Source: an optimization exercise on an open RTL-to-GDS flow (aim: small area). Production flows keep margins and buffers that such runs may drop.
The RTL was checked by simulation tests, not by an equivalence proof against the original design.
The series may have gaps, and a smaller design here may also do less where the tests do not look.
Power and IR drop assume default switching activity.

Figure 1. The metal 1 layer (run 1).
Bar = 200 µm. Supply wires on this layer in gray.
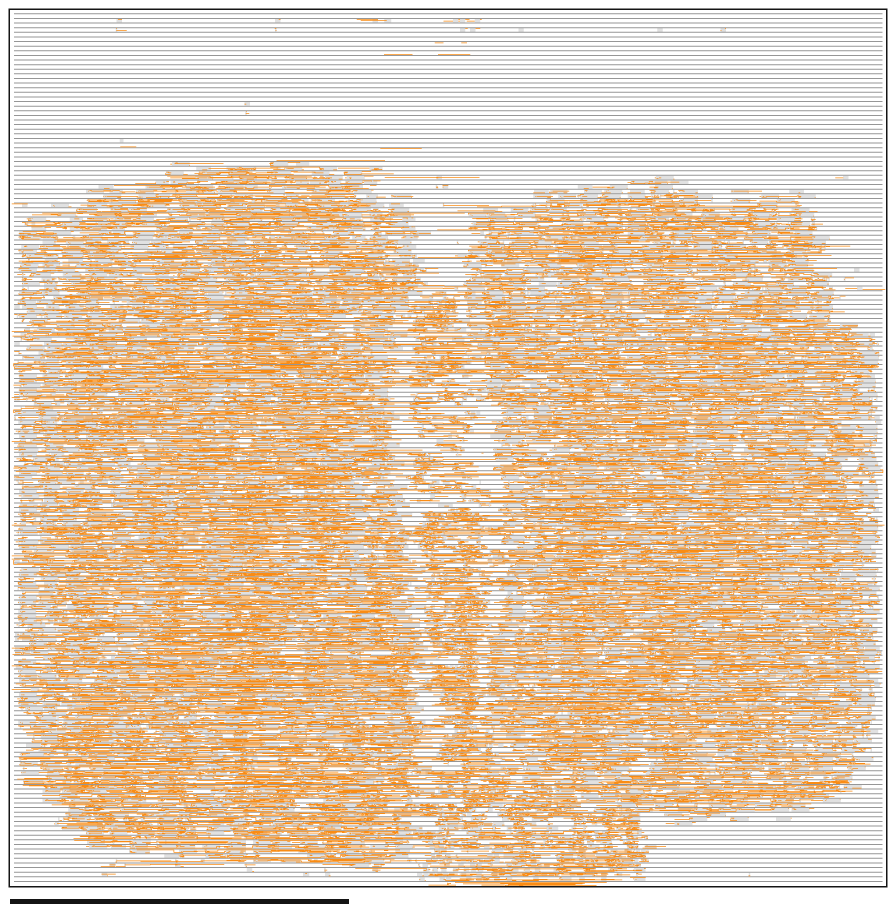
Figure 2. Met2 routing (run 1).
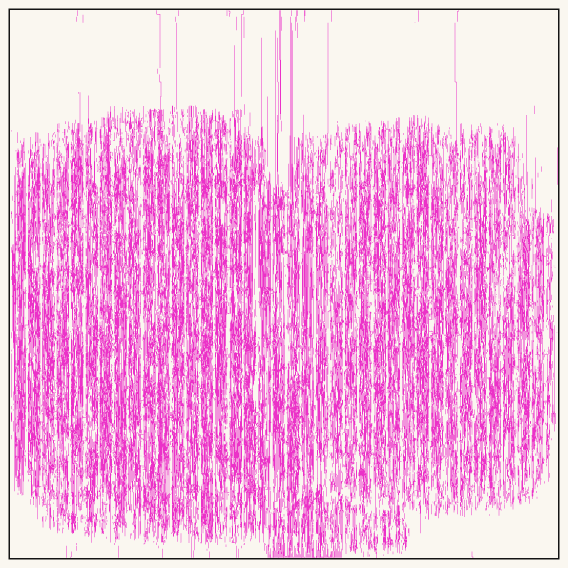
Figure 3. Met3 routing (run 1).
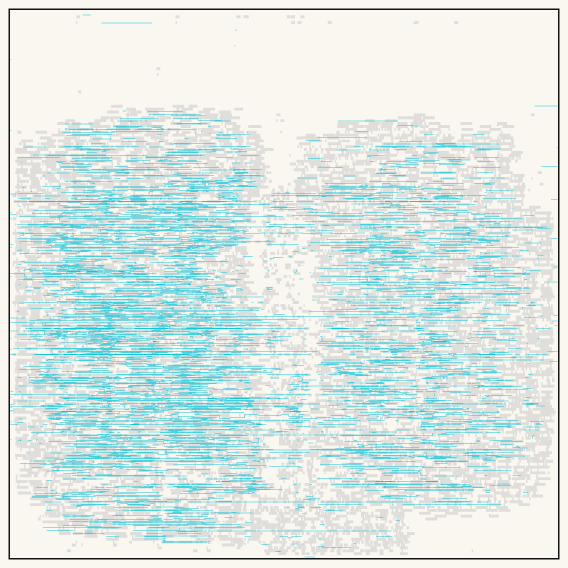
==> flow/config.mk <==
export PLATFORM = sky130hd
export DESIGN_NAME = Datapath
export DESIGN_NICKNAME = Datapath
export VERILOG_FILES = /design/flow/design.v
export SDC_FILE = /design/flow/constraint.sdc
export NUM_CORES = 4
export LEC_CHECK = 0
export CAP_MARGIN = 20
export CORE_MARGIN = 2
export CORE_UTILIZATION = 40
export SLEW_MARGIN = 20
==> flow/constraint.sdc <==
create_clock -name core_clock -period 12.0 [get_ports {clock}]
set_input_delay 2.4000 -clock core_clock [delete_from_list [all_inputs] [get_ports {clock}]]
set_output_delay 2.4000 -clock core_clock [all_outputs]
set_load 0.01 [all_outputs]
==> flow/run.sh <==
#!/bin/bash
# synth_recipe.tcl (not shown) runs the flow's synth.tcl, then flattens the netlist and writes it again
# the make line also repeats each setting of config.mk as NAME=value (left out here)
make -C /OpenROAD-flow-scripts/flow DESIGN_CONFIG=/design/flow/config.mk WORK_HOME=/design/flow/orfs CLKGATE_MAP_FILE= SYNTH_SCRIPT=/design/flow/synth_recipe.tcl finish
==> flow/design.v <==
module ProgramCounter(
    outPCNext,
    PCNext,
    reset,
    clock
);
    output reg[31:0] outPCNext;  
    input[31:0] PCNext;          
    input reset;                 
    input clock;                 
    always @(posedge clock)
        begin
            if (reset)  
                begin
                    outPCNext <= 32'b0;
                end
            else
                begin
                    outPCNext <= PCNext;
                end
        end
endmodule
module PCAdder(
    outPCAdder,
    outPCNext
);
    output [31:0] outPCAdder;     
    input[31:0] outPCNext;        
    assign outPCAdder = outPCNext + 32'd4;
endmodule
module PCAdderShift(
    PCAddShift,
    outPCNext,
    immediate
);
    output [31:0] PCAddShift;     
    input[31:0] outPCNext;        
    input[31:0] immediate;        
    assign PCAddShift = outPCNext + {immediate[30:0], 1'b0};
endmodule
module Controller(
    ALUOp,
    branch,
    rWrite,
    memoryToRegister,
    ALUSrc,
    memoryRead,
    memoryWrite,
    opcode
);
    output reg branch;               
    output reg rWrite;               
    output reg memoryToRegister;     
    output reg ALUSrc;               
    output reg memoryRead;           
    output reg memoryWrite;          
    output reg[1:0] ALUOp;           
    input[6:0] opcode;               
    always @(*)
        begin
            ALUSrc = 1'b0;
            memoryToRegister = 1'b0;
            rWrite = 1'b0;
            memoryRead = 1'b0;
            memoryWrite = 1'b0;
            branch = 1'b0;
            ALUOp = 2'b00;
            case (opcode)
                7'b0110011:  
                    begin
                        rWrite = 1'b1;
                        ALUOp = 2'b10;
                    end
                7'b0000011:  
                    begin
                        ALUSrc = 1'b1;
                        memoryToRegister = 1'b1;
                        rWrite = 1'b1;
                        memoryRead = 1'b1;
                        ALUOp = 2'b00;
                    end
                7'b0100011:  
                    begin
                        ALUSrc = 1'b1;
                        memoryWrite = 1'b1;
                        ALUOp = 2'b00;
                    end
                7'b1100011:  
                    begin
                        branch = 1'b1;
                        ALUOp = 2'b01;
                    end
                default: ;
            endcase
        end
endmodule
module ImmediateGenerator(
    outImmediate,
    immediate
);
    output reg[31:0] outImmediate;   
    input[31:0] immediate;           
    always @(*)
        begin
            case (immediate[6:0])
                7'b0100011: outImmediate = {{20{immediate[31]}}, immediate[31:25], immediate[11:7]};              
                7'b0000011: outImmediate = {{20{immediate[31]}}, immediate[31:20]};                               
                7'b1100011: outImmediate = {{21{immediate[31]}}, immediate[7], immediate[30:25], immediate[11:8]};  
                default:    outImmediate = 32'b0;
            endcase
        end
endmodule
module ALUControl(
    outALUControl,
    funct7,
    funct3,
    ALUOp
);
    output reg[3:0] outALUControl;   
    input[6:0] funct7;           
    input[2:0] funct3;           
    input[1:0] ALUOp;            
    always @(*)
        begin
            if (ALUOp == 2'b00)       
                outALUControl = 4'b0010;
            else if (ALUOp == 2'b01)  
                outALUControl = 4'b0110;
            else if (ALUOp == 2'b10 && funct7 == 7'b0000000 && funct3 == 3'b000)  
                outALUControl = 4'b0010;
            else if (ALUOp == 2'b10 && funct7 == 7'b0100000 && funct3 == 3'b000)  
                outALUControl = 4'b0110;
            else if (ALUOp == 2'b10 && funct7 == 7'b0000000 && funct3 == 3'b111)  
                outALUControl = 4'b0000;
            else if (ALUOp == 2'b10 && funct7 == 7'b0000000 && funct3 == 3'b110)  
                outALUControl = 4'b0001;
            else
                outALUControl = 4'b1111;  
        end
endmodule
module ALU(
    ALUOut,
    zero,
    ALUControl,
    input1,
    input2
);
    output reg[31:0] ALUOut;     
    output zero;                 
    input[31:0] input1;          
    input[31:0] input2;          
    input[3:0] ALUControl;       
    always @(*)
        begin
            case (ALUControl)
                4'b0000: ALUOut = input1 & input2;    
                4'b0001: ALUOut = input1 | input2;    
                4'b0010: ALUOut = input1 + input2;    
                4'b0110: ALUOut = input1 - input2;    
                4'b0111: ALUOut = input1 & input2;
                4'b1100: ALUOut = ~(input1 | input2);
                default: ALUOut = 32'b0;              
            endcase
        end
    assign zero = (ALUOut == 32'b0);
endmodule
module MUX_32_2_1(
    out,
    input1,
    input2,
    selector
);
    output [31:0] out;       
    input[31:0] input1;      
    input[31:0] input2;      
    input selector;          
    assign out = selector ? input2 : input1;
endmodule
module MUX_32_2_1_2(
    out,
    input1,
    input2,
    selector
);
    output [31:0] out;       
    input[31:0] input1;      
    input[31:0] input2;      
    input selector;          
    assign out = selector ? input2/4 : input1;
endmodule
module MUX32_2_1_and(
    PCNext,
    addPC,
    addPCShift,
    zero,
    branch
);
    output [31:0] PCNext;        
    input[31:0] addPC;           
    input[31:0] addPCShift;      
    input zero;                  
    input branch;                
    assign PCNext = (zero && branch) ? addPCShift : addPC;
endmodule
module RegisterMemory(
    outRS1,
    outRS2,
    rs1,
    rs2,
    rsWrite,
    dataWrite,
    rWrite,
    clock,
    reset
);
    output [31:0] outRS1;                    
    output [31:0] outRS2;                    
    reg[31:0] registerArray[31:0];
    input[4:0] rs1;                          
    input[4:0] rs2;                          
    input[4:0] rsWrite;                      
    input[31:0] dataWrite;                   
    input rWrite;                            
    input reset;                             
    input clock;                             
    integer i;
    assign outRS1 = registerArray[rs1];
    assign outRS2 = registerArray[rs2];
    always @(posedge clock)
        begin
            if (reset)
                begin
                    for (i = 0; i < 32; i = i + 1)
                        registerArray[i] <= (i == 29) ? 32'd252 : i;
                end
            else if (rWrite == 1'b1 && rsWrite != 5'd0)
                begin
                    registerArray[rsWrite] <= dataWrite;
                end
        end
endmodule
module DataMemory(
    readData,
    position,
    writeData,
    memWrite,
    memRead,
    clock,
    reset
);
    output [31:0] readData;      
    input[4:0] position;         
    input[31:0] writeData;       
    input reset;                 
    input clock;                 
    input memWrite;              
    input memRead;               
    reg[31:0] dataArray[31:0];   
    integer i;
    assign readData = dataArray[position];
    always @(posedge clock)
        begin
            if (reset)
                begin
                    for (i = 0; i < 32; i = i + 1)
                        dataArray[i] <= i;
                end
            else if (memWrite)
                begin
                    dataArray[position] <= writeData;
                end
        end
endmodule
module Datapath(
    clock,
    reset,
    instr,
    pc,
    rf_we,
    rf_waddr,
    rf_wdata,
    dm_we,
    dm_addr,
    dm_wdata
);
    input reset, clock;
    input [31:0] instr;          
    output [31:0] pc;            
    output rf_we;                
    output [4:0] rf_waddr;
    output [31:0] rf_wdata;
    output dm_we;                
    output [4:0] dm_addr;        
    output [31:0] dm_wdata;
    wire[31:0] PCSel,
               instruction,
               PCpsadd,
               writeData,
               data1,
               data2,
               PCNext,
               ALUout,
               immediate,
               auxiliarData,
               PCshift,
               readData;
    wire branch,
         memRead,
         memtoReg,
         memWrite,
         ALUSrc,
         zero,
         rWrite;  
    wire[1:0] ALUOp;  
    wire[3:0] ALUCrt;
    assign instruction = instr;
    assign pc = PCNext;
    assign rf_we = rWrite;
    assign rf_waddr = instruction[11:7];
    assign rf_wdata = writeData;
    assign dm_we = memWrite;
    assign dm_addr = ALUout[4:0];
    assign dm_wdata = data2;
    ProgramCounter programCounter(
        .outPCNext(PCNext),
        .PCNext(PCSel),
        .reset(reset),
        .clock(clock)
    );
    PCAdder pcAdd(
        .outPCAdder(PCpsadd),
        .outPCNext(PCNext)
    );
    Controller control(
        .ALUOp(ALUOp),
        .branch(branch),
        .rWrite(rWrite),
        .memoryToRegister(memtoReg),
        .ALUSrc(ALUSrc),
        .memoryRead(memRead),
        .memoryWrite(memWrite),
        .opcode(instruction[6:0])
    );
    ImmediateGenerator immGen(
        .outImmediate(immediate),
        .immediate(instruction)
    );
    RegisterMemory registerMem(
        .outRS1(data1),
        .outRS2(data2),
        .rs1(instruction[19:15]),
        .rs2(instruction[24:20]),
        .rsWrite(instruction[11:7]),
        .dataWrite(writeData),
        .rWrite(rWrite),
        .clock(clock),
        .reset(reset)
    );
    ALUControl aluCrt(
        .outALUControl(ALUCrt),
        .funct7(instruction[31:25]),
        .funct3(instruction[14:12]),
        .ALUOp(ALUOp)
    );
    MUX_32_2_1_2 mux1(
        .out(auxiliarData),
        .input1(data2),
        .input2(immediate),
        .selector(ALUSrc)
    );
    ALU alu(
        .ALUOut(ALUout),
        .zero(zero),
        .ALUControl(ALUCrt),
        .input1(data1),
        .input2(auxiliarData)
    );
    DataMemory dataMem(
        .readData(readData),
        .position(ALUout[4:0]),
        .writeData(data2),
        .memWrite(memWrite),
        .memRead(memRead),
        .clock(clock),
        .reset(reset)
    );
    MUX_32_2_1 mux2(
        .out(writeData),
        .input1(ALUout),
        .input2(readData),
        .selector(memtoReg)
    );
    MUX32_2_1_and mux32And(
        .PCNext(PCSel),
        .addPC(PCpsadd),
        .addPCShift(PCshift),
        .zero(zero),
        .branch(branch)
    );
    PCAdderShift pcAdderShift(
        .PCAddShift(PCshift),
        .outPCNext(PCNext),
        .immediate(immediate)
    );
endmodule
==> run notes, run 1 <==
dpl ws -18.2 ps; worst clock skew 38.6 ps; post-synthesis adder-cell area fraction 1.01%; share of post-route cells with drive strength above 1 14.5%; top flop regs dataMem.dataArray x1024, registerMem.registerArray x1024, programCounter.outPCNext x31; CP delay by family, top buffers and inverters; DP Wirelength 268,000 µm; Mapped Avg Cell Area 11.3 µm²; seq_cells 2,079; gp weighted congestion 0.956; final setup violation count 0; mux cell area share after synthesis 11.6%; Required @ worst endpoint 9600 ps; Clk network pwr share 30.8%; worst setup path endpoint rf_wdata[22]; vias 82,900; global routing usage on met2 49.3%; count leader, synth edfxtp_1; Cell Area, Placed 112,000 µm²; Buf/Inv on CP 7; multi-input gate share of total cell area 33.6%; most numerous cell on the critical path buf_4; DR WL/cell 33.9 µm; RSZ-0062 raised after global routing no; Clock Network Area Fraction 5.65%; buffer depth of the longest clock path 3; Cell Pwr Density 181 nW/µm²; H-tree depth 4; CTS tree built; clk_buf instances 267; status no timing/DRC/antenna violations; Die Span X 516 µm; hold endpoint programCounter.outPCNext[1]; Synth Warn # 7; Distinct cells, synth 89; Worst setup EP type output port; # resized after CTS 1; measured slew at the worst slew-check pin 1260 ps; count of multi-input gates 6,242; worst reg-to-reg path cell count 29; sequential power share 38.7%; TritonRoute pass-1 iters 9; clock latency (worst-skew pair) 910 ps; Pwr Total 21.4 mW; crit path from instr[23]; Die Area 267,000 µm²; row count 188; largest net degree at the start of global routing 141; setup TNS 0 ps; Non-clock buffers 589; Antenna Nets Post-Route 0; Crit-path slowest cell buf_4; inverters 99; Seq/total area 52.3%; period utilisation layout 97.6%; Logic power comb 6.55 mW; total congestion overflow 0; initial DRC count 13,300; Min-Delay Path Depth 2; CP max FO 27; Net Switching 7.85 mW; met3 Track Usage GR 9.61%; DRT met1 WL 153,000 µm; FF+latch count, synth 2,079; core area 262,000 µm²; placed cells 12,500; area growth from synthesis to layout 13.0%; top power group sequential cells; internal power 13.6 mW; Slew headroom 15.6%; GRT Total Usage 32.2%; top post-synthesis cells by area edfxtp_1 59%, mux4_2 8.0%, nor2_1 7.3%, nand2_1 5.0%, mux2i_1 3.5%; Setup Buffers After CTS 0; Vert. Die Dim 516 µm; FF-to-FF End programCounter.outPCNext[31]; Final Util 45.3%; Final Net Count 9,327; DR vias/cell 6.41; CP startpoint kind input pin; Post-CTS Hold Buffers 0; ant diodes 12; fillers 23,900; Slew Viols, Final 0; first-pass GRT wire length 608,000 µm; routed wl met2 195,000 µm; commonest non-fill, non-tap cells in the layout 2,048 x edfxtp_1, 2,033 x nor2_1, 1,354 x nand2_1; VDD IR max 175 µV; clk pwr 6.59 mW; number of synthesized flops with an enable pin 2,048; clock sink count 2,079; largest family of logic cells by synthesized area simple AND/OR/NAND/NOR gates; leading cell type in the layout, fill and taps excluded edfxtp_1; TAP cells 3,515; initial antenna violation count 19; Final Hold Fails 0; CP arrival 9320 ps; CP max stage delay 530 ps; Final WS setup 284 ps; Switching Share 36.6%; Multi-input gate area 39,800 µm²; top cell category flip-flops and latches; hold path start programCounter.outPCNext[1]; critical path cell sequence buf_2 -> buf_4 -> buf_4 -> or2_2 -> nor2_1 -> a22oi_1 -> and4_2 -> buf_4 -> buf_4 -> a21oi_1 -> xor2_1 -> ha_1 -> a21o_1 -> a31o_2 -> a21oi_1 -> o31ai_1 -> o21a_1 -> or3_1 -> xor2_1 -> a22o_1 -> nor2_1 -> a41o_1 -> inv_1 -> clkdlybuf4s50_1; Met3 Wirelength 58,800 µm; Yosys top cell area share 58.6%; Compound-Gate Fraction of Synth Area 6.07%; Gate power share 30.6%; register area share after synthesis 59.2%; top sig layer met5; I/O pin total 142; Post-Syn Instances 9,274; Most Crowded Layer GR met2; Initial Util 40.1%; Leakage 43.7 nW; Post-Synth Simple-Gate Area 17.4%; Root Driver clkbuf_16; Port Buffers 140; Async SR Flop Fraction 0%; Hold Path Class register to register; Design Area, Final 119,000 µm²; FMAX 85.4 MHz; drt drc 0
About Figure 1:
longest straight run = 104 µm
main direction = horizontal
Routed WL: 438,000 µm
met1 Use GR: 40.4%

About Figure 2:
share of all routed wire = 44%
main direction = vertical
wire length on this layer = 195 mm
longest straight run = 194 µm

About Figure 3:
main direction = horizontal
nets with wire on the layer = 1,195
share of all routed wire = 13%
wire length on this layer = 58.8 mm
longest straight run = 314 µm

Figure 4. Critical path on the layout (run 1).
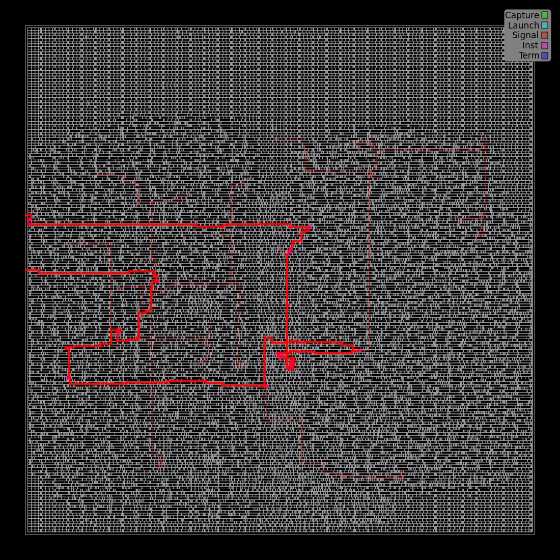

==> run 2, diff against run 1 <==
==> flow/design.v (replaced) <==
module Datapath(
    clock,
    reset,
    instr,
    pc,
    rf_we,
    rf_waddr,
    rf_wdata,
    dm_we,
    dm_addr,
    dm_wdata
);
    input reset, clock;
    input [31:0] instr;
    output [31:0] pc;
    output rf_we;
    output [4:0] rf_waddr;
    output [31:0] rf_wdata;
    output dm_we;
    output [4:0] dm_addr;
    output [31:0] dm_wdata;
    wire [6:0] op = instr[6:0];
    wire [4:0] rd = instr[11:7];
    wire [4:0] rs1 = instr[19:15];
    wire [4:0] rs2 = instr[24:20];
    wire [2:0] f3 = instr[14:12];
    wire [6:0] f7 = instr[31:25];
    wire is_r  = (op == 7'b0110011);
    wire is_ld = (op == 7'b0000011);
    wire is_st = (op == 7'b0100011);
    wire is_br = (op == 7'b1100011);
    reg [31:1] pcq;
    assign pc = {pcq, 1'b0};
    reg [31:0] rf [1:31];
    reg [31:0] dm [0:31];
    reg [31:0] a, b;
    integer k;
    always @(*) begin
        a = 32'd0;
        b = 32'd0;
        for (k = 1; k < 32; k = k + 1) begin
            a = a | ({32{rs1 == k}} & rf[k]);
            b = b | ({32{rs2 == k}} & rf[k]);
        end
    end
    wire f7z = (f7 == 7'b0000000);
    wire f7s = (f7 == 7'b0100000);
    wire op_as  = (f7z | f7s) & (f3 == 3'b000);
    wire op_and = f7z & (f3 == 3'b111);
    wire op_or  = f7z & (f3 == 3'b110);
    wire inv = instr[30] | ~instr[4];        
    wire [31:0] bb = b ^ {32{inv}};
    wire [31:0] p = a ^ bb;
    wire [31:0] g = a & bb;
    wire [32:0] s2 = {a, 1'b1} + {bb, inv};
    wire [31:0] sum = s2[32:1];
    genvar n;
    wire [31:0] alu = ({32{op_as}} & sum) |
                      ({32{op_and}} & g) |
                      ({32{op_or}} & (p | g));
    wire [4:0] ioff = is_st ? {instr[26:25], instr[11:9]} : instr[26:22];
    wire [4:0] ip = a[4:0] ^ ioff;
    wire [4:0] ig = a[4:0] & ioff;
    wire [5:0] ic;
    assign ic[0] = 1'b0;
    generate
        for (n = 0; n < 5; n = n + 1) begin : g_idx
            assign ic[n+1] = ig[n] | (ip[n] & ic[n]);
        end
    endgenerate
    wire [4:0] idx = ip ^ ic[4:0];
    reg [31:0] mrd;
    always @(*) begin
        mrd = 32'd0;
        for (k = 0; k < 32; k = k + 1)
            mrd = mrd | ({32{idx == k}} & dm[k]);
    end
    wire [31:0] wd = is_ld ? mrd : alu;
    assign rf_we = is_r | is_ld;
    assign rf_waddr = rd;
    assign rf_wdata = wd;
    assign dm_we = is_st;
    assign dm_addr = idx;
    assign dm_wdata = b;
    wire taken = is_br & (&p);
    wire [10:0] boff = taken ? {instr[7], instr[30:25], instr[11:8]} : 11'd2;
    wire bs = taken & instr[31];
    wire [30:0] pa = {{20{bs}}, boff};
    wire [31:1] pcn = pcq + pa;
    always @(posedge clock)
        if (reset) pcq <= 31'd0;
        else pcq <= pcn;
    wire [31:0] wd0 = wd & {32{~reset}};
    wire [31:0] wd1 = wd | {32{reset}};
    wire [31:0] bd0 = b & {32{~reset}};
    wire [31:0] bd1 = b | {32{reset}};
    genvar i, j;
    generate
        for (i = 1; i < 32; i = i + 1) begin : g_rf
            wire en = reset | (rf_we & (rd == i));
            wire [31:0] rv = (i == 29) ? 32'd252 : i;
            wire [31:0] d;
            for (j = 0; j < 32; j = j + 1) begin : g_b
                assign d[j] = rv[j] ? wd1[j] : wd0[j];
            end
            always @(posedge clock)
                if (en) rf[i] <= d;
        end
        for (i = 0; i < 32; i = i + 1) begin : g_dm
            wire en = reset | (is_st & (idx == i));
            wire [31:0] d;
            for (j = 0; j < 32; j = j + 1) begin : g_b
                assign d[j] = (i >> j) & 1 ? bd1[j] : bd0[j];
            end
            always @(posedge clock)
                if (en) dm[i] <= d;
        end
    endgenerate
endmodule
--- a/flow/config.mk
+++ b/flow/config.mk
@@ -8,4 +8,5 @@
 export CAP_MARGIN = 20
 export CORE_MARGIN = 2
-export CORE_UTILIZATION = 40
+export CORE_UTILIZATION = 60
+export CTS_BUF_LIST = sky130_fd_sc_hd__clkbuf_4
 export SLEW_MARGIN = 20
Figure 5. Critical path on the layout (run 2).
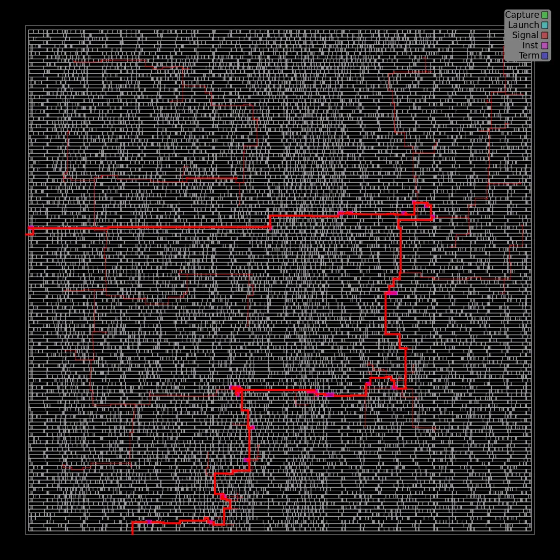
post-layout min period: 12,010 ps
Final Util: 70.3%
Final WS setup: -5.56 ps
fin cells: 8,626
setup TNS: -5.56 ps

Figure 6. Met2 routing (run 2).
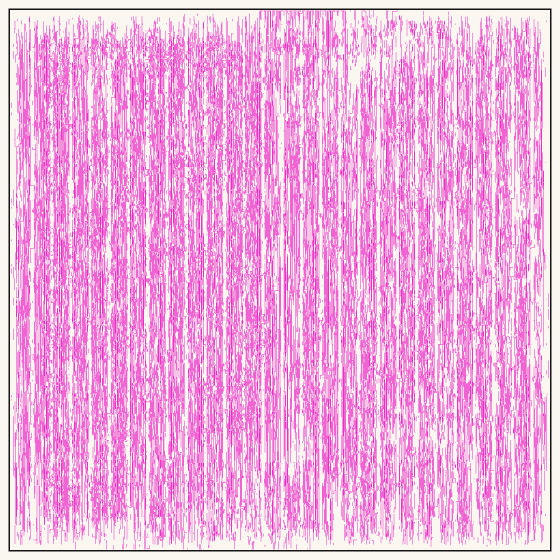
nets with wire on the layer = 5,660
wire length on this layer = 155 mm
longest straight run = 104 µm
vias: 67,700
global routing usage on met2: 72.1%
Routed WL: 369,000 µm

==> run 2 against run 1 <==
Now fails the layout checks on negative setup slack. Synthesized cell count is 39% lower. Register-to-register slack better by 860 ps. Area after synthesis is 19% lower. Cell area is 16% lower. Worst setup slack worse by 290 ps. Sequential cell count is 32 lower. Clock skew is 49 ps higher. Largest power group unchanged. Highest routed layer unchanged.
==> run notes, run 2 <==
CP arrival 9610 ps (was 9320 ps); DR vias/cell 7.85 (was 6.41); sequential power share 50.3% (was 38.7%); CP startpoint kind input pin (unchanged); Design Area, Final 99,400 µm² (was 119,000 µm²); Final Net Count 6,517 (was 9,327); leading cell type in the layout, fill and taps excluded edfxtp_1 (unchanged); Slew headroom 14.4% (was 15.6%); area growth from synthesis to layout 16.3% (was 13.0%); H-tree depth 6 (was 4); total congestion overflow 0 (unchanged); Final Hold Fails 0 (unchanged); Die Span X 381 µm (was 516 µm); share of post-route cells with drive strength above 1 21.8% (was 14.5%); final setup violation count 1 (was 0); DRT met1 WL 115,000 µm (was 153,000 µm); top power group sequential cells (unchanged); Port Buffers 140 (unchanged); post-synthesis adder-cell area fraction 1.48% (was 1.01%); Initial Util 60.4% (was 40.1%); VDD IR max 128 µV (was 175 µV); Synth Warn # 3 (was 7); most numerous cell on the critical path buf_4 (unchanged); Switching Share 28.6% (was 36.6%); ant diodes 19 (was 12); CP max stage delay 830 ps (was 530 ps); Logic power comb 2.63 mW (was 6.55 mW); TAP cells 1,890 (was 3,515); routed wl met2 155,000 µm (was 195,000 µm); GRT Total Usage 49.8% (was 32.2%); worst reg-to-reg path cell count 23 (was 29); Pwr Total 17.0 mW (was 21.4 mW); top post-synthesis cells by area edfxtp_1 71%, a22oi_1 6.4%, a221oi_1 3.0%, a22o_1 2.9%, ha_1 1.4% (was edfxtp_1 59%, mux4_2 8.0%, nor2_1 7.3%, nand2_1 5.0%, mux2i_1 3.5%); hold endpoint pcq[31] (was programCounter.outPCNext[1]); Yosys top cell area share 70.9% (was 58.6%); Mapped Avg Cell Area 15.1 µm² (was 11.3 µm²); first-pass GRT wire length 497,000 µm (was 608,000 µm); Final WS setup -5.56 ps (was 284 ps); worst clock skew 88.0 ps (was 38.6 ps); fillers 9,571 (was 23,900); FF-to-FF End rf[23][22] (was programCounter.outPCNext[31]); Most Crowded Layer GR met2 (unchanged); Multi-input gate area 23,800 µm² (was 39,800 µm²); Cell Area, Placed 93,000 µm² (was 112,000 µm²); Layout Check Fails negative setup slack; met1 Use GR 60.5% (was 40.4%); seq_cells 2,047 (was 2,079); worst setup path endpoint rf_wdata[21] (was rf_wdata[22]); Root Driver clkbuf_4 (was clkbuf_16); largest net degree at the start of global routing 81 (was 141); RSZ-0062 raised after global routing no (unchanged); status failed layout checks (was no timing/DRC/antenna violations); top sig layer met5 (unchanged); critical path cell sequence clkdlybuf4s50_1 -> buf_4 -> nand2_1 -> buf_4 -> nor2_4 -> buf_4 -> a22o_1 -> a221oi_1 -> nand3_1 -> or4_1 -> fa_1 -> inv_1 -> fa_1 -> buf_4 -> nor3_2 -> buf_12 -> a22oi_1 -> and3_1 -> nand4_1 -> o311ai_1 -> buf_4 -> o41a_1 -> nand2_1 -> clkdlybuf4s50_1 (was buf_2 -> buf_4 -> buf_4 -> or2_2 -> nor2_1 -> a22oi_1 -> and4_2 -> buf_4 -> buf_4 -> a21oi_1 -> xor2_1 -> ha_1 -> a21o_1 -> a31o_2 -> a21oi_1 -> o31ai_1 -> o21a_1 -> or3_1 -> xor2_1 -> a22o_1 -> nor2_1 -> a41o_1 -> inv_1 -> clkdlybuf4s50_1); CP delay by family, top buffers and inverters (unchanged); Required @ worst endpoint 9600 ps (about the same); Slew Viols, Final 0 (unchanged); multi-input gate share of total cell area 23.9% (was 33.6%); FF+latch count, synth 2,047 (was 2,079); hold path start pcq[31] (was programCounter.outPCNext[1]); inverters 103 (was 99); DP Wirelength 213,000 µm (was 268,000 µm); TritonRoute pass-1 iters 12 (was 9); buffer depth of the longest clock path 4 (was 3); Min-Delay Path Depth 3 (was 2); dpl ws 53.8 ps (was -18.2 ps); register area share after synthesis 71.6% (was 59.2%)
Figure 7. The metal 1 layer (run 2).
Bar = 100 µm. Supply wires on this layer in gray.
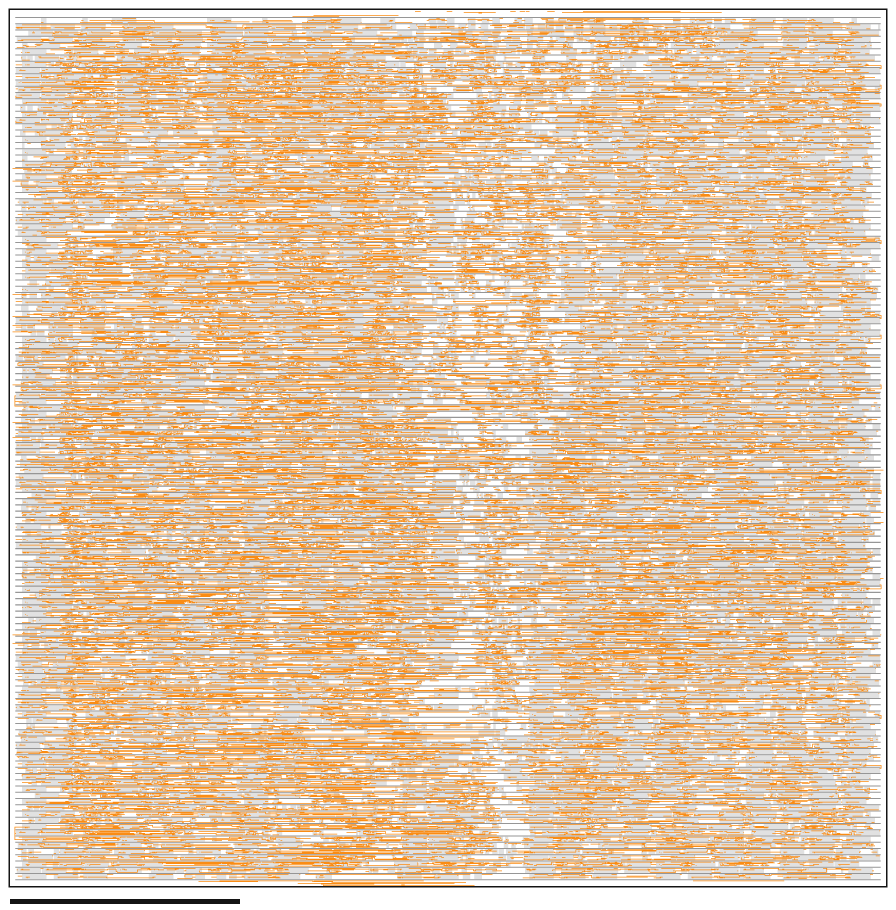

==> run 3, diff against run 2 <==
==> flow/flow/run.sh (new file) <==
#!/bin/bash
# Layout flow: the standard ORFS flow (standard synthesis unchanged),
# with a leaner clock tree (larger sink clusters, no dummy loads) and
# plain buf_2 port buffers. Each tool's output goes to a log in this folder.
set -euo pipefail
CTS="-sink_clustering_enable -repair_clock_nets -dont_use_dummy_load"
CTS="$CTS -sink_clustering_size 24 -sink_clustering_max_diameter 80"
CTS="$CTS -buf_list {sky130_fd_sc_hd__clkbuf_8 sky130_fd_sc_hd__clkbuf_16}"
bash standard.sh "CTS_ARGS=$CTS" \
    "BUFFER_PORTS_ARGS=-buffer_cell sky130_fd_sc_hd__buf_2" \
    finish > standard_flow.log 2>&1
==> flow/standard.sh (new file) <==
#!/bin/bash
# synth_recipe.tcl (not shown) runs the flow's synth.tcl, then flattens the netlist and writes it again
# the make line also repeats each setting of config.mk as NAME=value (left out here)
make -C /OpenROAD-flow-scripts/flow DESIGN_CONFIG=/design/flow/config.mk WORK_HOME=/design/flow/orfs CLKGATE_MAP_FILE= SYNTH_SCRIPT=/design/flow/synth_recipe.tcl "${@:-finish}"
--- a/flow/config.mk
+++ b/flow/config.mk
@@ -8,5 +8,4 @@
 export CAP_MARGIN = 20
 export CORE_MARGIN = 2
-export CORE_UTILIZATION = 60
-export CTS_BUF_LIST = sky130_fd_sc_hd__clkbuf_4
+export CORE_UTILIZATION = 40
 export SLEW_MARGIN = 20
removed: flow/run.sh
Figure 8. The metal 1 layer (run 3).
Bar = 100 µm. Supply wires on this layer in gray.
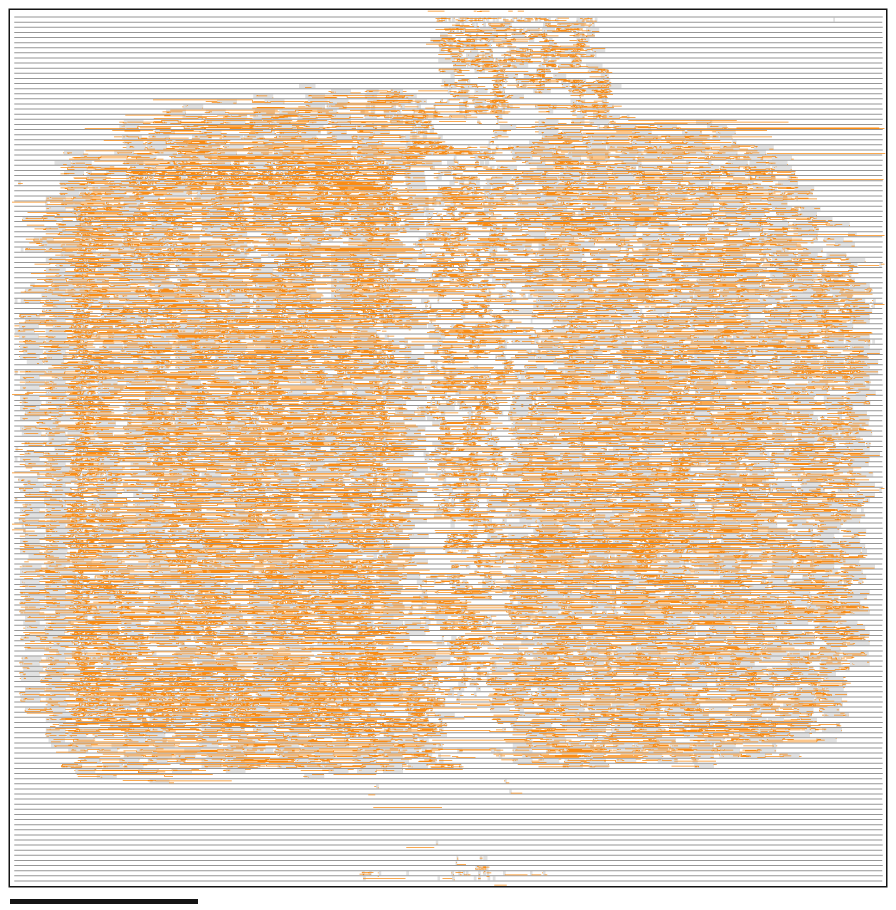
longest straight run = 122 µm
main direction = horizontal
nets with wire on the layer = 5,752
vias: 63,600
met1 Use GR: 41.6%

==> run 3 against run 2 <==
Now clean on timing, DRC and antenna. Worst setup slack better by 370 ps. Sequential power hardly changed. Hold slack better by 7.3 ps. Non-clock buffer count is 67 lower. Fmax is 3.2% higher. Global-route usage is 17 points lower. Via count is 6.1% lower. Die area is 49% higher. Utilization is 25 points lower. Critical path type unchanged.
==> run notes, run 3 <==
status no timing/DRC/antenna violations (was failed layout checks); clk pwr 3.78 mW (was 5.79 mW); Distinct cells, synth 91 (unchanged); Die Area 217,000 µm² (was 145,000 µm²); clock latency (worst-skew pair) 840 ps (was 1380 ps); register area share after synthesis 71.6% (unchanged); Initial Util 40.2% (was 60.4%); FF-to-FF End rf[15][12] (was rf[23][22]); placed cells 8,601 (was 7,740); Net Switching 4.23 mW (was 4.86 mW); met3 Track Usage GR 11.8% (was 21.6%); Logic power comb 2.54 mW (was 2.63 mW); DRT met1 WL 126,000 µm (was 115,000 µm); Die Span X 466 µm (was 381 µm); DR vias/cell 7.29 (was 7.85); FF+latch count, synth 2,047 (unchanged); worst reg-to-reg path cell count 24 (was 23); top post-synthesis cells by area edfxtp_1 71%, a22oi_1 6.4%, a221oi_1 3.0%, a22o_1 2.9%, ha_1 1.4% (unchanged); clk_buf instances 106 (was 739); top flop regs dm x1024, rf x992, pcq x31 (unchanged); Root Driver clkbuf_16 (was clkbuf_4); final setup violation count 0 (was 1); top cell category flip-flops and latches (unchanged); TritonRoute pass-1 iters 13 (was 12); Cell Area, Placed 92,700 µm² (was 93,000 µm²); GRT Total Usage 33.2% (was 49.8%); global routing usage on met2 50.1% (was 72.1%); Most Crowded Layer GR met2 (unchanged); Antenna Nets Post-Route 0 (unchanged); measured slew at the worst slew-check pin 1220 ps (was 1280 ps); Clk network pwr share 25.5% (was 34.2%); Async SR Flop Fraction 0% (unchanged); Routed WL 374,000 µm (was 369,000 µm); Post-Syn Instances 5,653 (unchanged); number of synthesized flops with an enable pin 2,016 (unchanged); I/O pin total 142 (unchanged); Design Area, Final 95,600 µm² (was 99,400 µm²); top power group sequential cells (unchanged); multi-input gate share of total cell area 25.0% (was 23.9%); Cell Pwr Density 155 nW/µm² (was 171 nW/µm²); Setup Buffers After CTS 0 (unchanged); most numerous cell on the critical path buf_4 (unchanged); initial DRC count 14,000 (was 14,100); initial antenna violation count 25 (was 18); Vert. Die Dim 466 µm (was 381 µm); worst setup path endpoint rf_wdata[12] (was rf_wdata[21]); CP max FO 21 (was 29); CP max stage delay 840 ps (was 830 ps); share of post-route cells with drive strength above 1 14.7% (was 21.8%); Slew headroom 17.6% (was 14.4%); TAP cells 2,821 (was 1,890); gp weighted congestion 0.975 (was 0.986); Final Net Count 6,025 (was 6,517); Crit-path slowest cell fa_1 (was nor3_2); Gate power share 17.1% (was 15.5%); hold endpoint pcq[1] (was pcq[31]); Worst setup EP type output port (unchanged); VDD IR max 142 µV (was 128 µV); Min-Delay Path Depth 2 (was 3); Required @ worst endpoint 9600 ps (about the same); post-synthesis adder-cell area fraction 1.48% (unchanged); Buf/Inv on CP 7 (was 9); Yosys top cell area share 70.9% (unchanged); count of multi-input gates 3,119 (unchanged); hold path start pcq[1] (was pcq[31]); Clock Network Area Fraction 2.78% (was 6.25%); Post-CTS Hold Buffers 0 (unchanged)
Figure 9. Critical path on the layout (run 3).
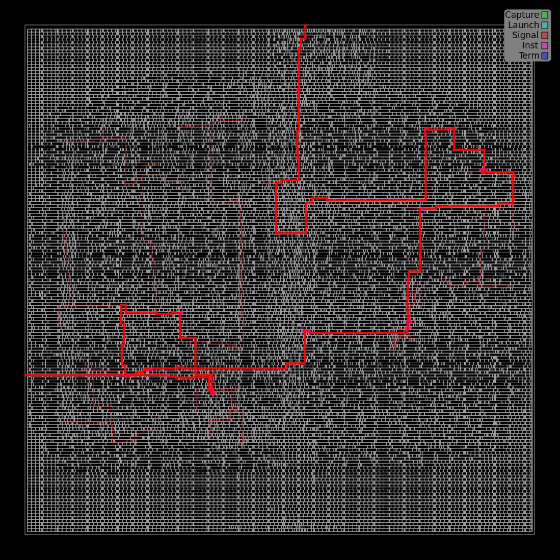
Final WS setup: 361 ps
setup TNS: 0 ps
post-layout min period: 11,640 ps
fin cells: 8,722

Figure 10. Signal wires on met4 (run 3).
Supply wires on this layer in gray.
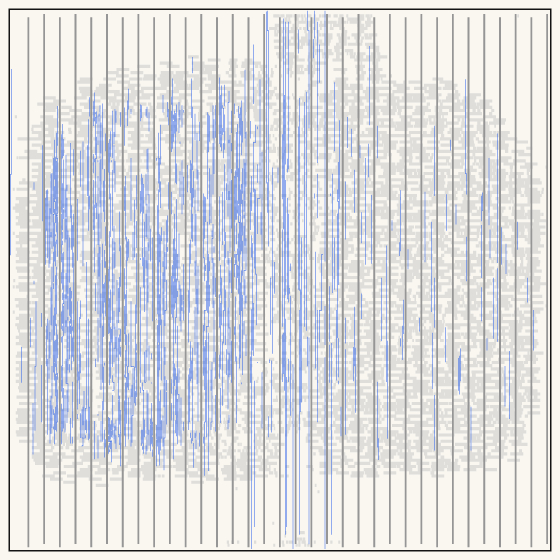

==> run 4, diff against run 3 <==
--- a/flow/design.v
+++ b/flow/design.v
@@ -60,14 +60,5 @@
                       ({32{op_or}} & (p | g));
     wire [4:0] ioff = is_st ? {instr[26:25], instr[11:9]} : instr[26:22];
-    wire [4:0] ip = a[4:0] ^ ioff;
-    wire [4:0] ig = a[4:0] & ioff;
-    wire [5:0] ic;
-    assign ic[0] = 1'b0;
-    generate
-        for (n = 0; n < 5; n = n + 1) begin : g_idx
-            assign ic[n+1] = ig[n] | (ip[n] & ic[n]);
-        end
-    endgenerate
-    wire [4:0] idx = ip ^ ic[4:0];
+    wire [4:0] idx = a[4:0] + ioff;
     reg [31:0] mrd;
     always @(*) begin
Figure 11. Signal wires on met4 (run 4).
Supply wires on this layer in gray.
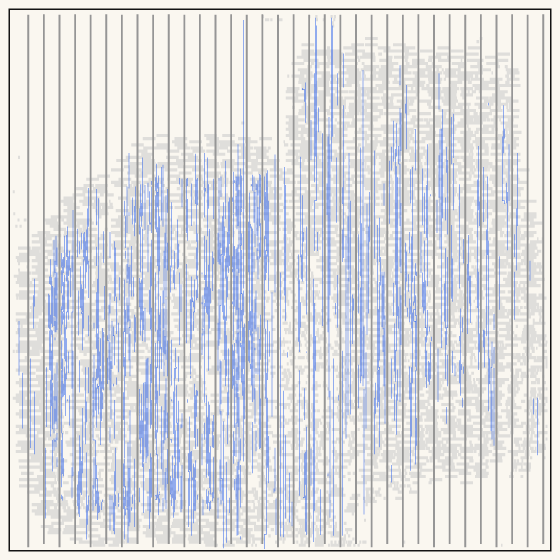
nets with wire on the layer = 386
main direction = vertical
wire length on this layer = 31.9 mm
longest straight run = 275 µm
share of all routed wire = 8.0%

==> run 4 against run 3 <==
Clock-buffer cell count rose by 1. Area after synthesis grew 1.5%. Critical path depth down 1. Utilization hardly changed.
==> run notes, run 4 <==
status no timing/DRC/antenna violations (unchanged); CP max stage delay 1120 ps (was 840 ps); Net Switching 4.56 mW (was 4.23 mW); top post-synthesis cells by area edfxtp_1 70%, a22oi_1 6.2%, a221oi_1 2.1%, a22o_1 1.8%, a222oi_1 1.5% (was edfxtp_1 71%, a22oi_1 6.4%, a221oi_1 3.0%, a22o_1 2.9%, ha_1 1.4%); Switching Share 29.9% (was 28.5%); Cell Pwr Density 157 nW/µm² (was 155 nW/µm²); Crit-path slowest cell nor2_4 (was fa_1); hold path start pcq[1] (unchanged); routed wl met2 171,000 µm (was 162,000 µm); placed cells 8,925 (was 8,601); Non-clock buffers 543 (was 515); Cell Area, Placed 94,100 µm² (was 92,700 µm²); Post-Synth Simple-Gate Area 7.56% (was 6.43%); mux cell area share after synthesis 1.09% (was 0.716%); drt drc 0 (unchanged); Die Span X 470 µm (was 466 µm); Seq/total area 63.1% (was 64.0%); number of synthesized flops with an enable pin 2,016 (unchanged); Slew headroom 17.6% (about the same); RSZ-0062 raised after global routing no (unchanged); Min-Delay Path Depth 2 (unchanged); post-synthesis adder-cell area fraction 1.46% (was 1.48%); Port Buffers 140 (unchanged); crit path from instr[24] (was instr[17]); Worst setup EP type output port (unchanged); Final Hold Fails 0 (unchanged); # resized after CTS 0 (unchanged); gp weighted congestion 0.989 (was 0.975); register area share after synthesis 70.6% (was 71.6%); Post-CTS Hold Buffers 0 (unchanged); Design Area, Final 96,900 µm² (was 95,600 µm²); buffer depth of the longest clock path 3 (unchanged); seq_cells 2,047 (unchanged); total congestion overflow 0 (unchanged); Die Area 220,000 µm² (was 217,000 µm²); sequential power share 55.8% (was 57.4%); clk_buf instances 107 (was 106); Root Driver clkbuf_16 (unchanged); top sig layer met5 (unchanged); leading cell type in the layout, fill and taps excluded edfxtp_1 (unchanged); Critical Path Stages 19 (was 20); Compound-Gate Fraction of Synth Area 16.4% (was 16.8%); worst reg-to-reg path cell count 22 (was 24); ant diodes 20 (was 11); vias 66,900 (was 63,600); Hold Path Class register to register (unchanged); Required @ worst endpoint 9600 ps (about the same); worst clock skew 106 ps (was 120 ps); clock latency (worst-skew pair) 840 ps (about the same); top power group sequential cells (unchanged); inverters 88 (was 103); TritonRoute pass-1 iters 12 (was 13); Pwr Total 15.2 mW (was 14.8 mW); Clk network pwr share 25.0% (was 25.5%); fillers 18,700 (was 18,600); CP startpoint kind input pin (unchanged); top cell category flip-flops and latches (unchanged); clk pwr 3.82 mW (was 3.78 mW); dpl ws 412 ps (was 448 ps); Synth Warn # 3 (unchanged); met3 Track Usage GR 12.8% (was 11.8%); core area 215,000 µm² (was 212,000 µm²); post-layout min period 11,830 ps (was 11,640 ps); FF-to-FF End pcq[30] (was rf[15][12]); count of multi-input gates 3,412 (was 3,119); Gate power share 19.1% (was 17.1%); Setup Buffers After CTS 0 (unchanged); global routing usage on met2 52.1% (was 50.1%); count leader, synth edfxtp_1 (unchanged); FMAX 84.6 MHz (was 85.9 MHz); Antenna Nets Post-Route 0 (unchanged); Met3 Wirelength 64,100 µm (was 57,800 µm); VDD IR max 139 µV (was 142 µV); multi-input gate share of total cell area 25.7% (was 25.0%); Final WS setup 173 ps (was 361 ps); period utilisation layout 98.6% (was 97.0%); initial antenna violation count 17 (was 25); area growth from synthesis to layout 11.8% (was 11.9%); top flop regs dm x1024, rf x992, pcq x31 (unchanged); final setup violation count 0 (unchanged); clock sink count 2,047 (unchanged); Routed WL 401,000 µm (was 374,000 µm); TAP cells 2,838 (was 2,821); CP arrival 9430 ps (was 9240 ps); Post-Syn Instances 5,952 (was 5,653); fin cells 9,055 (was 8,722); Yosys top cell area share 69.8% (was 70.9%); DRT met1 WL 134,000 µm (was 126,000 µm); commonest non-fill, non-tap cells in the layout 2,016 x edfxtp_1, 715 x a22oi_1, 370 x buf_4 (was 2,016 x edfxtp_1, 729 x a22oi_1, 343 x buf_4); Clock Network Area Fraction 2.76% (was 2.78%); max FFs per register 1,024 (unchanged); CP delay by family, top simple AND/OR/NAND/NOR gates (was buffers and inverters); DR WL/cell 44.3 µm (was 42.9 µm); Async SR Flop Fraction 0% (unchanged); initial DRC count 15,000 (was 14,000); largest family of logic cells by synthesized area compound AO/OA/AOI/OAI gates (unchanged); Multi-input gate area 24,900 µm² (was 23,900 µm²); hold endpoint pcq[1] (unchanged); I/O pin total 142 (unchanged); internal power 10.7 mW (was 10.6 mW); Vert. Die Dim 470 µm (was 466 µm); Final Net Count 6,333 (was 6,025); setup TNS 0 ps (unchanged); Slew Viols, Final 0 (unchanged); most numerous cell on the critical path buf_4 (unchanged); row count 170 (was 169); DP Wirelength 241,000 µm (was 221,000 µm)
Figure 12. Track usage over the die (run 4).
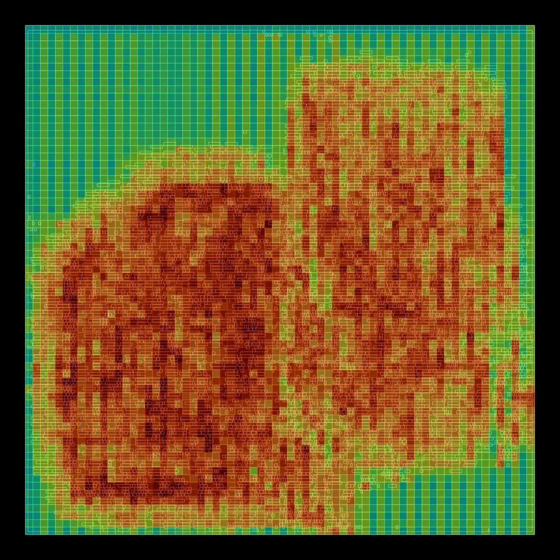
GRT Total Usage: 35.1%
Most Crowded Layer GR: met2
met1 Use GR: 43.6%
Final Util: 45.1%

Figure 13. Met3 routing (run 4).
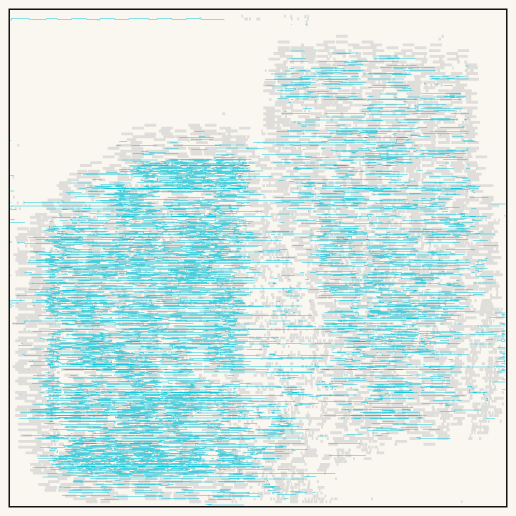

==> run 5, diff against run 4 <==
--- a/flow/design.v
+++ b/flow/design.v
@@ -34,14 +34,24 @@
     reg [31:0] rf [1:31];
     reg [31:0] dm [0:31];
-    reg [31:0] a, b;
-    integer k;
-    always @(*) begin
-        a = 32'd0;
-        b = 32'd0;
-        for (k = 1; k < 32; k = k + 1) begin
-            a = a | ({32{rs1 == k}} & rf[k]);
-            b = b | ({32{rs2 == k}} & rf[k]);
+    wire [31:1] sa, sb;
+    genvar n;
+    generate
+        for (n = 1; n < 32; n = n + 1) begin : g_sel
+            assign sa[n] = (rs1 == n);
+            assign sb[n] = (rs2 == n);
         end
-    end
+    endgenerate
+    wire [31:0] a, b;
+    generate
+        for (n = 0; n < 32; n = n + 1) begin : g_rd
+            wire [31:1] col;
+            genvar m;
+            for (m = 1; m < 32; m = m + 1) begin : g_c
+                assign col[m] = rf[m][n];
+            end
+            OneHotMux31 mux_a(.sel(sa), .d(col), .o(a[n]));
+            OneHotMux31 mux_b(.sel(sb), .d(col), .o(b[n]));
+        end
+    endgenerate
     wire f7z = (f7 == 7'b0000000);
     wire f7s = (f7 == 7'b0100000);
@@ -55,16 +65,34 @@
     wire [32:0] s2 = {a, 1'b1} + {bb, inv};
     wire [31:0] sum = s2[32:1];
-    genvar n;
     wire [31:0] alu = ({32{op_as}} & sum) |
                       ({32{op_and}} & g) |
                       ({32{op_or}} & (p | g));
     wire [4:0] ioff = is_st ? {instr[26:25], instr[11:9]} : instr[26:22];
-    wire [4:0] idx = a[4:0] + ioff;
-    reg [31:0] mrd;
-    always @(*) begin
-        mrd = 32'd0;
-        for (k = 0; k < 32; k = k + 1)
-            mrd = mrd | ({32{idx == k}} & dm[k]);
-    end
+    wire [4:0] ip = a[4:0] ^ ioff;
+    wire [4:0] ig = a[4:0] & ioff;
+    wire [4:1] ic;
+    assign ic[1] = ig[0];
+    assign ic[2] = ig[1] | (ip[1] & ig[0]);
+    assign ic[3] = ig[2] | (ip[2] & ig[1]) | (ip[2] & ip[1] & ig[0]);
+    assign ic[4] = ig[3] | (ip[3] & ig[2]) | (ip[3] & ip[2] & ig[1]) |
+                   (ip[3] & ip[2] & ip[1] & ig[0]);
+    wire [4:0] idx = ip ^ {ic, 1'b0};
+    wire [31:0] sm;
+    generate
+        for (n = 0; n < 32; n = n + 1) begin : g_msel
+            assign sm[n] = (idx == n);
+        end
+    endgenerate
+    wire [31:0] mrd;
+    generate
+        for (n = 0; n < 32; n = n + 1) begin : g_mrd
+            wire [31:0] col;
+            genvar m;
+            for (m = 0; m < 32; m = m + 1) begin : g_c
+                assign col[m] = dm[m][n];
+            end
+            OneHotMux32 mux_m(.sel(sm), .d(col), .o(mrd[n]));
+        end
+    endgenerate
     wire [31:0] wd = is_ld ? mrd : alu;
     assign rf_we = is_r | is_ld;
@@ -109,2 +137,37 @@
     endgenerate
 endmodule
+module OneHotMux31(sel, d, o);
+    input [31:1] sel;
+    input [31:1] d;
+    output o;
+    wire [10:0] t;
+    genvar g;
+    generate
+        for (g = 0; g < 10; g = g + 1) begin : g_t
+            AOI222 u(.a0(sel[3*g+1]), .b0(d[3*g+1]), .a1(sel[3*g+2]), .b1(d[3*g+2]),
+                     .a2(sel[3*g+3]), .b2(d[3*g+3]), .y(t[g]));
+        end
+    endgenerate
+    assign t[10] = ~(sel[31] & d[31]);
+    assign o = ~&t;
+endmodule
+module OneHotMux32(sel, d, o);
+    input [31:0] sel;
+    input [31:0] d;
+    output o;
+    wire [10:0] t;
+    genvar g;
+    generate
+        for (g = 0; g < 10; g = g + 1) begin : g_t
+            AOI222 u(.a0(sel[3*g]), .b0(d[3*g]), .a1(sel[3*g+1]), .b1(d[3*g+1]),
+                     .a2(sel[3*g+2]), .b2(d[3*g+2]), .y(t[g]));
+        end
+    endgenerate
+    assign t[10] = ~((sel[30] & d[30]) | (sel[31] & d[31]));
+    assign o = ~&t;
+endmodule
+module AOI222(a0, b0, a1, b1, a2, b2, y);
+    input a0, b0, a1, b1, a2, b2;
+    output y;
+    assign y = ~((a0 & b0) | (a1 & b1) | (a2 & b2));
+endmodule
==> flow/flow/run.sh (replaced) <==
#!/bin/bash
# Layout flow: the standard ORFS flow (standard synthesis unchanged),
# with a leaner clock tree (clkbuf_8 leaves over clusters of up to 16
# sinks, no dummy loads) and plain buf_2 port buffers.
# Each tool's output goes to a log in this folder.
set -euo pipefail
CTS="-sink_clustering_enable -repair_clock_nets -dont_use_dummy_load"
CTS="$CTS -sink_clustering_size 16 -sink_clustering_max_diameter 60"
CTS="$CTS -buf_list {sky130_fd_sc_hd__clkbuf_8}"
bash standard.sh "CTS_ARGS=$CTS" \
    "BUFFER_PORTS_ARGS=-buffer_cell sky130_fd_sc_hd__buf_2" \
    finish > standard_flow.log 2>&1
--- a/flow/config.mk
+++ b/flow/config.mk
@@ -10,2 +10,3 @@
 export CORE_UTILIZATION = 40
 export SLEW_MARGIN = 20
+export SYNTH_HIERARCHICAL = 1
Figure 14. Met3 routing (run 5).
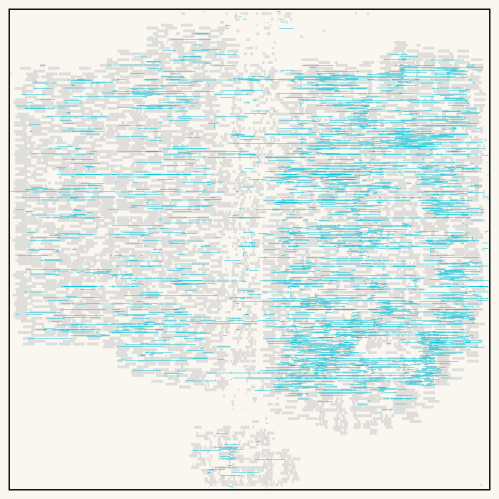
nets with wire on the layer = 890
share of all routed wire = 11%
met3 Track Usage GR: 5.36%
vias: 54,000
Routed WL: 278,000 µm

==> run 5 against run 4 <==
Combinational power is 24% lower. Cell count is 14% lower. Sequential cell count stayed put. Clock-buffer cell count is 55 higher. Sequential power hardly changed. Worst setup slack better by 390 ps. Total power is 7.8% lower. Via count is 19% lower. Critical path type unchanged. Critical endpoint is now rf_wdata[21].
==> run notes, run 5 <==
number of synthesized flops with an enable pin 2,016 (unchanged); FF+latch count, synth 2,047 (unchanged); Seq/total area 67.4% (was 63.1%); seq_cells 2,047 (unchanged); Buf/Inv on CP 7 (was 5); top cell category flip-flops and latches (unchanged); Cell Pwr Density 155 nW/µm² (was 157 nW/µm²); commonest non-fill, non-tap cells in the layout 2,016 x edfxtp_1, 965 x a222oi_1, 264 x buf_4 (was 2,016 x edfxtp_1, 715 x a22oi_1, 370 x buf_4); drt drc 0 (unchanged); multi-input gate share of total cell area 22.6% (was 25.7%); worst setup path endpoint rf_wdata[21] (was rf_wdata[28]); post-synthesis adder-cell area fraction 1.27% (was 1.46%); Most Crowded Layer GR met2 (unchanged); Vert. Die Dim 454 µm (was 470 µm); Gate power share 15.7% (was 19.1%); Clock Network Area Fraction 2.46% (was 2.76%); # resized after CTS 0 (unchanged); fin cells 7,794 (was 9,055); initial DRC count 12,000 (was 15,000); Hold Path Class register to register (unchanged); Yosys top cell area share 74.9% (was 69.8%); post-layout min period 11,440 ps (was 11,830 ps); TAP cells 2,672 (was 2,838); Final Net Count 5,229 (was 6,333); top post-synthesis cells by area edfxtp_1 75%, a222oi_1 12%, nand4_1 1.6%, ha_1 1.2%, a2111o_1 0.91% (was edfxtp_1 70%, a22oi_1 6.2%, a221oi_1 2.1%, a22o_1 1.8%, a222oi_1 1.5%); Pwr Total 14.1 mW (was 15.2 mW); Post-CTS Hold Buffers 0 (unchanged); GRT Total Usage 26.3% (was 35.1%); measured slew at the worst slew-check pin 1160 ps (was 1230 ps); final setup violation count 0 (unchanged); TritonRoute pass-1 iters 17 (was 12); placed cells 7,622 (was 8,925); clock sink count 2,047 (unchanged); first-pass GRT wire length 388,000 µm (was 534,000 µm); Setup Buffers After CTS 0 (unchanged); clk_buf instances 162 (was 107); Post-Synth Simple-Gate Area 5.57% (was 7.56%); sequential power share 60.4% (was 55.8%); H-tree depth 4 (was 3); CP max FO 23 (was 19); Mapped Avg Cell Area 17.6 µm² (was 14.6 µm²); Logic power comb 2.21 mW (was 2.91 mW); CTS tree built (unchanged); critical path cell sequence buf_2 -> nand2_1 -> nor2_4 -> buf_4 -> a222oi_1 -> nand4_1 -> a2111o_1 -> ha_1 -> a21oi_1 -> inv_1 -> a21oi_1 -> xnor2_2 -> buf_4 -> nor2_4 -> buf_4 -> a222oi_1 -> nand4_1 -> or4_4 -> a222oi_1 -> inv_1 -> buf_2 (was buf_2 -> nand2b_1 -> nor2_4 -> buf_4 -> buf_4 -> a22oi_1 -> nand3_1 -> or3_1 -> xnor2_1 -> ha_1 -> a21oi_1 -> o31ai_1 -> o311ai_0 -> buf_4 -> nand3_1 -> a211oi_1 -> mux2i_1 -> a22oi_1 -> buf_2); Die Span X 454 µm (was 470 µm); total congestion overflow 0 (unchanged); gp weighted congestion 0.944 (was 0.989); internal power 10.2 mW (was 10.7 mW); Clk network pwr share 23.9% (was 25.0%); Crit-path slowest cell a222oi_1 (was nor2_4); Met3 Wirelength 31,900 µm (was 64,100 µm); crit path from instr[15] (was instr[24]); inverters 101 (was 88); ant diodes 10 (was 20); dpl ws 690 ps (was 412 ps); row count 165 (was 170); area growth from synthesis to layout 12.2% (was 11.8%); Slew Viols, Final 0 (unchanged); status no timing/DRC/antenna violations (unchanged); period utilisation layout 95.3% (was 98.6%); Async SR Flop Fraction 0% (unchanged); Distinct cells, synth 77 (was 91); Leakage 31.1 nW (was 33.8 nW); FMAX 87.4 MHz (was 84.6 MHz); initial antenna violation count 20 (was 17); Antenna Nets Post-Route 0 (unchanged); worst clock skew 123 ps (was 106 ps); top flop regs dm x1024, rf x992, pcq x31 (unchanged); clk pwr 3.36 mW (was 3.82 mW); Multi-input gate area 20,500 µm² (was 24,900 µm²); I/O pin total 142 (unchanged); Final Hold Fails 0 (unchanged); Synth Warn # 9 (was 3); largest net degree at the start of global routing 140 (was 77); DR vias/cell 6.93 (was 7.38); largest family of logic cells by synthesized area compound AO/OA/AOI/OAI gates (unchanged); hold path start pcq[31] (was pcq[1]); top sig layer met5 (unchanged); leading cell type in the layout, fill and taps excluded edfxtp_1 (unchanged); Design Area, Final 90,700 µm² (was 96,900 µm²); Cell Area, Placed 88,400 µm² (was 94,100 µm²); global routing usage on met2 42.3% (was 52.1%); register area share after synthesis 75.6% (was 70.6%); share of post-route cells with drive strength above 1 16.8% (was 14.4%); DR WL/cell 35.7 µm (was 44.3 µm); core area 201,000 µm² (was 215,000 µm²); RSZ-0062 raised after global routing no (unchanged); CP delay by family, top compound AO/OA/AOI/OAI gates (was simple AND/OR/NAND/NOR gates); CP arrival 9040 ps (was 9430 ps); DP Wirelength 181,000 µm (was 241,000 µm); Port Buffers 140 (unchanged); top power group sequential cells (unchanged)
Figure 15. The metal 1 layer (run 5).
Bar = 100 µm. Supply wires on this layer in gray.
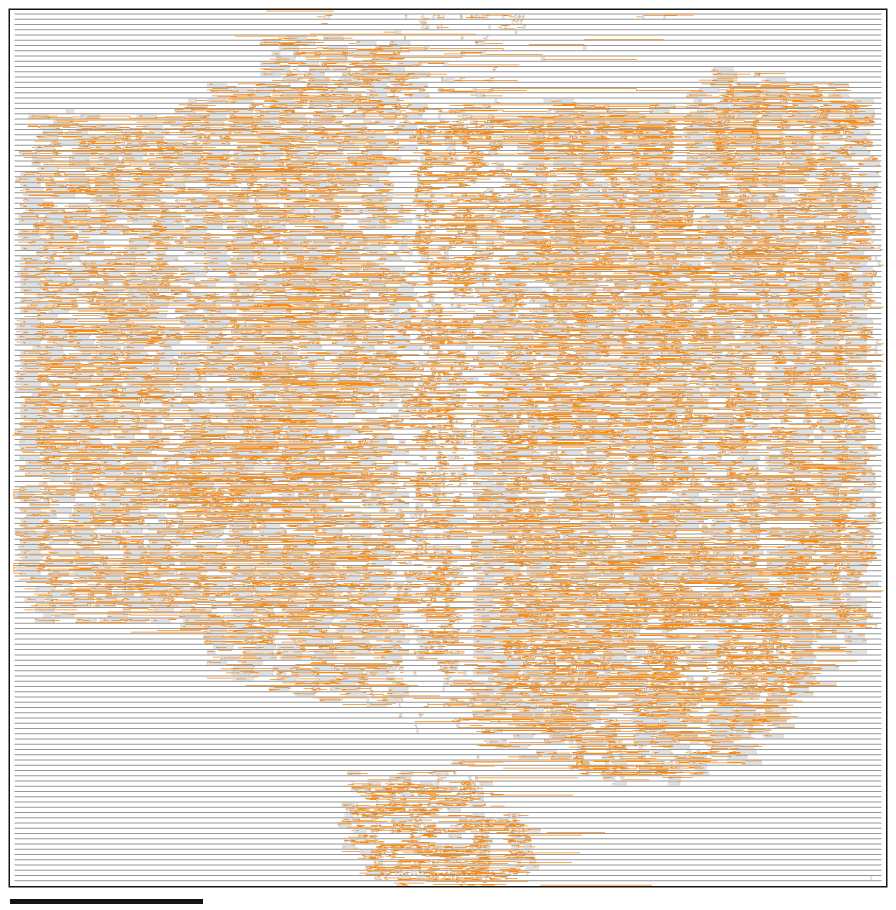
wire length on this layer = 102 mm
main direction = horizontal
share of all routed wire = 37%
longest straight run = 167 µm
met1 Use GR: 34.5%

Figure 16. Track usage over the die (run 5).
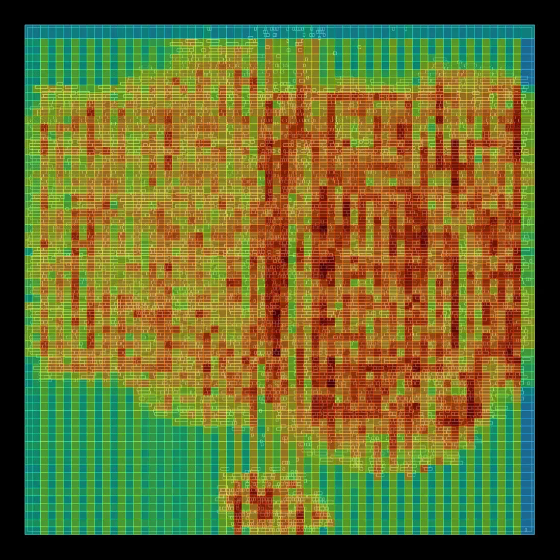

==> run 6, diff against run 5 <==
--- a/flow/config.mk
+++ b/flow/config.mk
@@ -8,5 +8,5 @@
 export CAP_MARGIN = 20
 export CORE_MARGIN = 2
-export CORE_UTILIZATION = 40
+export CORE_UTILIZATION = 60
 export SLEW_MARGIN = 20
 export SYNTH_HIERARCHICAL = 1
Figure 17. Track usage over the die (run 6).
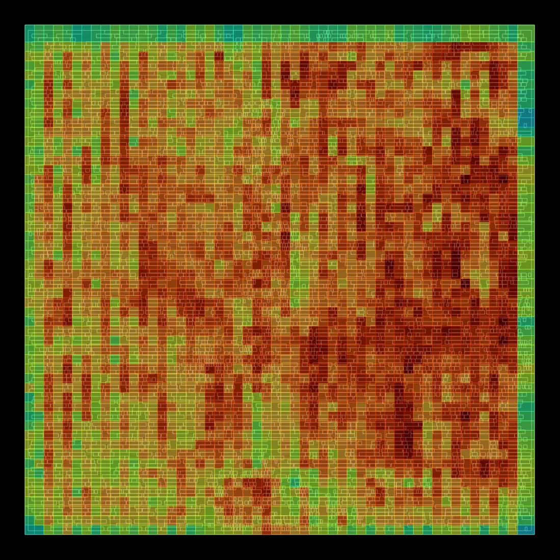
Final Util: 66.8%
met3 Track Usage GR: 13.2%
DR WL/cell: 41.6 µm
met1 Use GR: 52.2%

==> run 6 against run 5 <==
Critical endpoint is now rf_wdata[15]. Combinational power rose by 2%. Cell area fell by 1.5%. Sequential power is essentially flat. Largest cell class unchanged.
==> run notes, run 6 <==
top cells by count, synth 2,016 x edfxtp_1, 965 x a222oi_1, 202 x nand4_1, 193 x nor2_1, 190 x nand2_1 (unchanged); top flop regs dm x1024, rf x992, pcq x31 (unchanged); DRT met1 WL 94,400 µm (was 102,000 µm); Critical Path Stages 22 (was 21); Root Driver clkbuf_8 (unchanged); RSZ-0062 raised after global routing no (unchanged); Yosys top cell area share 74.9% (unchanged); Non-clock buffers 402 (was 421); count leader, synth edfxtp_1 (unchanged); measured slew at the worst slew-check pin 1160 ps (about the same); Slew Viols, Final 0 (unchanged); # resized after CTS 0 (unchanged); Switching Share 27.4% (was 27.2%); dpl ws 697 ps (was 690 ps); crit path from instr[17] (was instr[15]); GRT Total Usage 41.0% (was 26.3%); count of multi-input gates 2,381 (unchanged); FF-to-FF End pcq[30] (unchanged); mux cell area share after synthesis 0.141% (unchanged); seq_cells 2,047 (unchanged); worst setup path endpoint rf_wdata[15] (was rf_wdata[21]); clock latency (worst-skew pair) 920 ps (was 1000 ps); top power group sequential cells (unchanged); Most Crowded Layer GR met2 (unchanged); total congestion overflow 0 (unchanged); Die Area 138,000 µm² (was 206,000 µm²); Seq/total area 68.5% (was 67.4%); ant diodes 12 (was 10); clk pwr 3.27 mW (was 3.36 mW); clk slew on worst S/H paths 90 ps (was 60 ps); Slew headroom 22.3% (was 22.4%); gp weighted congestion 0.939 (was 0.944); Compound-Gate Fraction of Synth Area 15.6% (unchanged); CP delay by family, top compound AO/OA/AOI/OAI gates (unchanged); worst clock skew 84.6 ps (was 123 ps); inverters 101 (unchanged); drt drc 0 (unchanged); VDD IR max 113 µV (was 114 µV); area growth from synthesis to layout 10.4% (was 12.2%); row count 134 (was 165); Antenna Nets Post-Route 0 (unchanged); hold path start pcq[31] (unchanged); sequential power share 60.6% (was 60.4%); Setup Buffers After CTS 0 (unchanged); Initial Util 60.5% (was 40.1%); fillers 9,081 (was 17,400); cell taking the most area after synthesis edfxtp_1 (unchanged); Design Area, Final 89,300 µm² (was 90,700 µm²); Gate power share 16.1% (was 15.7%); largest family of logic cells by synthesized area compound AO/OA/AOI/OAI gates (unchanged); initial antenna violation count 21 (was 20); Final WS setup 521 ps (was 560 ps); Port Buffers 140 (unchanged); Worst setup EP type output port (unchanged); share of post-route cells with drive strength above 1 16.3% (was 16.8%); Post-CTS Hold Buffers 0 (unchanged); Vert. Die Dim 371 µm (was 454 µm); worst reg-to-reg path cell count 20 (was 22); Worst R2R Setup Slack 5030 ps (was 4880 ps); Crit-path slowest cell a222oi_1 (unchanged); Top reg by flops dm (unchanged); Routed WL 286,000 µm (was 278,000 µm); Net Switching 3.85 mW (was 3.83 mW); Cell Area, Placed 87,100 µm² (was 88,400 µm²); multi-input gate share of total cell area 23.0% (was 22.6%); Die Span X 371 µm (was 454 µm); clk_buf instances 156 (was 162); number of synthesized flops with an enable pin 2,016 (unchanged); Min-Delay Path Depth 2 (unchanged); placed cells 6,697 (was 7,622); Leakage 30.9 nW (was 31.1 nW); Required @ worst endpoint 9600 ps (about the same); vias 55,800 (was 54,000); status no timing/DRC/antenna violations (unchanged); FMAX 87.1 MHz (was 87.4 MHz); top post-synthesis cells by area edfxtp_1 75%, a222oi_1 12%, nand4_1 1.6%, ha_1 1.2%, a2111o_1 0.91% (unchanged); Mapped Avg Cell Area 17.6 µm² (unchanged); max FFs per register 1,024 (unchanged); H-tree depth 4 (unchanged); FF+latch count, synth 2,047 (unchanged); CP arrival 9080 ps (was 9040 ps); Post-Synth Simple-Gate Area 5.57% (unchanged); hold endpoint pcq[31] (unchanged); CP startpoint kind input pin (unchanged); register area share after synthesis 75.6% (unchanged); Multi-input gate area 20,500 µm² (about the same); Top FF cell, synth edfxtp_1 (unchanged); Buf/Inv on CP 7 (unchanged); top cell category flip-flops and latches (unchanged); TAP cells 1,768 (was 2,672); I/O pin total 142 (unchanged); global routing usage on met2 63.4% (was 42.3%); Distinct cells, synth 77 (unchanged); fin cells 6,867 (was 7,794); Final Net Count 5,204 (was 5,229); Synth Warn # 9 (unchanged); top sig layer met5 (unchanged); routed wl met2 129,000 µm (was 130,000 µm); CP max FO 18 (was 23); Pwr Total 14.0 mW (was 14.1 mW); Cell Area, Synth 80,900 µm² (unchanged); buffer depth of the longest clock path 3 (unchanged); Post-Syn Instances 4,605 (unchanged); DP Wirelength 178,000 µm (was 181,000 µm); internal power 10.2 mW (about the same); setup TNS 0 ps (unchanged); leading cell type in the layout, fill and taps excluded edfxtp_1 (unchanged); CTS tree built (unchanged); Clk network pwr share 23.3% (was 23.9%); final setup violation count 0 (unchanged); Final Hold Fails 0 (unchanged); Cell Pwr Density 157 nW/µm² (was 155 nW/µm²); Clock Network Area Fraction 2.40% (was 2.46%); first-pass GRT wire length 393,000 µm (was 388,000 µm); CP max stage delay 740 ps (was 800 ps); Async SR Flop Fraction 0% (unchanged); TritonRoute pass-1 iters 15 (was 17); post-layout min period 11,480 ps (was 11,440 ps); post-synthesis adder-cell area fraction 1.27% (unchanged); largest net degree at the start of global routing 78 (was 140); core area 134,000 µm² (was 201,000 µm²); initial DRC count 12,800 (was 12,000); clock sink count 2,047 (unchanged); R2R Path Start rf[28][26] (was rf[19][22]); Hold Path Class register to register (unchanged); DR vias/cell 8.12 (was 6.93); Met3 Wirelength 44,400 µm (was 31,900 µm); critical path cell sequence buf_2 -> nand2b_1 -> buf_4 -> nor3_2 -> a222oi_1 -> nand4_1 -> a2111o_1 -> ha_1 -> a21o_1 -> a21oi_1 -> inv_1 -> a21oi_1 -> xnor2_2 -> buf_4 -> nor2_4 -> buf_4 -> a222oi_1 -> nand4_1 -> or4_4 -> a222oi_1 -> inv_1 -> buf_2 (was buf_2 -> nand2_1 -> nor2_4 -> buf_4 -> a222oi_1 -> nand4_1 -> a2111o_1 -> ha_1 -> a21oi_1 -> inv_1 -> a21oi_1 -> xnor2_2 -> buf_4 -> nor2_4 -> buf_4 -> a222oi_1 -> nand4_1 -> or4_4 -> a222oi_1 -> inv_1 -> buf_2); period utilisation layout 95.7% (was 95.3%); commonest non-fill, non-tap cells in the layout 2,016 x edfxtp_1, 965 x a222oi_1, 251 x buf_4 (was 2,016 x edfxtp_1, 965 x a222oi_1, 264 x buf_4); Logic power comb 2.26 mW (was 2.21 mW)
Figure 18. Signal wires on met4 (run 6).
Supply wires on this layer in gray.
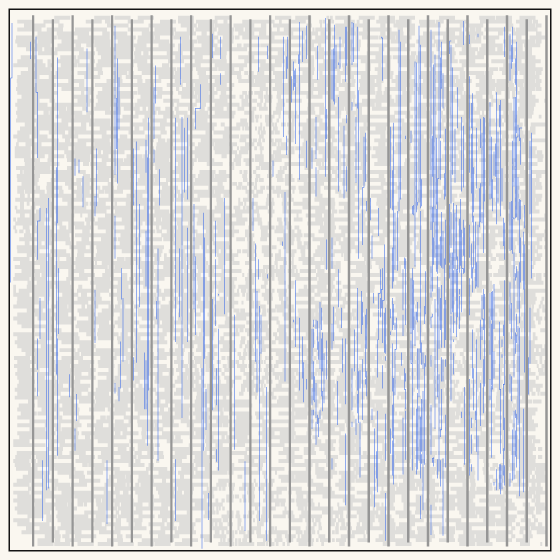
share of all routed wire = 6.3%
wire length on this layer = 17,900 µm
nets with wire on the layer = 250
main direction = vertical
longest straight run = 207 µm

Figure 19. Met2 routing (run 6).
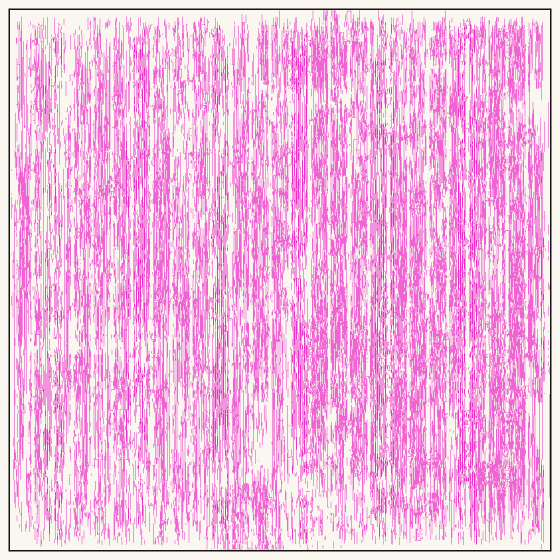

==> run 7, diff against run 6 <==
--- a/flow/config.mk
+++ b/flow/config.mk
@@ -8,5 +8,5 @@
 export CAP_MARGIN = 20
 export CORE_MARGIN = 2
-export CORE_UTILIZATION = 60
+export CORE_UTILIZATION = 50
 export SLEW_MARGIN = 20
 export SYNTH_HIERARCHICAL = 1
Figure 20. Met2 routing (run 7).
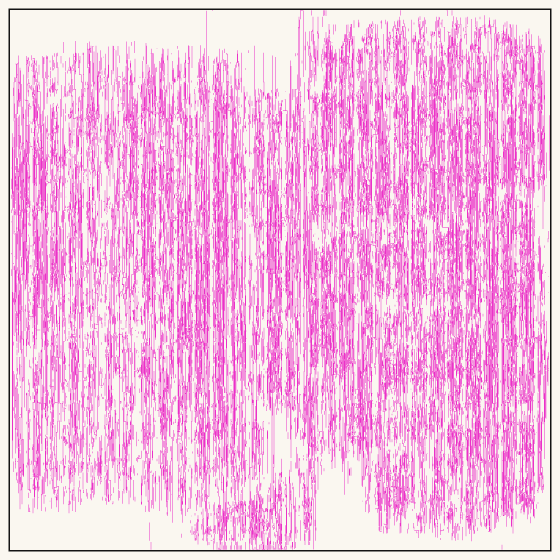
main direction = vertical
wire length on this layer = 135 mm

Figure 21. The metal 1 layer (run 7).
Bar = 100 µm. Supply wires on this layer in gray.
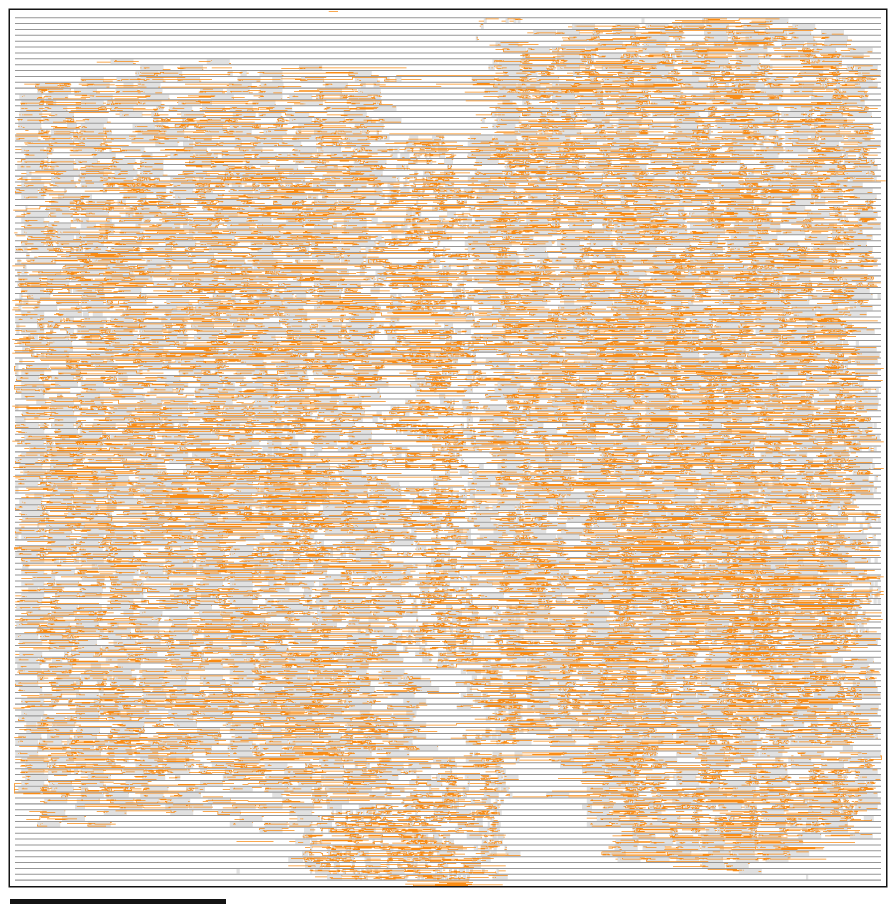
wire length on this layer = 103 mm
longest straight run = 123 µm
share of all routed wire = 34%
vias: 55,800
Routed WL: 302,000 µm
met1 Use GR: 45.9%

==> run 7 against run 6 <==
Register-to-register slack got worse by 360 ps. Sequential cell count is the same. Area after synthesis unchanged. Worst setup slack worse by 47 ps. Die area rose by 20%. Total power grew 0.97%. Combinational power is 3% higher. Clock power grew 2%. Hold slack improved by 3.3 ps. Largest cell class unchanged. Global-route usage shrank 5.0 points. Still clean.
==> run notes, run 7 <==
worst clock skew 133 ps (was 84.6 ps); DR vias/cell 7.67 (was 8.12); Final WS setup 474 ps (was 521 ps); drt drc 0 (unchanged); post-layout min period 11,530 ps (was 11,480 ps); Antenna Nets Post-Route 0 (unchanged); top cell category flip-flops and latches (unchanged); Most Crowded Layer GR met2 (unchanged); DR WL/cell 41.5 µm (was 41.6 µm); Min-Delay Path Depth 2 (unchanged); inverters 101 (unchanged); Top reg by flops dm (unchanged); I/O pin total 142 (unchanged); Root Driver clkbuf_8 (unchanged); TritonRoute pass-1 iters 19 (was 15); Worst R2R Setup Slack 4670 ps (was 5030 ps); RSZ-0062 raised after global routing no (unchanged); CP delay by family, top simple AND/OR/NAND/NOR gates (was compound AO/OA/AOI/OAI gates); first-pass GRT wire length 410,000 µm (was 393,000 µm); clk slew on worst S/H paths 80 ps (was 90 ps); Final Util 56.1% (was 66.8%); Buf/Inv on CP 8 (was 7); core area 161,000 µm² (was 134,000 µm²); Distinct cells, synth 77 (unchanged); CP max stage delay 610 ps (was 740 ps); top flop regs dm x1024, rf x992, pcq x31 (unchanged); worst reg-to-reg path cell count 21 (was 20); post-synthesis adder-cell area fraction 1.27% (unchanged); Critical Path Stages 24 (was 22); TAP cells 2,160 (was 1,768); routed wl met2 135,000 µm (was 129,000 µm); Post-Syn Instances 4,605 (unchanged); Slew headroom 16.8% (was 22.3%); Crit-path slowest cell o21ai_0 (was a222oi_1); clock latency (worst-skew pair) 990 ps (was 920 ps); Die Span X 406 µm (was 371 µm); number of synthesized flops with an enable pin 2,016 (unchanged); Switching Share 27.8% (was 27.4%); FMAX 86.8 MHz (was 87.1 MHz); Logic power comb 2.32 mW (was 2.26 mW); top sig layer met5 (unchanged); Multi-input gate area 20,500 µm² (about the same); register area share after synthesis 75.6% (unchanged); initial DRC count 13,300 (was 12,800); Non-clock buffers 424 (was 402); H-tree depth 4 (unchanged); Net Switching 3.94 mW (was 3.85 mW); Setup Buffers After CTS 0 (unchanged); commonest non-fill, non-tap cells in the layout 2,016 x edfxtp_1, 965 x a222oi_1, 269 x buf_4 (was 2,016 x edfxtp_1, 965 x a222oi_1, 251 x buf_4); count of multi-input gates 2,381 (unchanged); Port Buffers 140 (unchanged); Initial Util 50.4% (was 60.5%); top post-synthesis cells by area edfxtp_1 75%, a222oi_1 12%, nand4_1 1.6%, ha_1 1.2%, a2111o_1 0.91% (unchanged); share of post-route cells with drive strength above 1 16.9% (was 16.3%); clock sink count 2,047 (unchanged); ant diodes 8 (was 12); top power group sequential cells (unchanged); seq_cells 2,047 (unchanged); Slew Viols, Final 0 (unchanged); DRT met1 WL 103,000 µm (was 94,400 µm); period utilisation layout 96.0% (was 95.7%); multi-input gate share of total cell area 22.8% (was 23.0%); area growth from synthesis to layout 11.4% (was 10.4%); total congestion overflow 0 (unchanged); CP arrival 9130 ps (was 9080 ps); buffer depth of the longest clock path 3 (unchanged); Final Hold Fails 0 (unchanged); Max-cap violations 0 (unchanged); max FFs per register 1,024 (unchanged); most numerous cell on the critical path buf_4; fin cells 7,282 (was 6,867); GRT Total Usage 36.0% (was 41.0%); Mapped Avg Cell Area 17.6 µm² (unchanged); CTS tree built (unchanged); leading cell type in the layout, fill and taps excluded edfxtp_1 (unchanged); Final Net Count 5,231 (was 5,204); measured slew at the worst slew-check pin 1240 ps (was 1160 ps); Pwr Total 14.2 mW (was 14.0 mW); sequential power share 59.9% (was 60.6%); met3 Track Usage GR 11.5% (was 13.2%); Hold Path Class register to register (unchanged); R2R Path Start rf[28][25] (was rf[28][26]); Vert. Die Dim 406 µm (was 371 µm); critical path cell sequence buf_2 -> nand2b_1 -> nor3_2 -> buf_4 -> a222oi_1 -> nand4_1 -> a2111o_1 -> ha_1 -> a21o_1 -> a21oi_1 -> xor2_1 -> buf_4 -> inv_1 -> nor2_1 -> nand2_1 -> nor2_4 -> buf_4 -> a222oi_1 -> nand4_1 -> or4_4 -> o21ai_0 -> buf_4 -> inv_1 -> buf_2 (was buf_2 -> nand2b_1 -> buf_4 -> nor3_2 -> a222oi_1 -> nand4_1 -> a2111o_1 -> ha_1 -> a21o_1 -> a21oi_1 -> inv_1 -> a21oi_1 -> xnor2_2 -> buf_4 -> nor2_4 -> buf_4 -> a222oi_1 -> nand4_1 -> or4_4 -> a222oi_1 -> inv_1 -> buf_2); Worst setup EP type output port (unchanged); largest family of logic cells by synthesized area compound AO/OA/AOI/OAI gates (unchanged); Clk network pwr share 23.6% (was 23.3%); Clock Network Area Fraction 2.46% (was 2.40%); dpl ws 664 ps (was 697 ps); Gate power share 16.4% (was 16.1%); VDD IR max 122 µV (was 113 µV); internal power 10.2 mW (about the same); Cell Area, Synth 80,900 µm² (unchanged); global routing usage on met2 55.1% (was 63.4%); FF-to-FF End pcq[30] (unchanged); clk pwr 3.35 mW (was 3.27 mW); top cells by count, synth 2,016 x edfxtp_1, 965 x a222oi_1, 202 x nand4_1, 193 x nor2_1, 190 x nand2_1 (unchanged); count leader, synth edfxtp_1 (unchanged); clk_buf instances 161 (was 156); Die Area 165,000 µm² (was 138,000 µm²); Async SR Flop Fraction 0% (unchanged); fillers 12,400 (was 9,081); worst setup path endpoint rf_wdata[6] (was rf_wdata[15]); Top FF cell, synth edfxtp_1 (unchanged); final setup violation count 0 (unchanged); cell taking the most area after synthesis edfxtp_1 (unchanged); Post-Synth Simple-Gate Area 5.57% (unchanged); largest net degree at the start of global routing 70 (was 78); placed cells 7,112 (was 6,697); Leakage 31.1 nW (was 30.9 nW); FF+latch count, synth 2,047 (unchanged); status no timing/DRC/antenna violations (unchanged); mux cell area share after synthesis 0.141% (unchanged); Yosys top cell area share 74.9% (unchanged); initial antenna violation count 22 (was 21); gp weighted congestion 0.972 (was 0.939); CP startpoint kind input pin (unchanged); vias in the first global route 52,500 (was 52,900); Cell Pwr Density 157 nW/µm² (about the same); Required @ worst endpoint 9600 ps (about the same); crit path from instr[16] (was instr[17]); row count 147 (was 134); Seq/total area 67.9% (was 68.5%); hold path start pcq[31] (unchanged); hold endpoint pcq[31] (unchanged); CP max FO 18 (unchanged); Design Area, Final 90,100 µm² (was 89,300 µm²); setup TNS 0 ps (unchanged); Cell Area, Placed 87,800 µm² (was 87,100 µm²); # resized after CTS 0 (unchanged); Synth Warn # 9 (unchanged); DP Wirelength 189,000 µm (was 178,000 µm)
Figure 22. Track usage over the die (run 7).
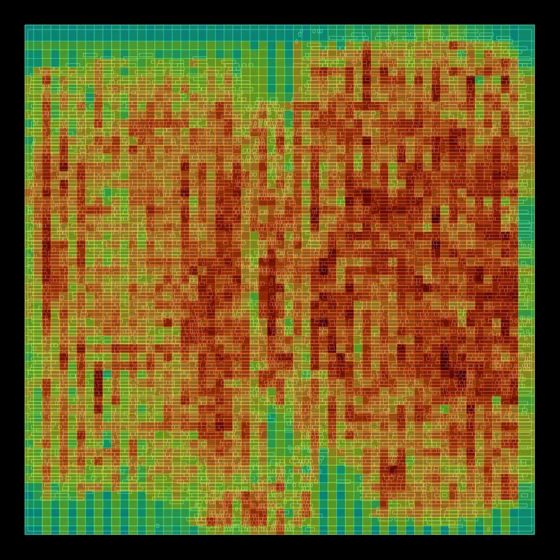

==> run 8, diff against run 7 <==
==> flow/flow/run.sh (replaced) <==
#!/bin/bash
# Layout flow: the standard ORFS flow (standard synthesis unchanged),
# with a leaner clock tree (clkbuf_8 leaves over clusters of up to 16
# sinks, no dummy loads) and plain buf_1 port buffers.
# Each tool's output goes to a log in this folder.
set -euo pipefail
CTS="-sink_clustering_enable -repair_clock_nets -dont_use_dummy_load"
CTS="$CTS -sink_clustering_size 16 -sink_clustering_max_diameter 60"
CTS="$CTS -buf_list {sky130_fd_sc_hd__clkbuf_8}"
bash standard.sh "CTS_ARGS=$CTS" \
    "BUFFER_PORTS_ARGS=-buffer_cell sky130_fd_sc_hd__buf_1" \
    finish > standard_flow.log 2>&1
--- a/flow/config.mk
+++ b/flow/config.mk
@@ -6,7 +6,7 @@
 export NUM_CORES = 4
 export LEC_CHECK = 0
-export CAP_MARGIN = 20
+export CAP_MARGIN = 10
 export CORE_MARGIN = 2
 export CORE_UTILIZATION = 50
-export SLEW_MARGIN = 20
+export SLEW_MARGIN = 10
 export SYNTH_HIERARCHICAL = 1
Figure 23. Track usage over the die (run 8).
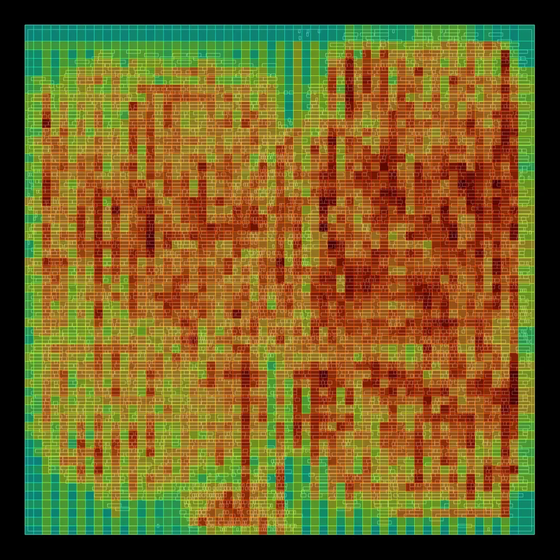
met3 Track Usage GR: 9.80%
DR WL/cell: 40.2 µm
met1 Use GR: 44.8%
global routing usage on met2: 52.8%
GRT Total Usage: 34.9%

Figure 24. Signal wires on met4 (run 8).
Supply wires on this layer in gray.
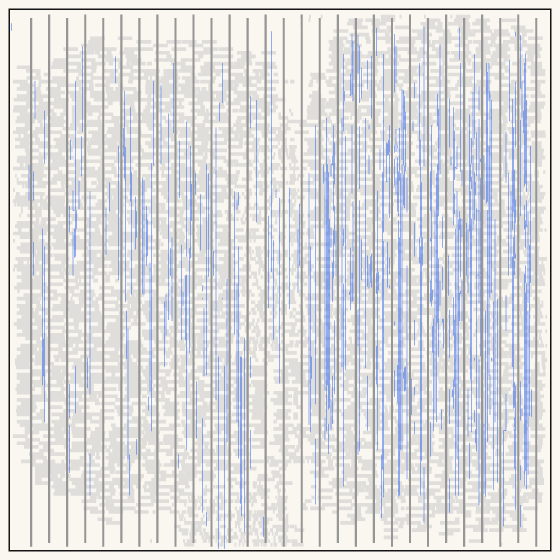
longest straight run = 235 µm
wire length on this layer = 21.2 mm
main direction = vertical
share of all routed wire = 7.2%
Routed WL: 292,000 µm
vias: 54,700

==> run 8 against run 7 <==
Now fails the layout checks on negative setup slack. Non-clock buffer count decreased by 18. Clock-buffer cell count unchanged. Sequential cell count unchanged. Total power decreased by 0.21%. Via count decreased by 2.1%. Combinational power about the same. Sequential share of layout area increased by 0.36 points. Largest cell class unchanged. Fmax decreased by 4.0%. Critical endpoint is now rf_wdata[28]. Wire length decreased by 3.1%. Clock power about the same. Cell area decreased by 0.52%. Area after synthesis unchanged.
==> run notes, run 8 <==
final setup violation count 1 (was 0); Buf/Inv on CP 5 (was 8); drt drc 0 (unchanged); Cell Area, Placed 87,300 µm² (was 87,800 µm²); Min-Delay Path Depth 2 (unchanged); clock sink count 2,047 (unchanged); clk pwr 3.35 mW (about the same); worst reg-to-reg path cell count 21 (unchanged); Crit-path slowest cell nor3_1 (was o21ai_0); Clock Network Area Fraction 2.47% (was 2.46%); Final Util 55.8% (was 56.1%); setup TNS -7.60 ps (was 0 ps); row count 147 (unchanged); Cell Pwr Density 158 nW/µm² (was 157 nW/µm²); TAP cells 2,160 (unchanged); top cell category flip-flops and latches (unchanged); Gate power share 16.2% (was 16.4%); DRT met1 WL 102,000 µm (was 103,000 µm); initial DRC count 12,400 (was 13,300); Post-Synth Simple-Gate Area 5.57% (unchanged); DP Wirelength 185,000 µm (was 189,000 µm); Top reg by flops dm (unchanged); commonest non-fill, non-tap cells in the layout 2,016 x edfxtp_1, 965 x a222oi_1, 264 x buf_4 (was 2,016 x edfxtp_1, 965 x a222oi_1, 269 x buf_4); Most Crowded Layer GR met2 (unchanged); buffer depth of the longest clock path 3 (unchanged); fin cells 7,271 (was 7,282); placed cells 7,094 (was 7,112); Met3 Wirelength 39,000 µm (was 44,100 µm); Final Hold Fails 0 (unchanged); sequential power share 60.1% (was 59.9%); Top FF cell, synth edfxtp_1 (unchanged); Multi-input gate area 20,600 µm² (was 20,500 µm²); FF-to-FF End pcq[30] (unchanged); Net Switching 3.93 mW (was 3.94 mW); Yosys top cell area share 74.9% (unchanged); Logic power comb 2.30 mW (was 2.32 mW); CP max stage delay 890 ps (was 610 ps); DR vias/cell 7.52 (was 7.67); # resized after CTS 0 (unchanged); CP startpoint kind input pin (unchanged); top post-synthesis cells by area edfxtp_1 75%, a222oi_1 12%, nand4_1 1.6%, ha_1 1.2%, a2111o_1 0.91% (unchanged); VDD IR max 125 µV (was 122 µV); clk slew on worst S/H paths 60 ps (was 80 ps); ant diodes 14 (was 8); critical path cell sequence buf_1 -> nand3b_1 -> nor2_4 -> a222oi_1 -> nand4_1 -> a2111o_1 -> ha_1 -> inv_1 -> fa_1 -> xor2_1 -> inv_1 -> nor2_1 -> nand3_1 -> nor2_4 -> buf_4 -> a222oi_1 -> nand4_1 -> or4_4 -> nor2_1 -> nor3_1 -> buf_1 (was buf_2 -> nand2b_1 -> nor3_2 -> buf_4 -> a222oi_1 -> nand4_1 -> a2111o_1 -> ha_1 -> a21o_1 -> a21oi_1 -> xor2_1 -> buf_4 -> inv_1 -> nor2_1 -> nand2_1 -> nor2_4 -> buf_4 -> a222oi_1 -> nand4_1 -> or4_4 -> o21ai_0 -> buf_4 -> inv_1 -> buf_2); Layout Check Fails negative setup slack; post-synthesis adder-cell area fraction 1.27% (unchanged); fillers 12,700 (was 12,400); Max-cap violations 0 (unchanged); status failed layout checks (was no timing/DRC/antenna violations); core area 161,000 µm² (unchanged); H-tree depth 4 (unchanged); Compound-Gate Fraction of Synth Area 15.6% (unchanged); Initial Util 50.4% (unchanged); worst setup path endpoint rf_wdata[28] (was rf_wdata[6]); area growth from synthesis to layout 10.8% (was 11.4%); Required @ worst endpoint 9600 ps (about the same); RSZ-0062 raised after global routing no (unchanged); Post-Syn Instances 4,605 (unchanged); Antenna Nets Post-Route 0 (unchanged); cell taking the most area after synthesis edfxtp_1 (unchanged); multi-input gate share of total cell area 22.9% (was 22.8%); crit path from instr[15] (was instr[16]); leading cell type in the layout, fill and taps excluded edfxtp_1 (unchanged); top sig layer met5 (unchanged); Slew headroom 14.3% (was 16.8%); FF+latch count, synth 2,047 (unchanged); Worst setup EP type output port (unchanged); top power group sequential cells (unchanged); inverters 101 (unchanged); number of synthesized flops with an enable pin 2,016 (unchanged); Root Driver clkbuf_8 (unchanged); clk_buf instances 161 (unchanged); Design Area, Final 89,600 µm² (was 90,100 µm²); Clk network pwr share 23.7% (was 23.6%); CP max FO 21 (was 18); FMAX 83.3 MHz (was 86.8 MHz); Final Net Count 5,214 (was 5,231); dpl ws 360 ps (was 664 ps); hold path start pcq[31] (unchanged); Distinct cells, synth 77 (unchanged); I/O pin total 142 (unchanged); Non-clock buffers 406 (was 424); Die Area 165,000 µm² (unchanged); Leakage 30.4 nW (was 31.1 nW); total congestion overflow 0 (unchanged); Synth Warn # 9 (unchanged); hold endpoint pcq[31] (unchanged); largest family of logic cells by synthesized area compound AO/OA/AOI/OAI gates (unchanged); CTS tree built (unchanged); period utilisation layout 100% (was 96.0%); Async SR Flop Fraction 0% (unchanged); Final WS setup -7.60 ps (was 474 ps); CP delay by family, top simple AND/OR/NAND/NOR gates (unchanged); count of multi-input gates 2,382 (was 2,381); largest net degree at the start of global routing 65 (was 70); seq_cells 2,047 (unchanged); CP arrival 9610 ps (was 9130 ps); Mapped Avg Cell Area 17.6 µm² (unchanged); top cells by count, synth 2,016 x edfxtp_1, 965 x a222oi_1, 202 x nand4_1, 193 x nor2_1, 190 x nand2_1 (unchanged); Setup Buffers After CTS 0 (unchanged); vias in the first global route 51,900 (was 52,500); max FFs per register 1,024 (unchanged)
Figure 25. Met2 routing (run 8).
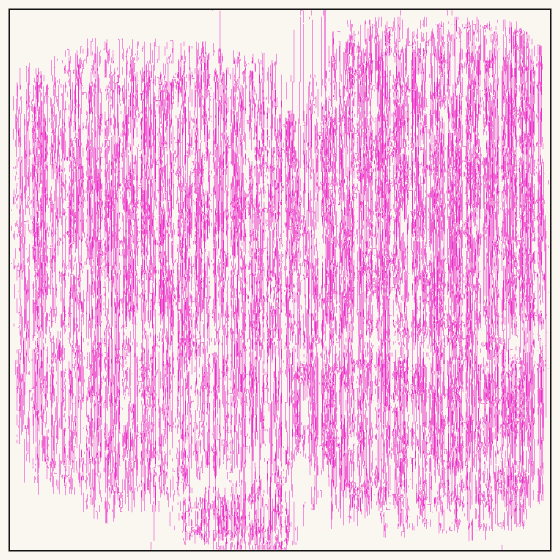

==> run 9, diff against run 8 <==
--- a/flow/design.v
+++ b/flow/design.v
@@ -81,8 +81,8 @@
     generate
         for (n = 0; n < 32; n = n + 1) begin : g_msel
-            assign sm[n] = (idx == n);
+            assign sm[n] = is_ld & (idx == n);
         end
     endgenerate
-    wire [31:0] mrd;
+    wire [31:0] wd;
     generate
         for (n = 0; n < 32; n = n + 1) begin : g_mrd
@@ -92,8 +92,7 @@
                 assign col[m] = dm[m][n];
             end
-            OneHotMux32 mux_m(.sel(sm), .d(col), .o(mrd[n]));
+            OneHotMux33 mux_m(.sel(sm), .d(col), .sx(~is_ld), .dx(alu[n]), .o(wd[n]));
         end
     endgenerate
-    wire [31:0] wd = is_ld ? mrd : alu;
     assign rf_we = is_r | is_ld;
     assign rf_waddr = rd;
@@ -152,7 +151,8 @@
     assign o = ~&t;
 endmodule
-module OneHotMux32(sel, d, o);
+module OneHotMux33(sel, d, sx, dx, o);
     input [31:0] sel;
     input [31:0] d;
+    input sx, dx;
     output o;
     wire [10:0] t;
@@ -164,5 +164,5 @@
         end
     endgenerate
-    assign t[10] = ~((sel[30] & d[30]) | (sel[31] & d[31]));
+    AOI222 u_x(.a0(sel[30]), .b0(d[30]), .a1(sel[31]), .b1(d[31]), .a2(sx), .b2(dx), .y(t[10]));
     assign o = ~&t;
 endmodule
==> flow/flow/run.sh (replaced) <==
#!/bin/bash
# Layout flow: the standard ORFS flow (standard synthesis unchanged),
# with a leaner clock tree (clkbuf_8 leaves over clusters of up to 16
# sinks, no dummy loads) and plain buf_2 port buffers.
# Each tool's output goes to a log in this folder.
set -euo pipefail
CTS="-sink_clustering_enable -repair_clock_nets -dont_use_dummy_load"
CTS="$CTS -sink_clustering_size 16 -sink_clustering_max_diameter 60"
CTS="$CTS -buf_list {sky130_fd_sc_hd__clkbuf_8}"
bash standard.sh "CTS_ARGS=$CTS" \
    "BUFFER_PORTS_ARGS=-buffer_cell sky130_fd_sc_hd__buf_2" \
    finish > standard_flow.log 2>&1
--- a/flow/config.mk
+++ b/flow/config.mk
@@ -6,7 +6,7 @@
 export NUM_CORES = 4
 export LEC_CHECK = 0
-export CAP_MARGIN = 10
+export CAP_MARGIN = 20
 export CORE_MARGIN = 2
-export CORE_UTILIZATION = 50
-export SLEW_MARGIN = 10
+export CORE_UTILIZATION = 60
+export SLEW_MARGIN = 20
 export SYNTH_HIERARCHICAL = 1
Figure 26. Met2 routing (run 9).
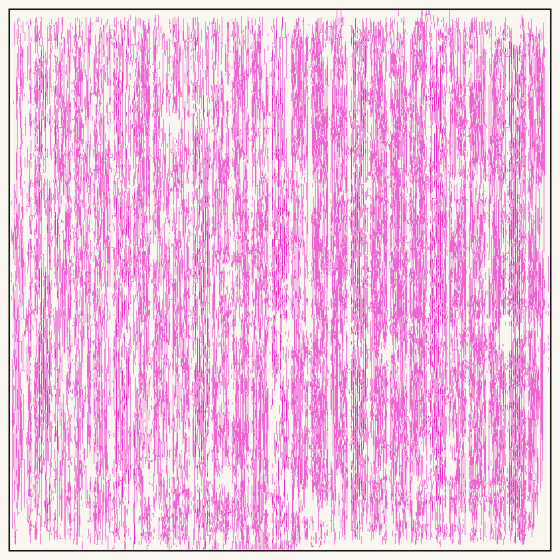
share of all routed wire = 46%
nets with wire on the layer = 4,624

Figure 27. The metal 1 layer (run 9).
Bar = 100 µm. Supply wires on this layer in gray.
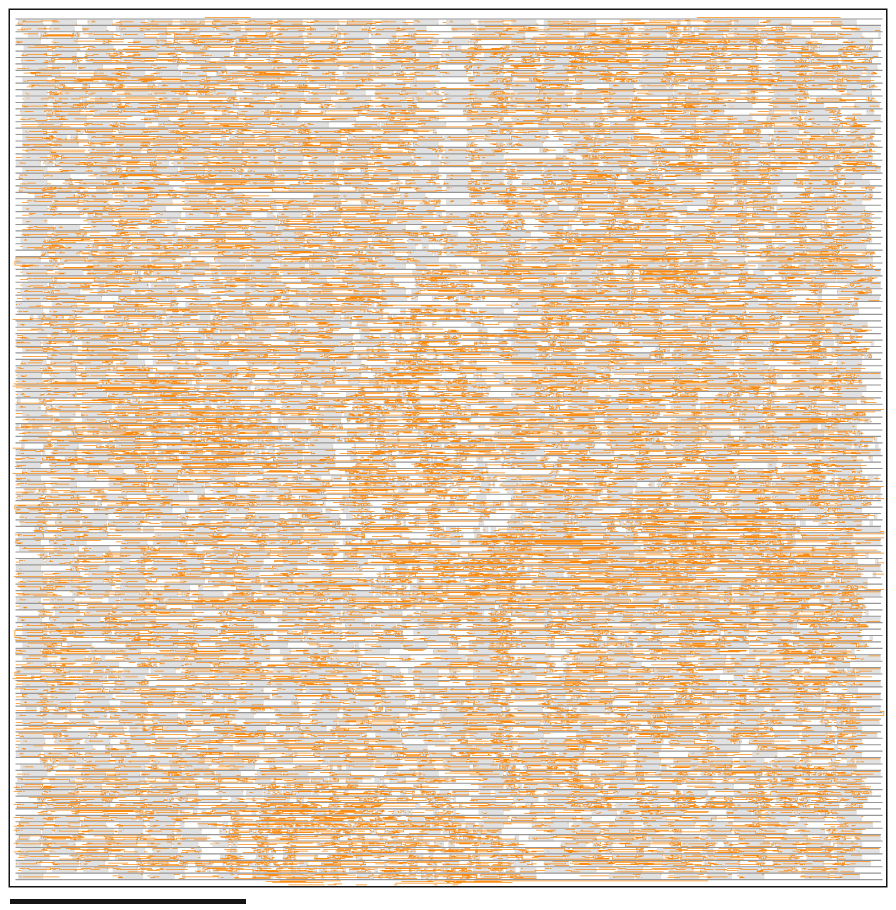
longest straight run = 129 µm
main direction = horizontal
met1 Use GR: 51.8%
vias: 54,800
Routed WL: 276,000 µm

==> run 9 against run 8 <==
Now clean on timing, DRC and antenna. Cell count shrank 5.8%. Sequential power is essentially flat. Clock skew grew 2.6 ps. Largest cell class unchanged. Non-clock buffer count shrank 8. Critical path type unchanged.
==> run notes, run 9 <==
I/O pin total 142 (unchanged); top cells by count, synth 2,016 x edfxtp_1, 992 x a222oi_1, 208 x nand4_1, 189 x nor2_1, 134 x nand2_1 (was 2,016 x edfxtp_1, 965 x a222oi_1, 202 x nand4_1, 193 x nor2_1, 190 x nand2_1); status no timing/DRC/antenna violations (was failed layout checks); Multi-input gate area 20,300 µm² (was 20,600 µm²); measured slew at the worst slew-check pin 1180 ps (was 1280 ps); post-layout min period 11,430 ps (was 12,010 ps); hold endpoint pcq[30] (was pcq[31]); top post-synthesis cells by area edfxtp_1 75%, a222oi_1 12%, nand4_1 1.6%, ha_1 1.2%, a2111o_1 0.92% (was edfxtp_1 75%, a222oi_1 12%, nand4_1 1.6%, ha_1 1.2%, a2111o_1 0.91%); max FFs per register 1,024 (unchanged); clk slew on worst S/H paths 70 ps (was 60 ps); DP Wirelength 175,000 µm (was 185,000 µm); setup TNS 0 ps (was -7.60 ps); count leader, synth edfxtp_1 (unchanged); Required @ worst endpoint 9600 ps (about the same); fillers 9,236 (was 12,700); VDD IR max 143 µV (was 125 µV); Yosys top cell area share 74.9% (about the same); DRT met1 WL 94,500 µm (was 102,000 µm); top cell category flip-flops and latches (unchanged); internal power 9.86 mW (was 10.2 mW); mux cell area share after synthesis 0.0542% (was 0.141%); Vert. Die Dim 371 µm (was 406 µm); Worst R2R Setup Slack 4900 ps (was 4810 ps); area growth from synthesis to layout 10.2% (was 10.8%); Buf/Inv on CP 4 (was 5); CP startpoint kind input pin (unchanged); Leakage 30.8 nW (was 30.4 nW); R2R Path Start rf[19][17] (was rf[28][16]); initial DRC count 12,100 (was 12,400); top sig layer met5 (unchanged); worst setup path endpoint rf_wdata[30] (was rf_wdata[28]); worst reg-to-reg path cell count 21 (unchanged); Post-Synth Simple-Gate Area 5.65% (was 5.57%); initial antenna violation count 20 (was 10); Hold Path Class register to register (unchanged); Slew Viols, Final 0 (unchanged); Net Switching 3.21 mW (was 3.93 mW); Setup Buffers After CTS 0 (unchanged); Final Util 66.6% (was 55.8%); drt drc 0 (unchanged); global routing usage on met2 61.1% (was 52.8%); Final Hold Fails 0 (unchanged); top flop regs dm x1024, rf x992, pcq x31 (unchanged); Design Area, Final 89,000 µm² (was 89,600 µm²); Pwr Total 13.1 mW (was 14.1 mW); Met3 Wirelength 36,500 µm (was 39,000 µm); vias in the first global route 51,500 (was 51,900); cell taking the most area after synthesis edfxtp_1 (unchanged); CP delay by family, top compound AO/OA/AOI/OAI gates (was simple AND/OR/NAND/NOR gates); post-synthesis adder-cell area fraction 1.27% (about the same); multi-input gate share of total cell area 22.8% (was 22.9%); number of synthesized flops with an enable pin 2,016 (unchanged); largest net degree at the start of global routing 114 (was 65); worst clock skew 122 ps (was 119 ps); count of multi-input gates 2,370 (was 2,382); CP arrival 9030 ps (was 9610 ps); clock latency (worst-skew pair) 920 ps (was 980 ps); largest family of logic cells by synthesized area compound AO/OA/AOI/OAI gates (unchanged); Top FF cell, synth edfxtp_1 (unchanged); gp weighted congestion 0.970 (was 1.01); Root Driver clkbuf_8 (unchanged); crit path from instr[23] (was instr[15]); row count 134 (was 147); Initial Util 60.5% (was 50.4%); met3 Track Usage GR 9.54% (was 9.80%); Async SR Flop Fraction 0% (unchanged); core area 134,000 µm² (was 161,000 µm²); Die Area 138,000 µm² (was 165,000 µm²); buffer depth of the longest clock path 3 (unchanged); Worst setup EP type output port (unchanged); TritonRoute pass-1 iters 14 (was 15); leading cell type in the layout, fill and taps excluded edfxtp_1 (unchanged); Cell Area, Synth 80,800 µm² (was 80,900 µm²); Switching Share 24.5% (was 27.8%); GRT Total Usage 39.7% (was 34.9%); Final WS setup 567 ps (was -7.60 ps); Post-CTS Hold Buffers 0 (unchanged); critical path cell sequence buf_2 -> nand2b_1 -> nor3_2 -> buf_4 -> a222oi_1 -> nand4_1 -> a2111o_1 -> xnor2_1 -> inv_1 -> ha_1 -> a21oi_1 -> o21ai_0 -> nand4_1 -> nand3_1 -> o211ai_1 -> a41oi_1 -> o21a_1 -> o32ai_1 -> a222oi_1 -> nand3_1 -> or3_1 -> buf_2 (was buf_1 -> nand3b_1 -> nor2_4 -> a222oi_1 -> nand4_1 -> a2111o_1 -> ha_1 -> inv_1 -> fa_1 -> xor2_1 -> inv_1 -> nor2_1 -> nand3_1 -> nor2_4 -> buf_4 -> a222oi_1 -> nand4_1 -> or4_4 -> nor2_1 -> nor3_1 -> buf_1); Post-Syn Instances 4,595 (was 4,605); Distinct cells, synth 80 (was 77); routed wl met2 126,000 µm (was 130,000 µm); Clock Network Area Fraction 2.41% (was 2.47%); clk_buf instances 156 (was 161)
Figure 28. Signal wires on met4 (run 9).
Supply wires on this layer in gray.
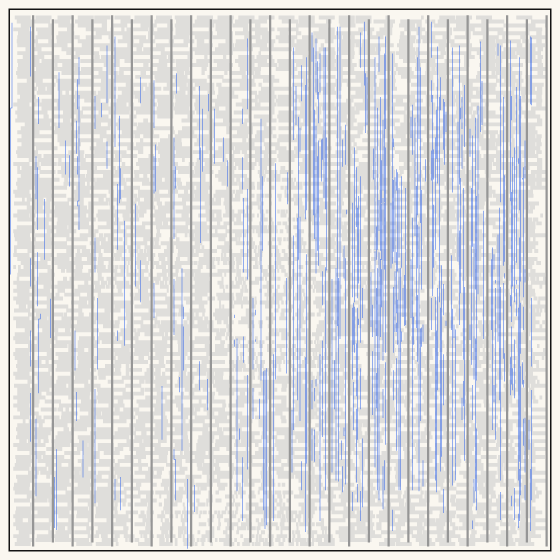

==> run 10, diff against run 9 <==
--- a/flow/config.mk
+++ b/flow/config.mk
@@ -8,5 +8,5 @@
 export CAP_MARGIN = 20
 export CORE_MARGIN = 2
-export CORE_UTILIZATION = 60
+export CORE_UTILIZATION = 70
 export SLEW_MARGIN = 20
 export SYNTH_HIERARCHICAL = 1
Figure 29. Signal wires on met4 (run 10).
Supply wires on this layer in gray.
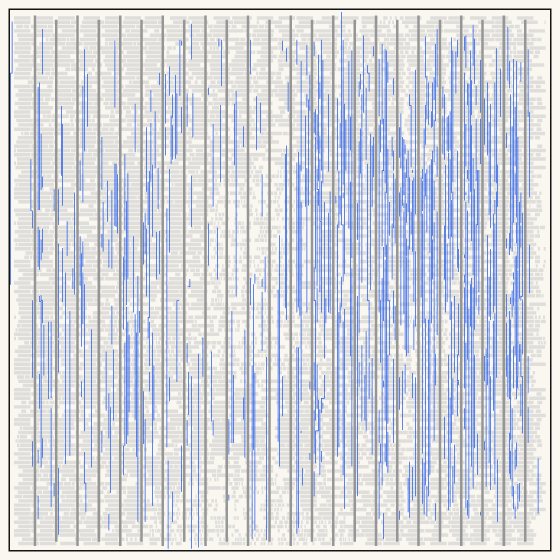
longest straight run = 156 µm
share of all routed wire = 8.4%

==> run 10 against run 9 <==
Still clean. Critical path depth shrank 2. Utilization up 11 points. Fmax decreased by 0.65%. Sequential share of layout area grew 0.25 points. Clock skew fell by 4.4 ps. Critical endpoint is now rf_wdata[7]. Largest cell class unchanged.
==> run notes, run 10 <==
count of multi-input gates 2,370 (unchanged); Post-Syn Instances 4,595 (unchanged); count leader, synth edfxtp_1 (unchanged); commonest non-fill, non-tap cells in the layout 2,016 x edfxtp_1, 992 x a222oi_1, 229 x buf_4 (was 2,016 x edfxtp_1, 992 x a222oi_1, 247 x buf_4); dpl ws 801 ps (was 768 ps); top cells by count, synth 2,016 x edfxtp_1, 992 x a222oi_1, 208 x nand4_1, 189 x nor2_1, 134 x nand2_1 (unchanged); Top FF cell, synth edfxtp_1 (unchanged); # resized after CTS 0 (unchanged); CP delay by family, top simple AND/OR/NAND/NOR gates (was compound AO/OA/AOI/OAI gates); Top reg by flops dm (unchanged); clk_buf instances 153 (was 156); routed wl met2 123,000 µm (was 126,000 µm); DRT met1 WL 82,000 µm (was 94,500 µm); TAP cells 1,512 (was 1,768); Logic power comb 1.35 mW (was 1.34 mW); CP max FO 17 (was 32); post-synthesis adder-cell area fraction 1.27% (unchanged); Final WS setup 493 ps (was 567 ps); CP startpoint kind input pin (unchanged); Final Hold Fails 0 (unchanged); Async SR Flop Fraction 0% (unchanged); status no timing/DRC/antenna violations (unchanged); Synth Warn # 9 (unchanged); largest family of logic cells by synthesized area compound AO/OA/AOI/OAI gates (unchanged); Antenna Nets Post-Route 0 (unchanged); clock sink count 2,047 (unchanged); Mapped Avg Cell Area 17.6 µm² (unchanged); hold path start pcq[30] (unchanged); register area share after synthesis 75.7% (unchanged); Slew Viols, Final 0 (unchanged); period utilisation layout 95.9% (was 95.3%); Crit-path slowest cell nor2_2 (was a2111o_1); met1 Use GR 57.5% (was 51.8%); Final Util 77.6% (was 66.6%); total congestion overflow 0 (unchanged); sequential power share 65.1% (was 64.9%); buffer depth of the longest clock path 3 (unchanged); worst setup path endpoint rf_wdata[7] (was rf_wdata[30]); fin cells 6,577 (was 6,846); area growth from synthesis to layout 9.75% (was 10.2%); top flop regs dm x1024, rf x992, pcq x31 (unchanged); critical path class input pin to output port (unchanged); initial antenna violation count 22 (was 20); Cell Pwr Density 147 nW/µm² (about the same); VDD IR max 141 µV (was 143 µV); top sig layer met5 (unchanged); DR vias/cell 8.53 (was 8.00); DP Wirelength 171,000 µm (was 175,000 µm); worst reg-to-reg path cell count 21 (unchanged); RSZ-0062 raised after global routing no (unchanged); crit path from instr[15] (was instr[23]); Worst R2R Setup Slack 4610 ps (was 4900 ps); internal power 9.84 mW (was 9.86 mW); R2R Path Start rf[25][27] (was rf[19][17]); CP max stage delay 800 ps (was 750 ps); number of synthesized flops with an enable pin 2,016 (unchanged); Net Switching 3.20 mW (was 3.21 mW); Cell Area, Synth 80,800 µm² (unchanged); inverters 93 (unchanged); Post-Synth Simple-Gate Area 5.65% (unchanged); Hold Path Class register to register (unchanged); FMAX 86.9 MHz (was 87.5 MHz); fillers 6,284 (was 9,236); cell taking the most area after synthesis edfxtp_1 (unchanged); core area 114,000 µm² (was 134,000 µm²); Buf/Inv on CP 6 (was 4); top post-synthesis cells by area edfxtp_1 75%, a222oi_1 12%, nand4_1 1.6%, ha_1 1.2%, a2111o_1 0.92% (unchanged); row count 124 (was 134); max FFs per register 1,024 (unchanged); Gate power share 10.4% (was 10.3%); Setup Buffers After CTS 0 (unchanged); Met3 Wirelength 45,900 µm (was 36,500 µm); Worst setup EP type output port (unchanged); H-tree depth 4 (unchanged); CP arrival 9110 ps (was 9030 ps); Die Span X 344 µm (was 371 µm); critical path cell sequence buf_2 -> or3_1 -> nor2_2 -> buf_4 -> a222oi_1 -> nand4_1 -> a2111o_1 -> ha_1 -> inv_1 -> fa_1 -> xor2_1 -> inv_1 -> nor2_1 -> nand3_1 -> nor2_2 -> buf_4 -> a222oi_1 -> nand3_1 -> or3_1 -> buf_2 (was buf_2 -> nand2b_1 -> nor3_2 -> buf_4 -> a222oi_1 -> nand4_1 -> a2111o_1 -> xnor2_1 -> inv_1 -> ha_1 -> a21oi_1 -> o21ai_0 -> nand4_1 -> nand3_1 -> o211ai_1 -> a41oi_1 -> o21a_1 -> o32ai_1 -> a222oi_1 -> nand3_1 -> or3_1 -> buf_2); ant diodes 12 (was 14); Min-Delay Path Depth 2 (unchanged); Cell Area, Placed 86,300 µm² (was 86,700 µm²); placed cells 6,407 (was 6,675); Final Net Count 5,170 (was 5,181); mux cell area share after synthesis 0.0542% (unchanged); Port Buffers 140 (unchanged); seq_cells 2,047 (unchanged); measured slew at the worst slew-check pin 1230 ps (was 1180 ps); clk slew on worst S/H paths 100 ps (was 70 ps); Required @ worst endpoint 9600 ps (about the same); hold endpoint pcq[30] (unchanged); Switching Share 24.5% (about the same); FF-to-FF End pcq[19] (unchanged); FF+latch count, synth 2,047 (unchanged); Non-clock buffers 390 (was 398); clock latency (worst-skew pair) 910 ps (was 920 ps); share of post-route cells with drive strength above 1 15.7% (was 16.0%); Routed WL 274,000 µm (was 276,000 µm); CTS tree built (unchanged); post-layout min period 11,510 ps (was 11,430 ps); Die Area 118,000 µm² (was 138,000 µm²); Clk network pwr share 24.5% (was 24.8%); setup TNS 0 ps (unchanged); Multi-input gate area 20,300 µm² (about the same); Vert. Die Dim 344 µm (was 371 µm); Most Crowded Layer GR met2 (unchanged); final setup violation count 0 (unchanged); drt drc 0 (unchanged); top power group sequential cells (unchanged); first-pass GRT wire length 381,000 µm (was 383,000 µm); vias 56,100 (was 54,800); Max-cap violations 0 (unchanged); largest net degree at the start of global routing 120 (was 114); clk pwr 3.19 mW (was 3.24 mW); I/O pin total 142 (unchanged); vias in the first global route 53,700 (was 51,500); Root Driver clkbuf_8 (unchanged); worst clock skew 117 ps (was 122 ps); Clock Network Area Fraction 2.37% (was 2.41%); leading cell type in the layout, fill and taps excluded edfxtp_1 (unchanged); Initial Util 70.7% (was 60.5%); GRT Total Usage 46.1% (was 39.7%); top cell category flip-flops and latches (unchanged); initial DRC count 14,500 (was 12,100); TritonRoute pass-1 iters 14 (unchanged); Yosys top cell area share 74.9% (unchanged); Design Area, Final 88,700 µm² (was 89,000 µm²); multi-input gate share of total cell area 22.9% (was 22.8%); Post-CTS Hold Buffers 0 (unchanged); Pwr Total 13.0 mW (was 13.1 mW); Compound-Gate Fraction of Synth Area 15.5% (unchanged); gp weighted congestion 1.02 (was 0.970)
Figure 30. Track usage over the die (run 10).
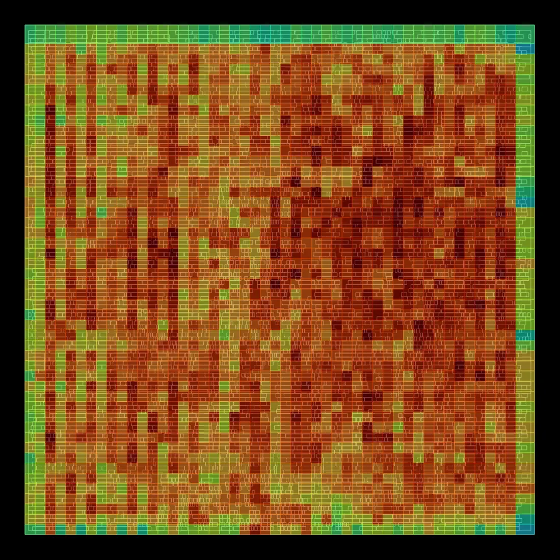
global routing usage on met2: 69.6%
DR WL/cell: 41.7 µm
met3 Track Usage GR: 14.4%


==> notes/layouts.md <==
Pictures saved along the way, in no particular order.

Signal wires on met4.
Supply wires on this layer in gray.
Plate I
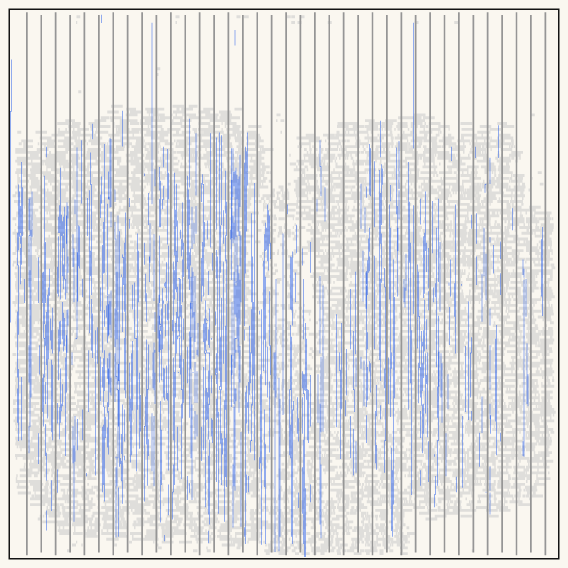
Plate II
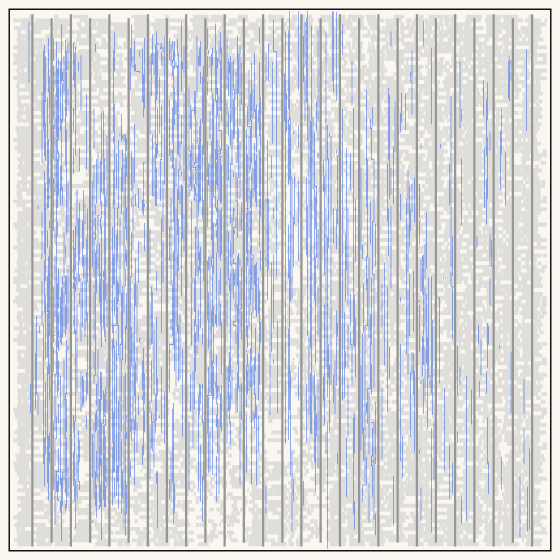
Plate III
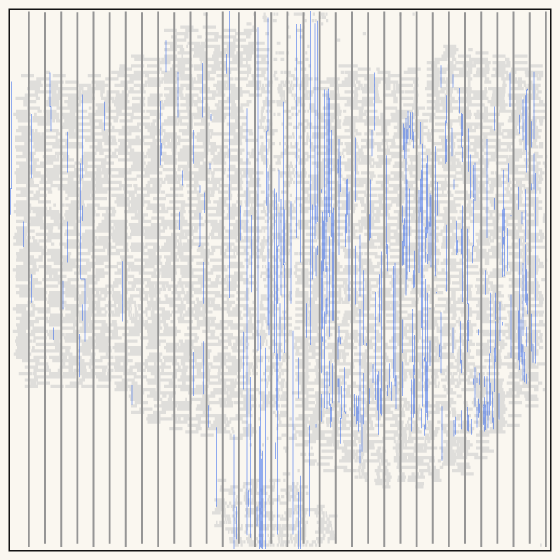
Plate IV
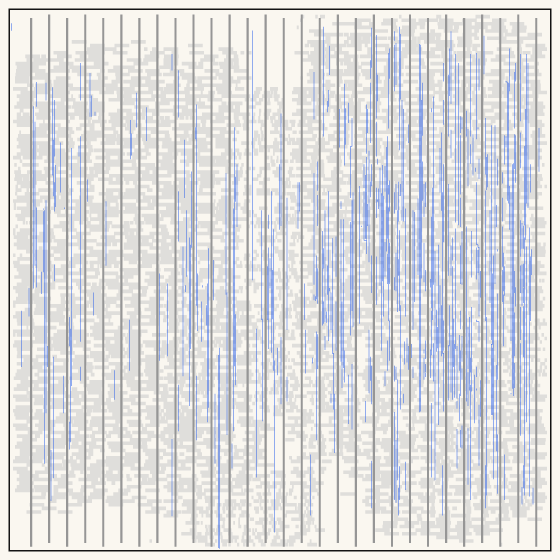
Run 7 is Plate IV.
Run 2 is Plate II.
Run 1 is Plate I.
Run 5 is Plate III.

re-timing with driven ports:
How much do the figures lean on ideal ports? The routed layouts below were timed once more, with nothing changed but the port constraints. Step 1 sets driving cells, clkbuf_16 on the clock port and buf_2 on the other inputs (assumed; they add their load-dependent delay and slew). Step 2 adds t to the input delays and takes it off the output delays; t is the mean of the earliest and latest rising clock arrival at the registers after step 1. Input paths then give back, and output paths get back, about the clock's delay inside the block. a / b / c = ideal ports / drivers / drivers and shift; a / b = the first two.
| run | t (ns) | setup slack, ns | worst setup path at the end | worst data-port slew with drivers (ns) | cell pins on the clock port's net |
|---|---|---|---|---|---|
| run 1 | 0.992 | 0.284 / 0.123 / 0.123 | input to output | 0.15 | 1 |
| run 2 | 1.416 | -0.006 / -0.039 / -0.039 | input to output | 0.07 | 1 |
| run 3 | 0.862 | 0.361 / 0.169 / 0.169 | input to output | 0.19 | 1 |
| run 4 | 0.874 | 0.173 / 0.123 / 0.123 | input to output | 0.08 | 1 |
| run 5 | 1.019 | 0.560 / 0.455 / 0.455 | input to output | 0.12 | 1 |
| run 6 | 0.952 | 0.521 / 0.490 / 0.490 | input to output | 0.19 | 1 |
| run 7 | 1.004 | 0.474 / 0.440 / 0.440 | input to output | 0.16 | 1 |
| run 8 | 1.000 | -0.008 / -0.032 / -0.032 | input to output | 0.18 | 1 |
| run 9 | 0.942 | 0.567 / 0.273 / 0.273 | input to output | 0.31 | 1 |
| run 10 | 0.938 | 0.493 / 0.297 / 0.297 | input to output | 0.23 | 1 |
The setup slack of run 9, which loses most, moves by -0.294 ns with the drivers and by -0.294 ns with both steps.
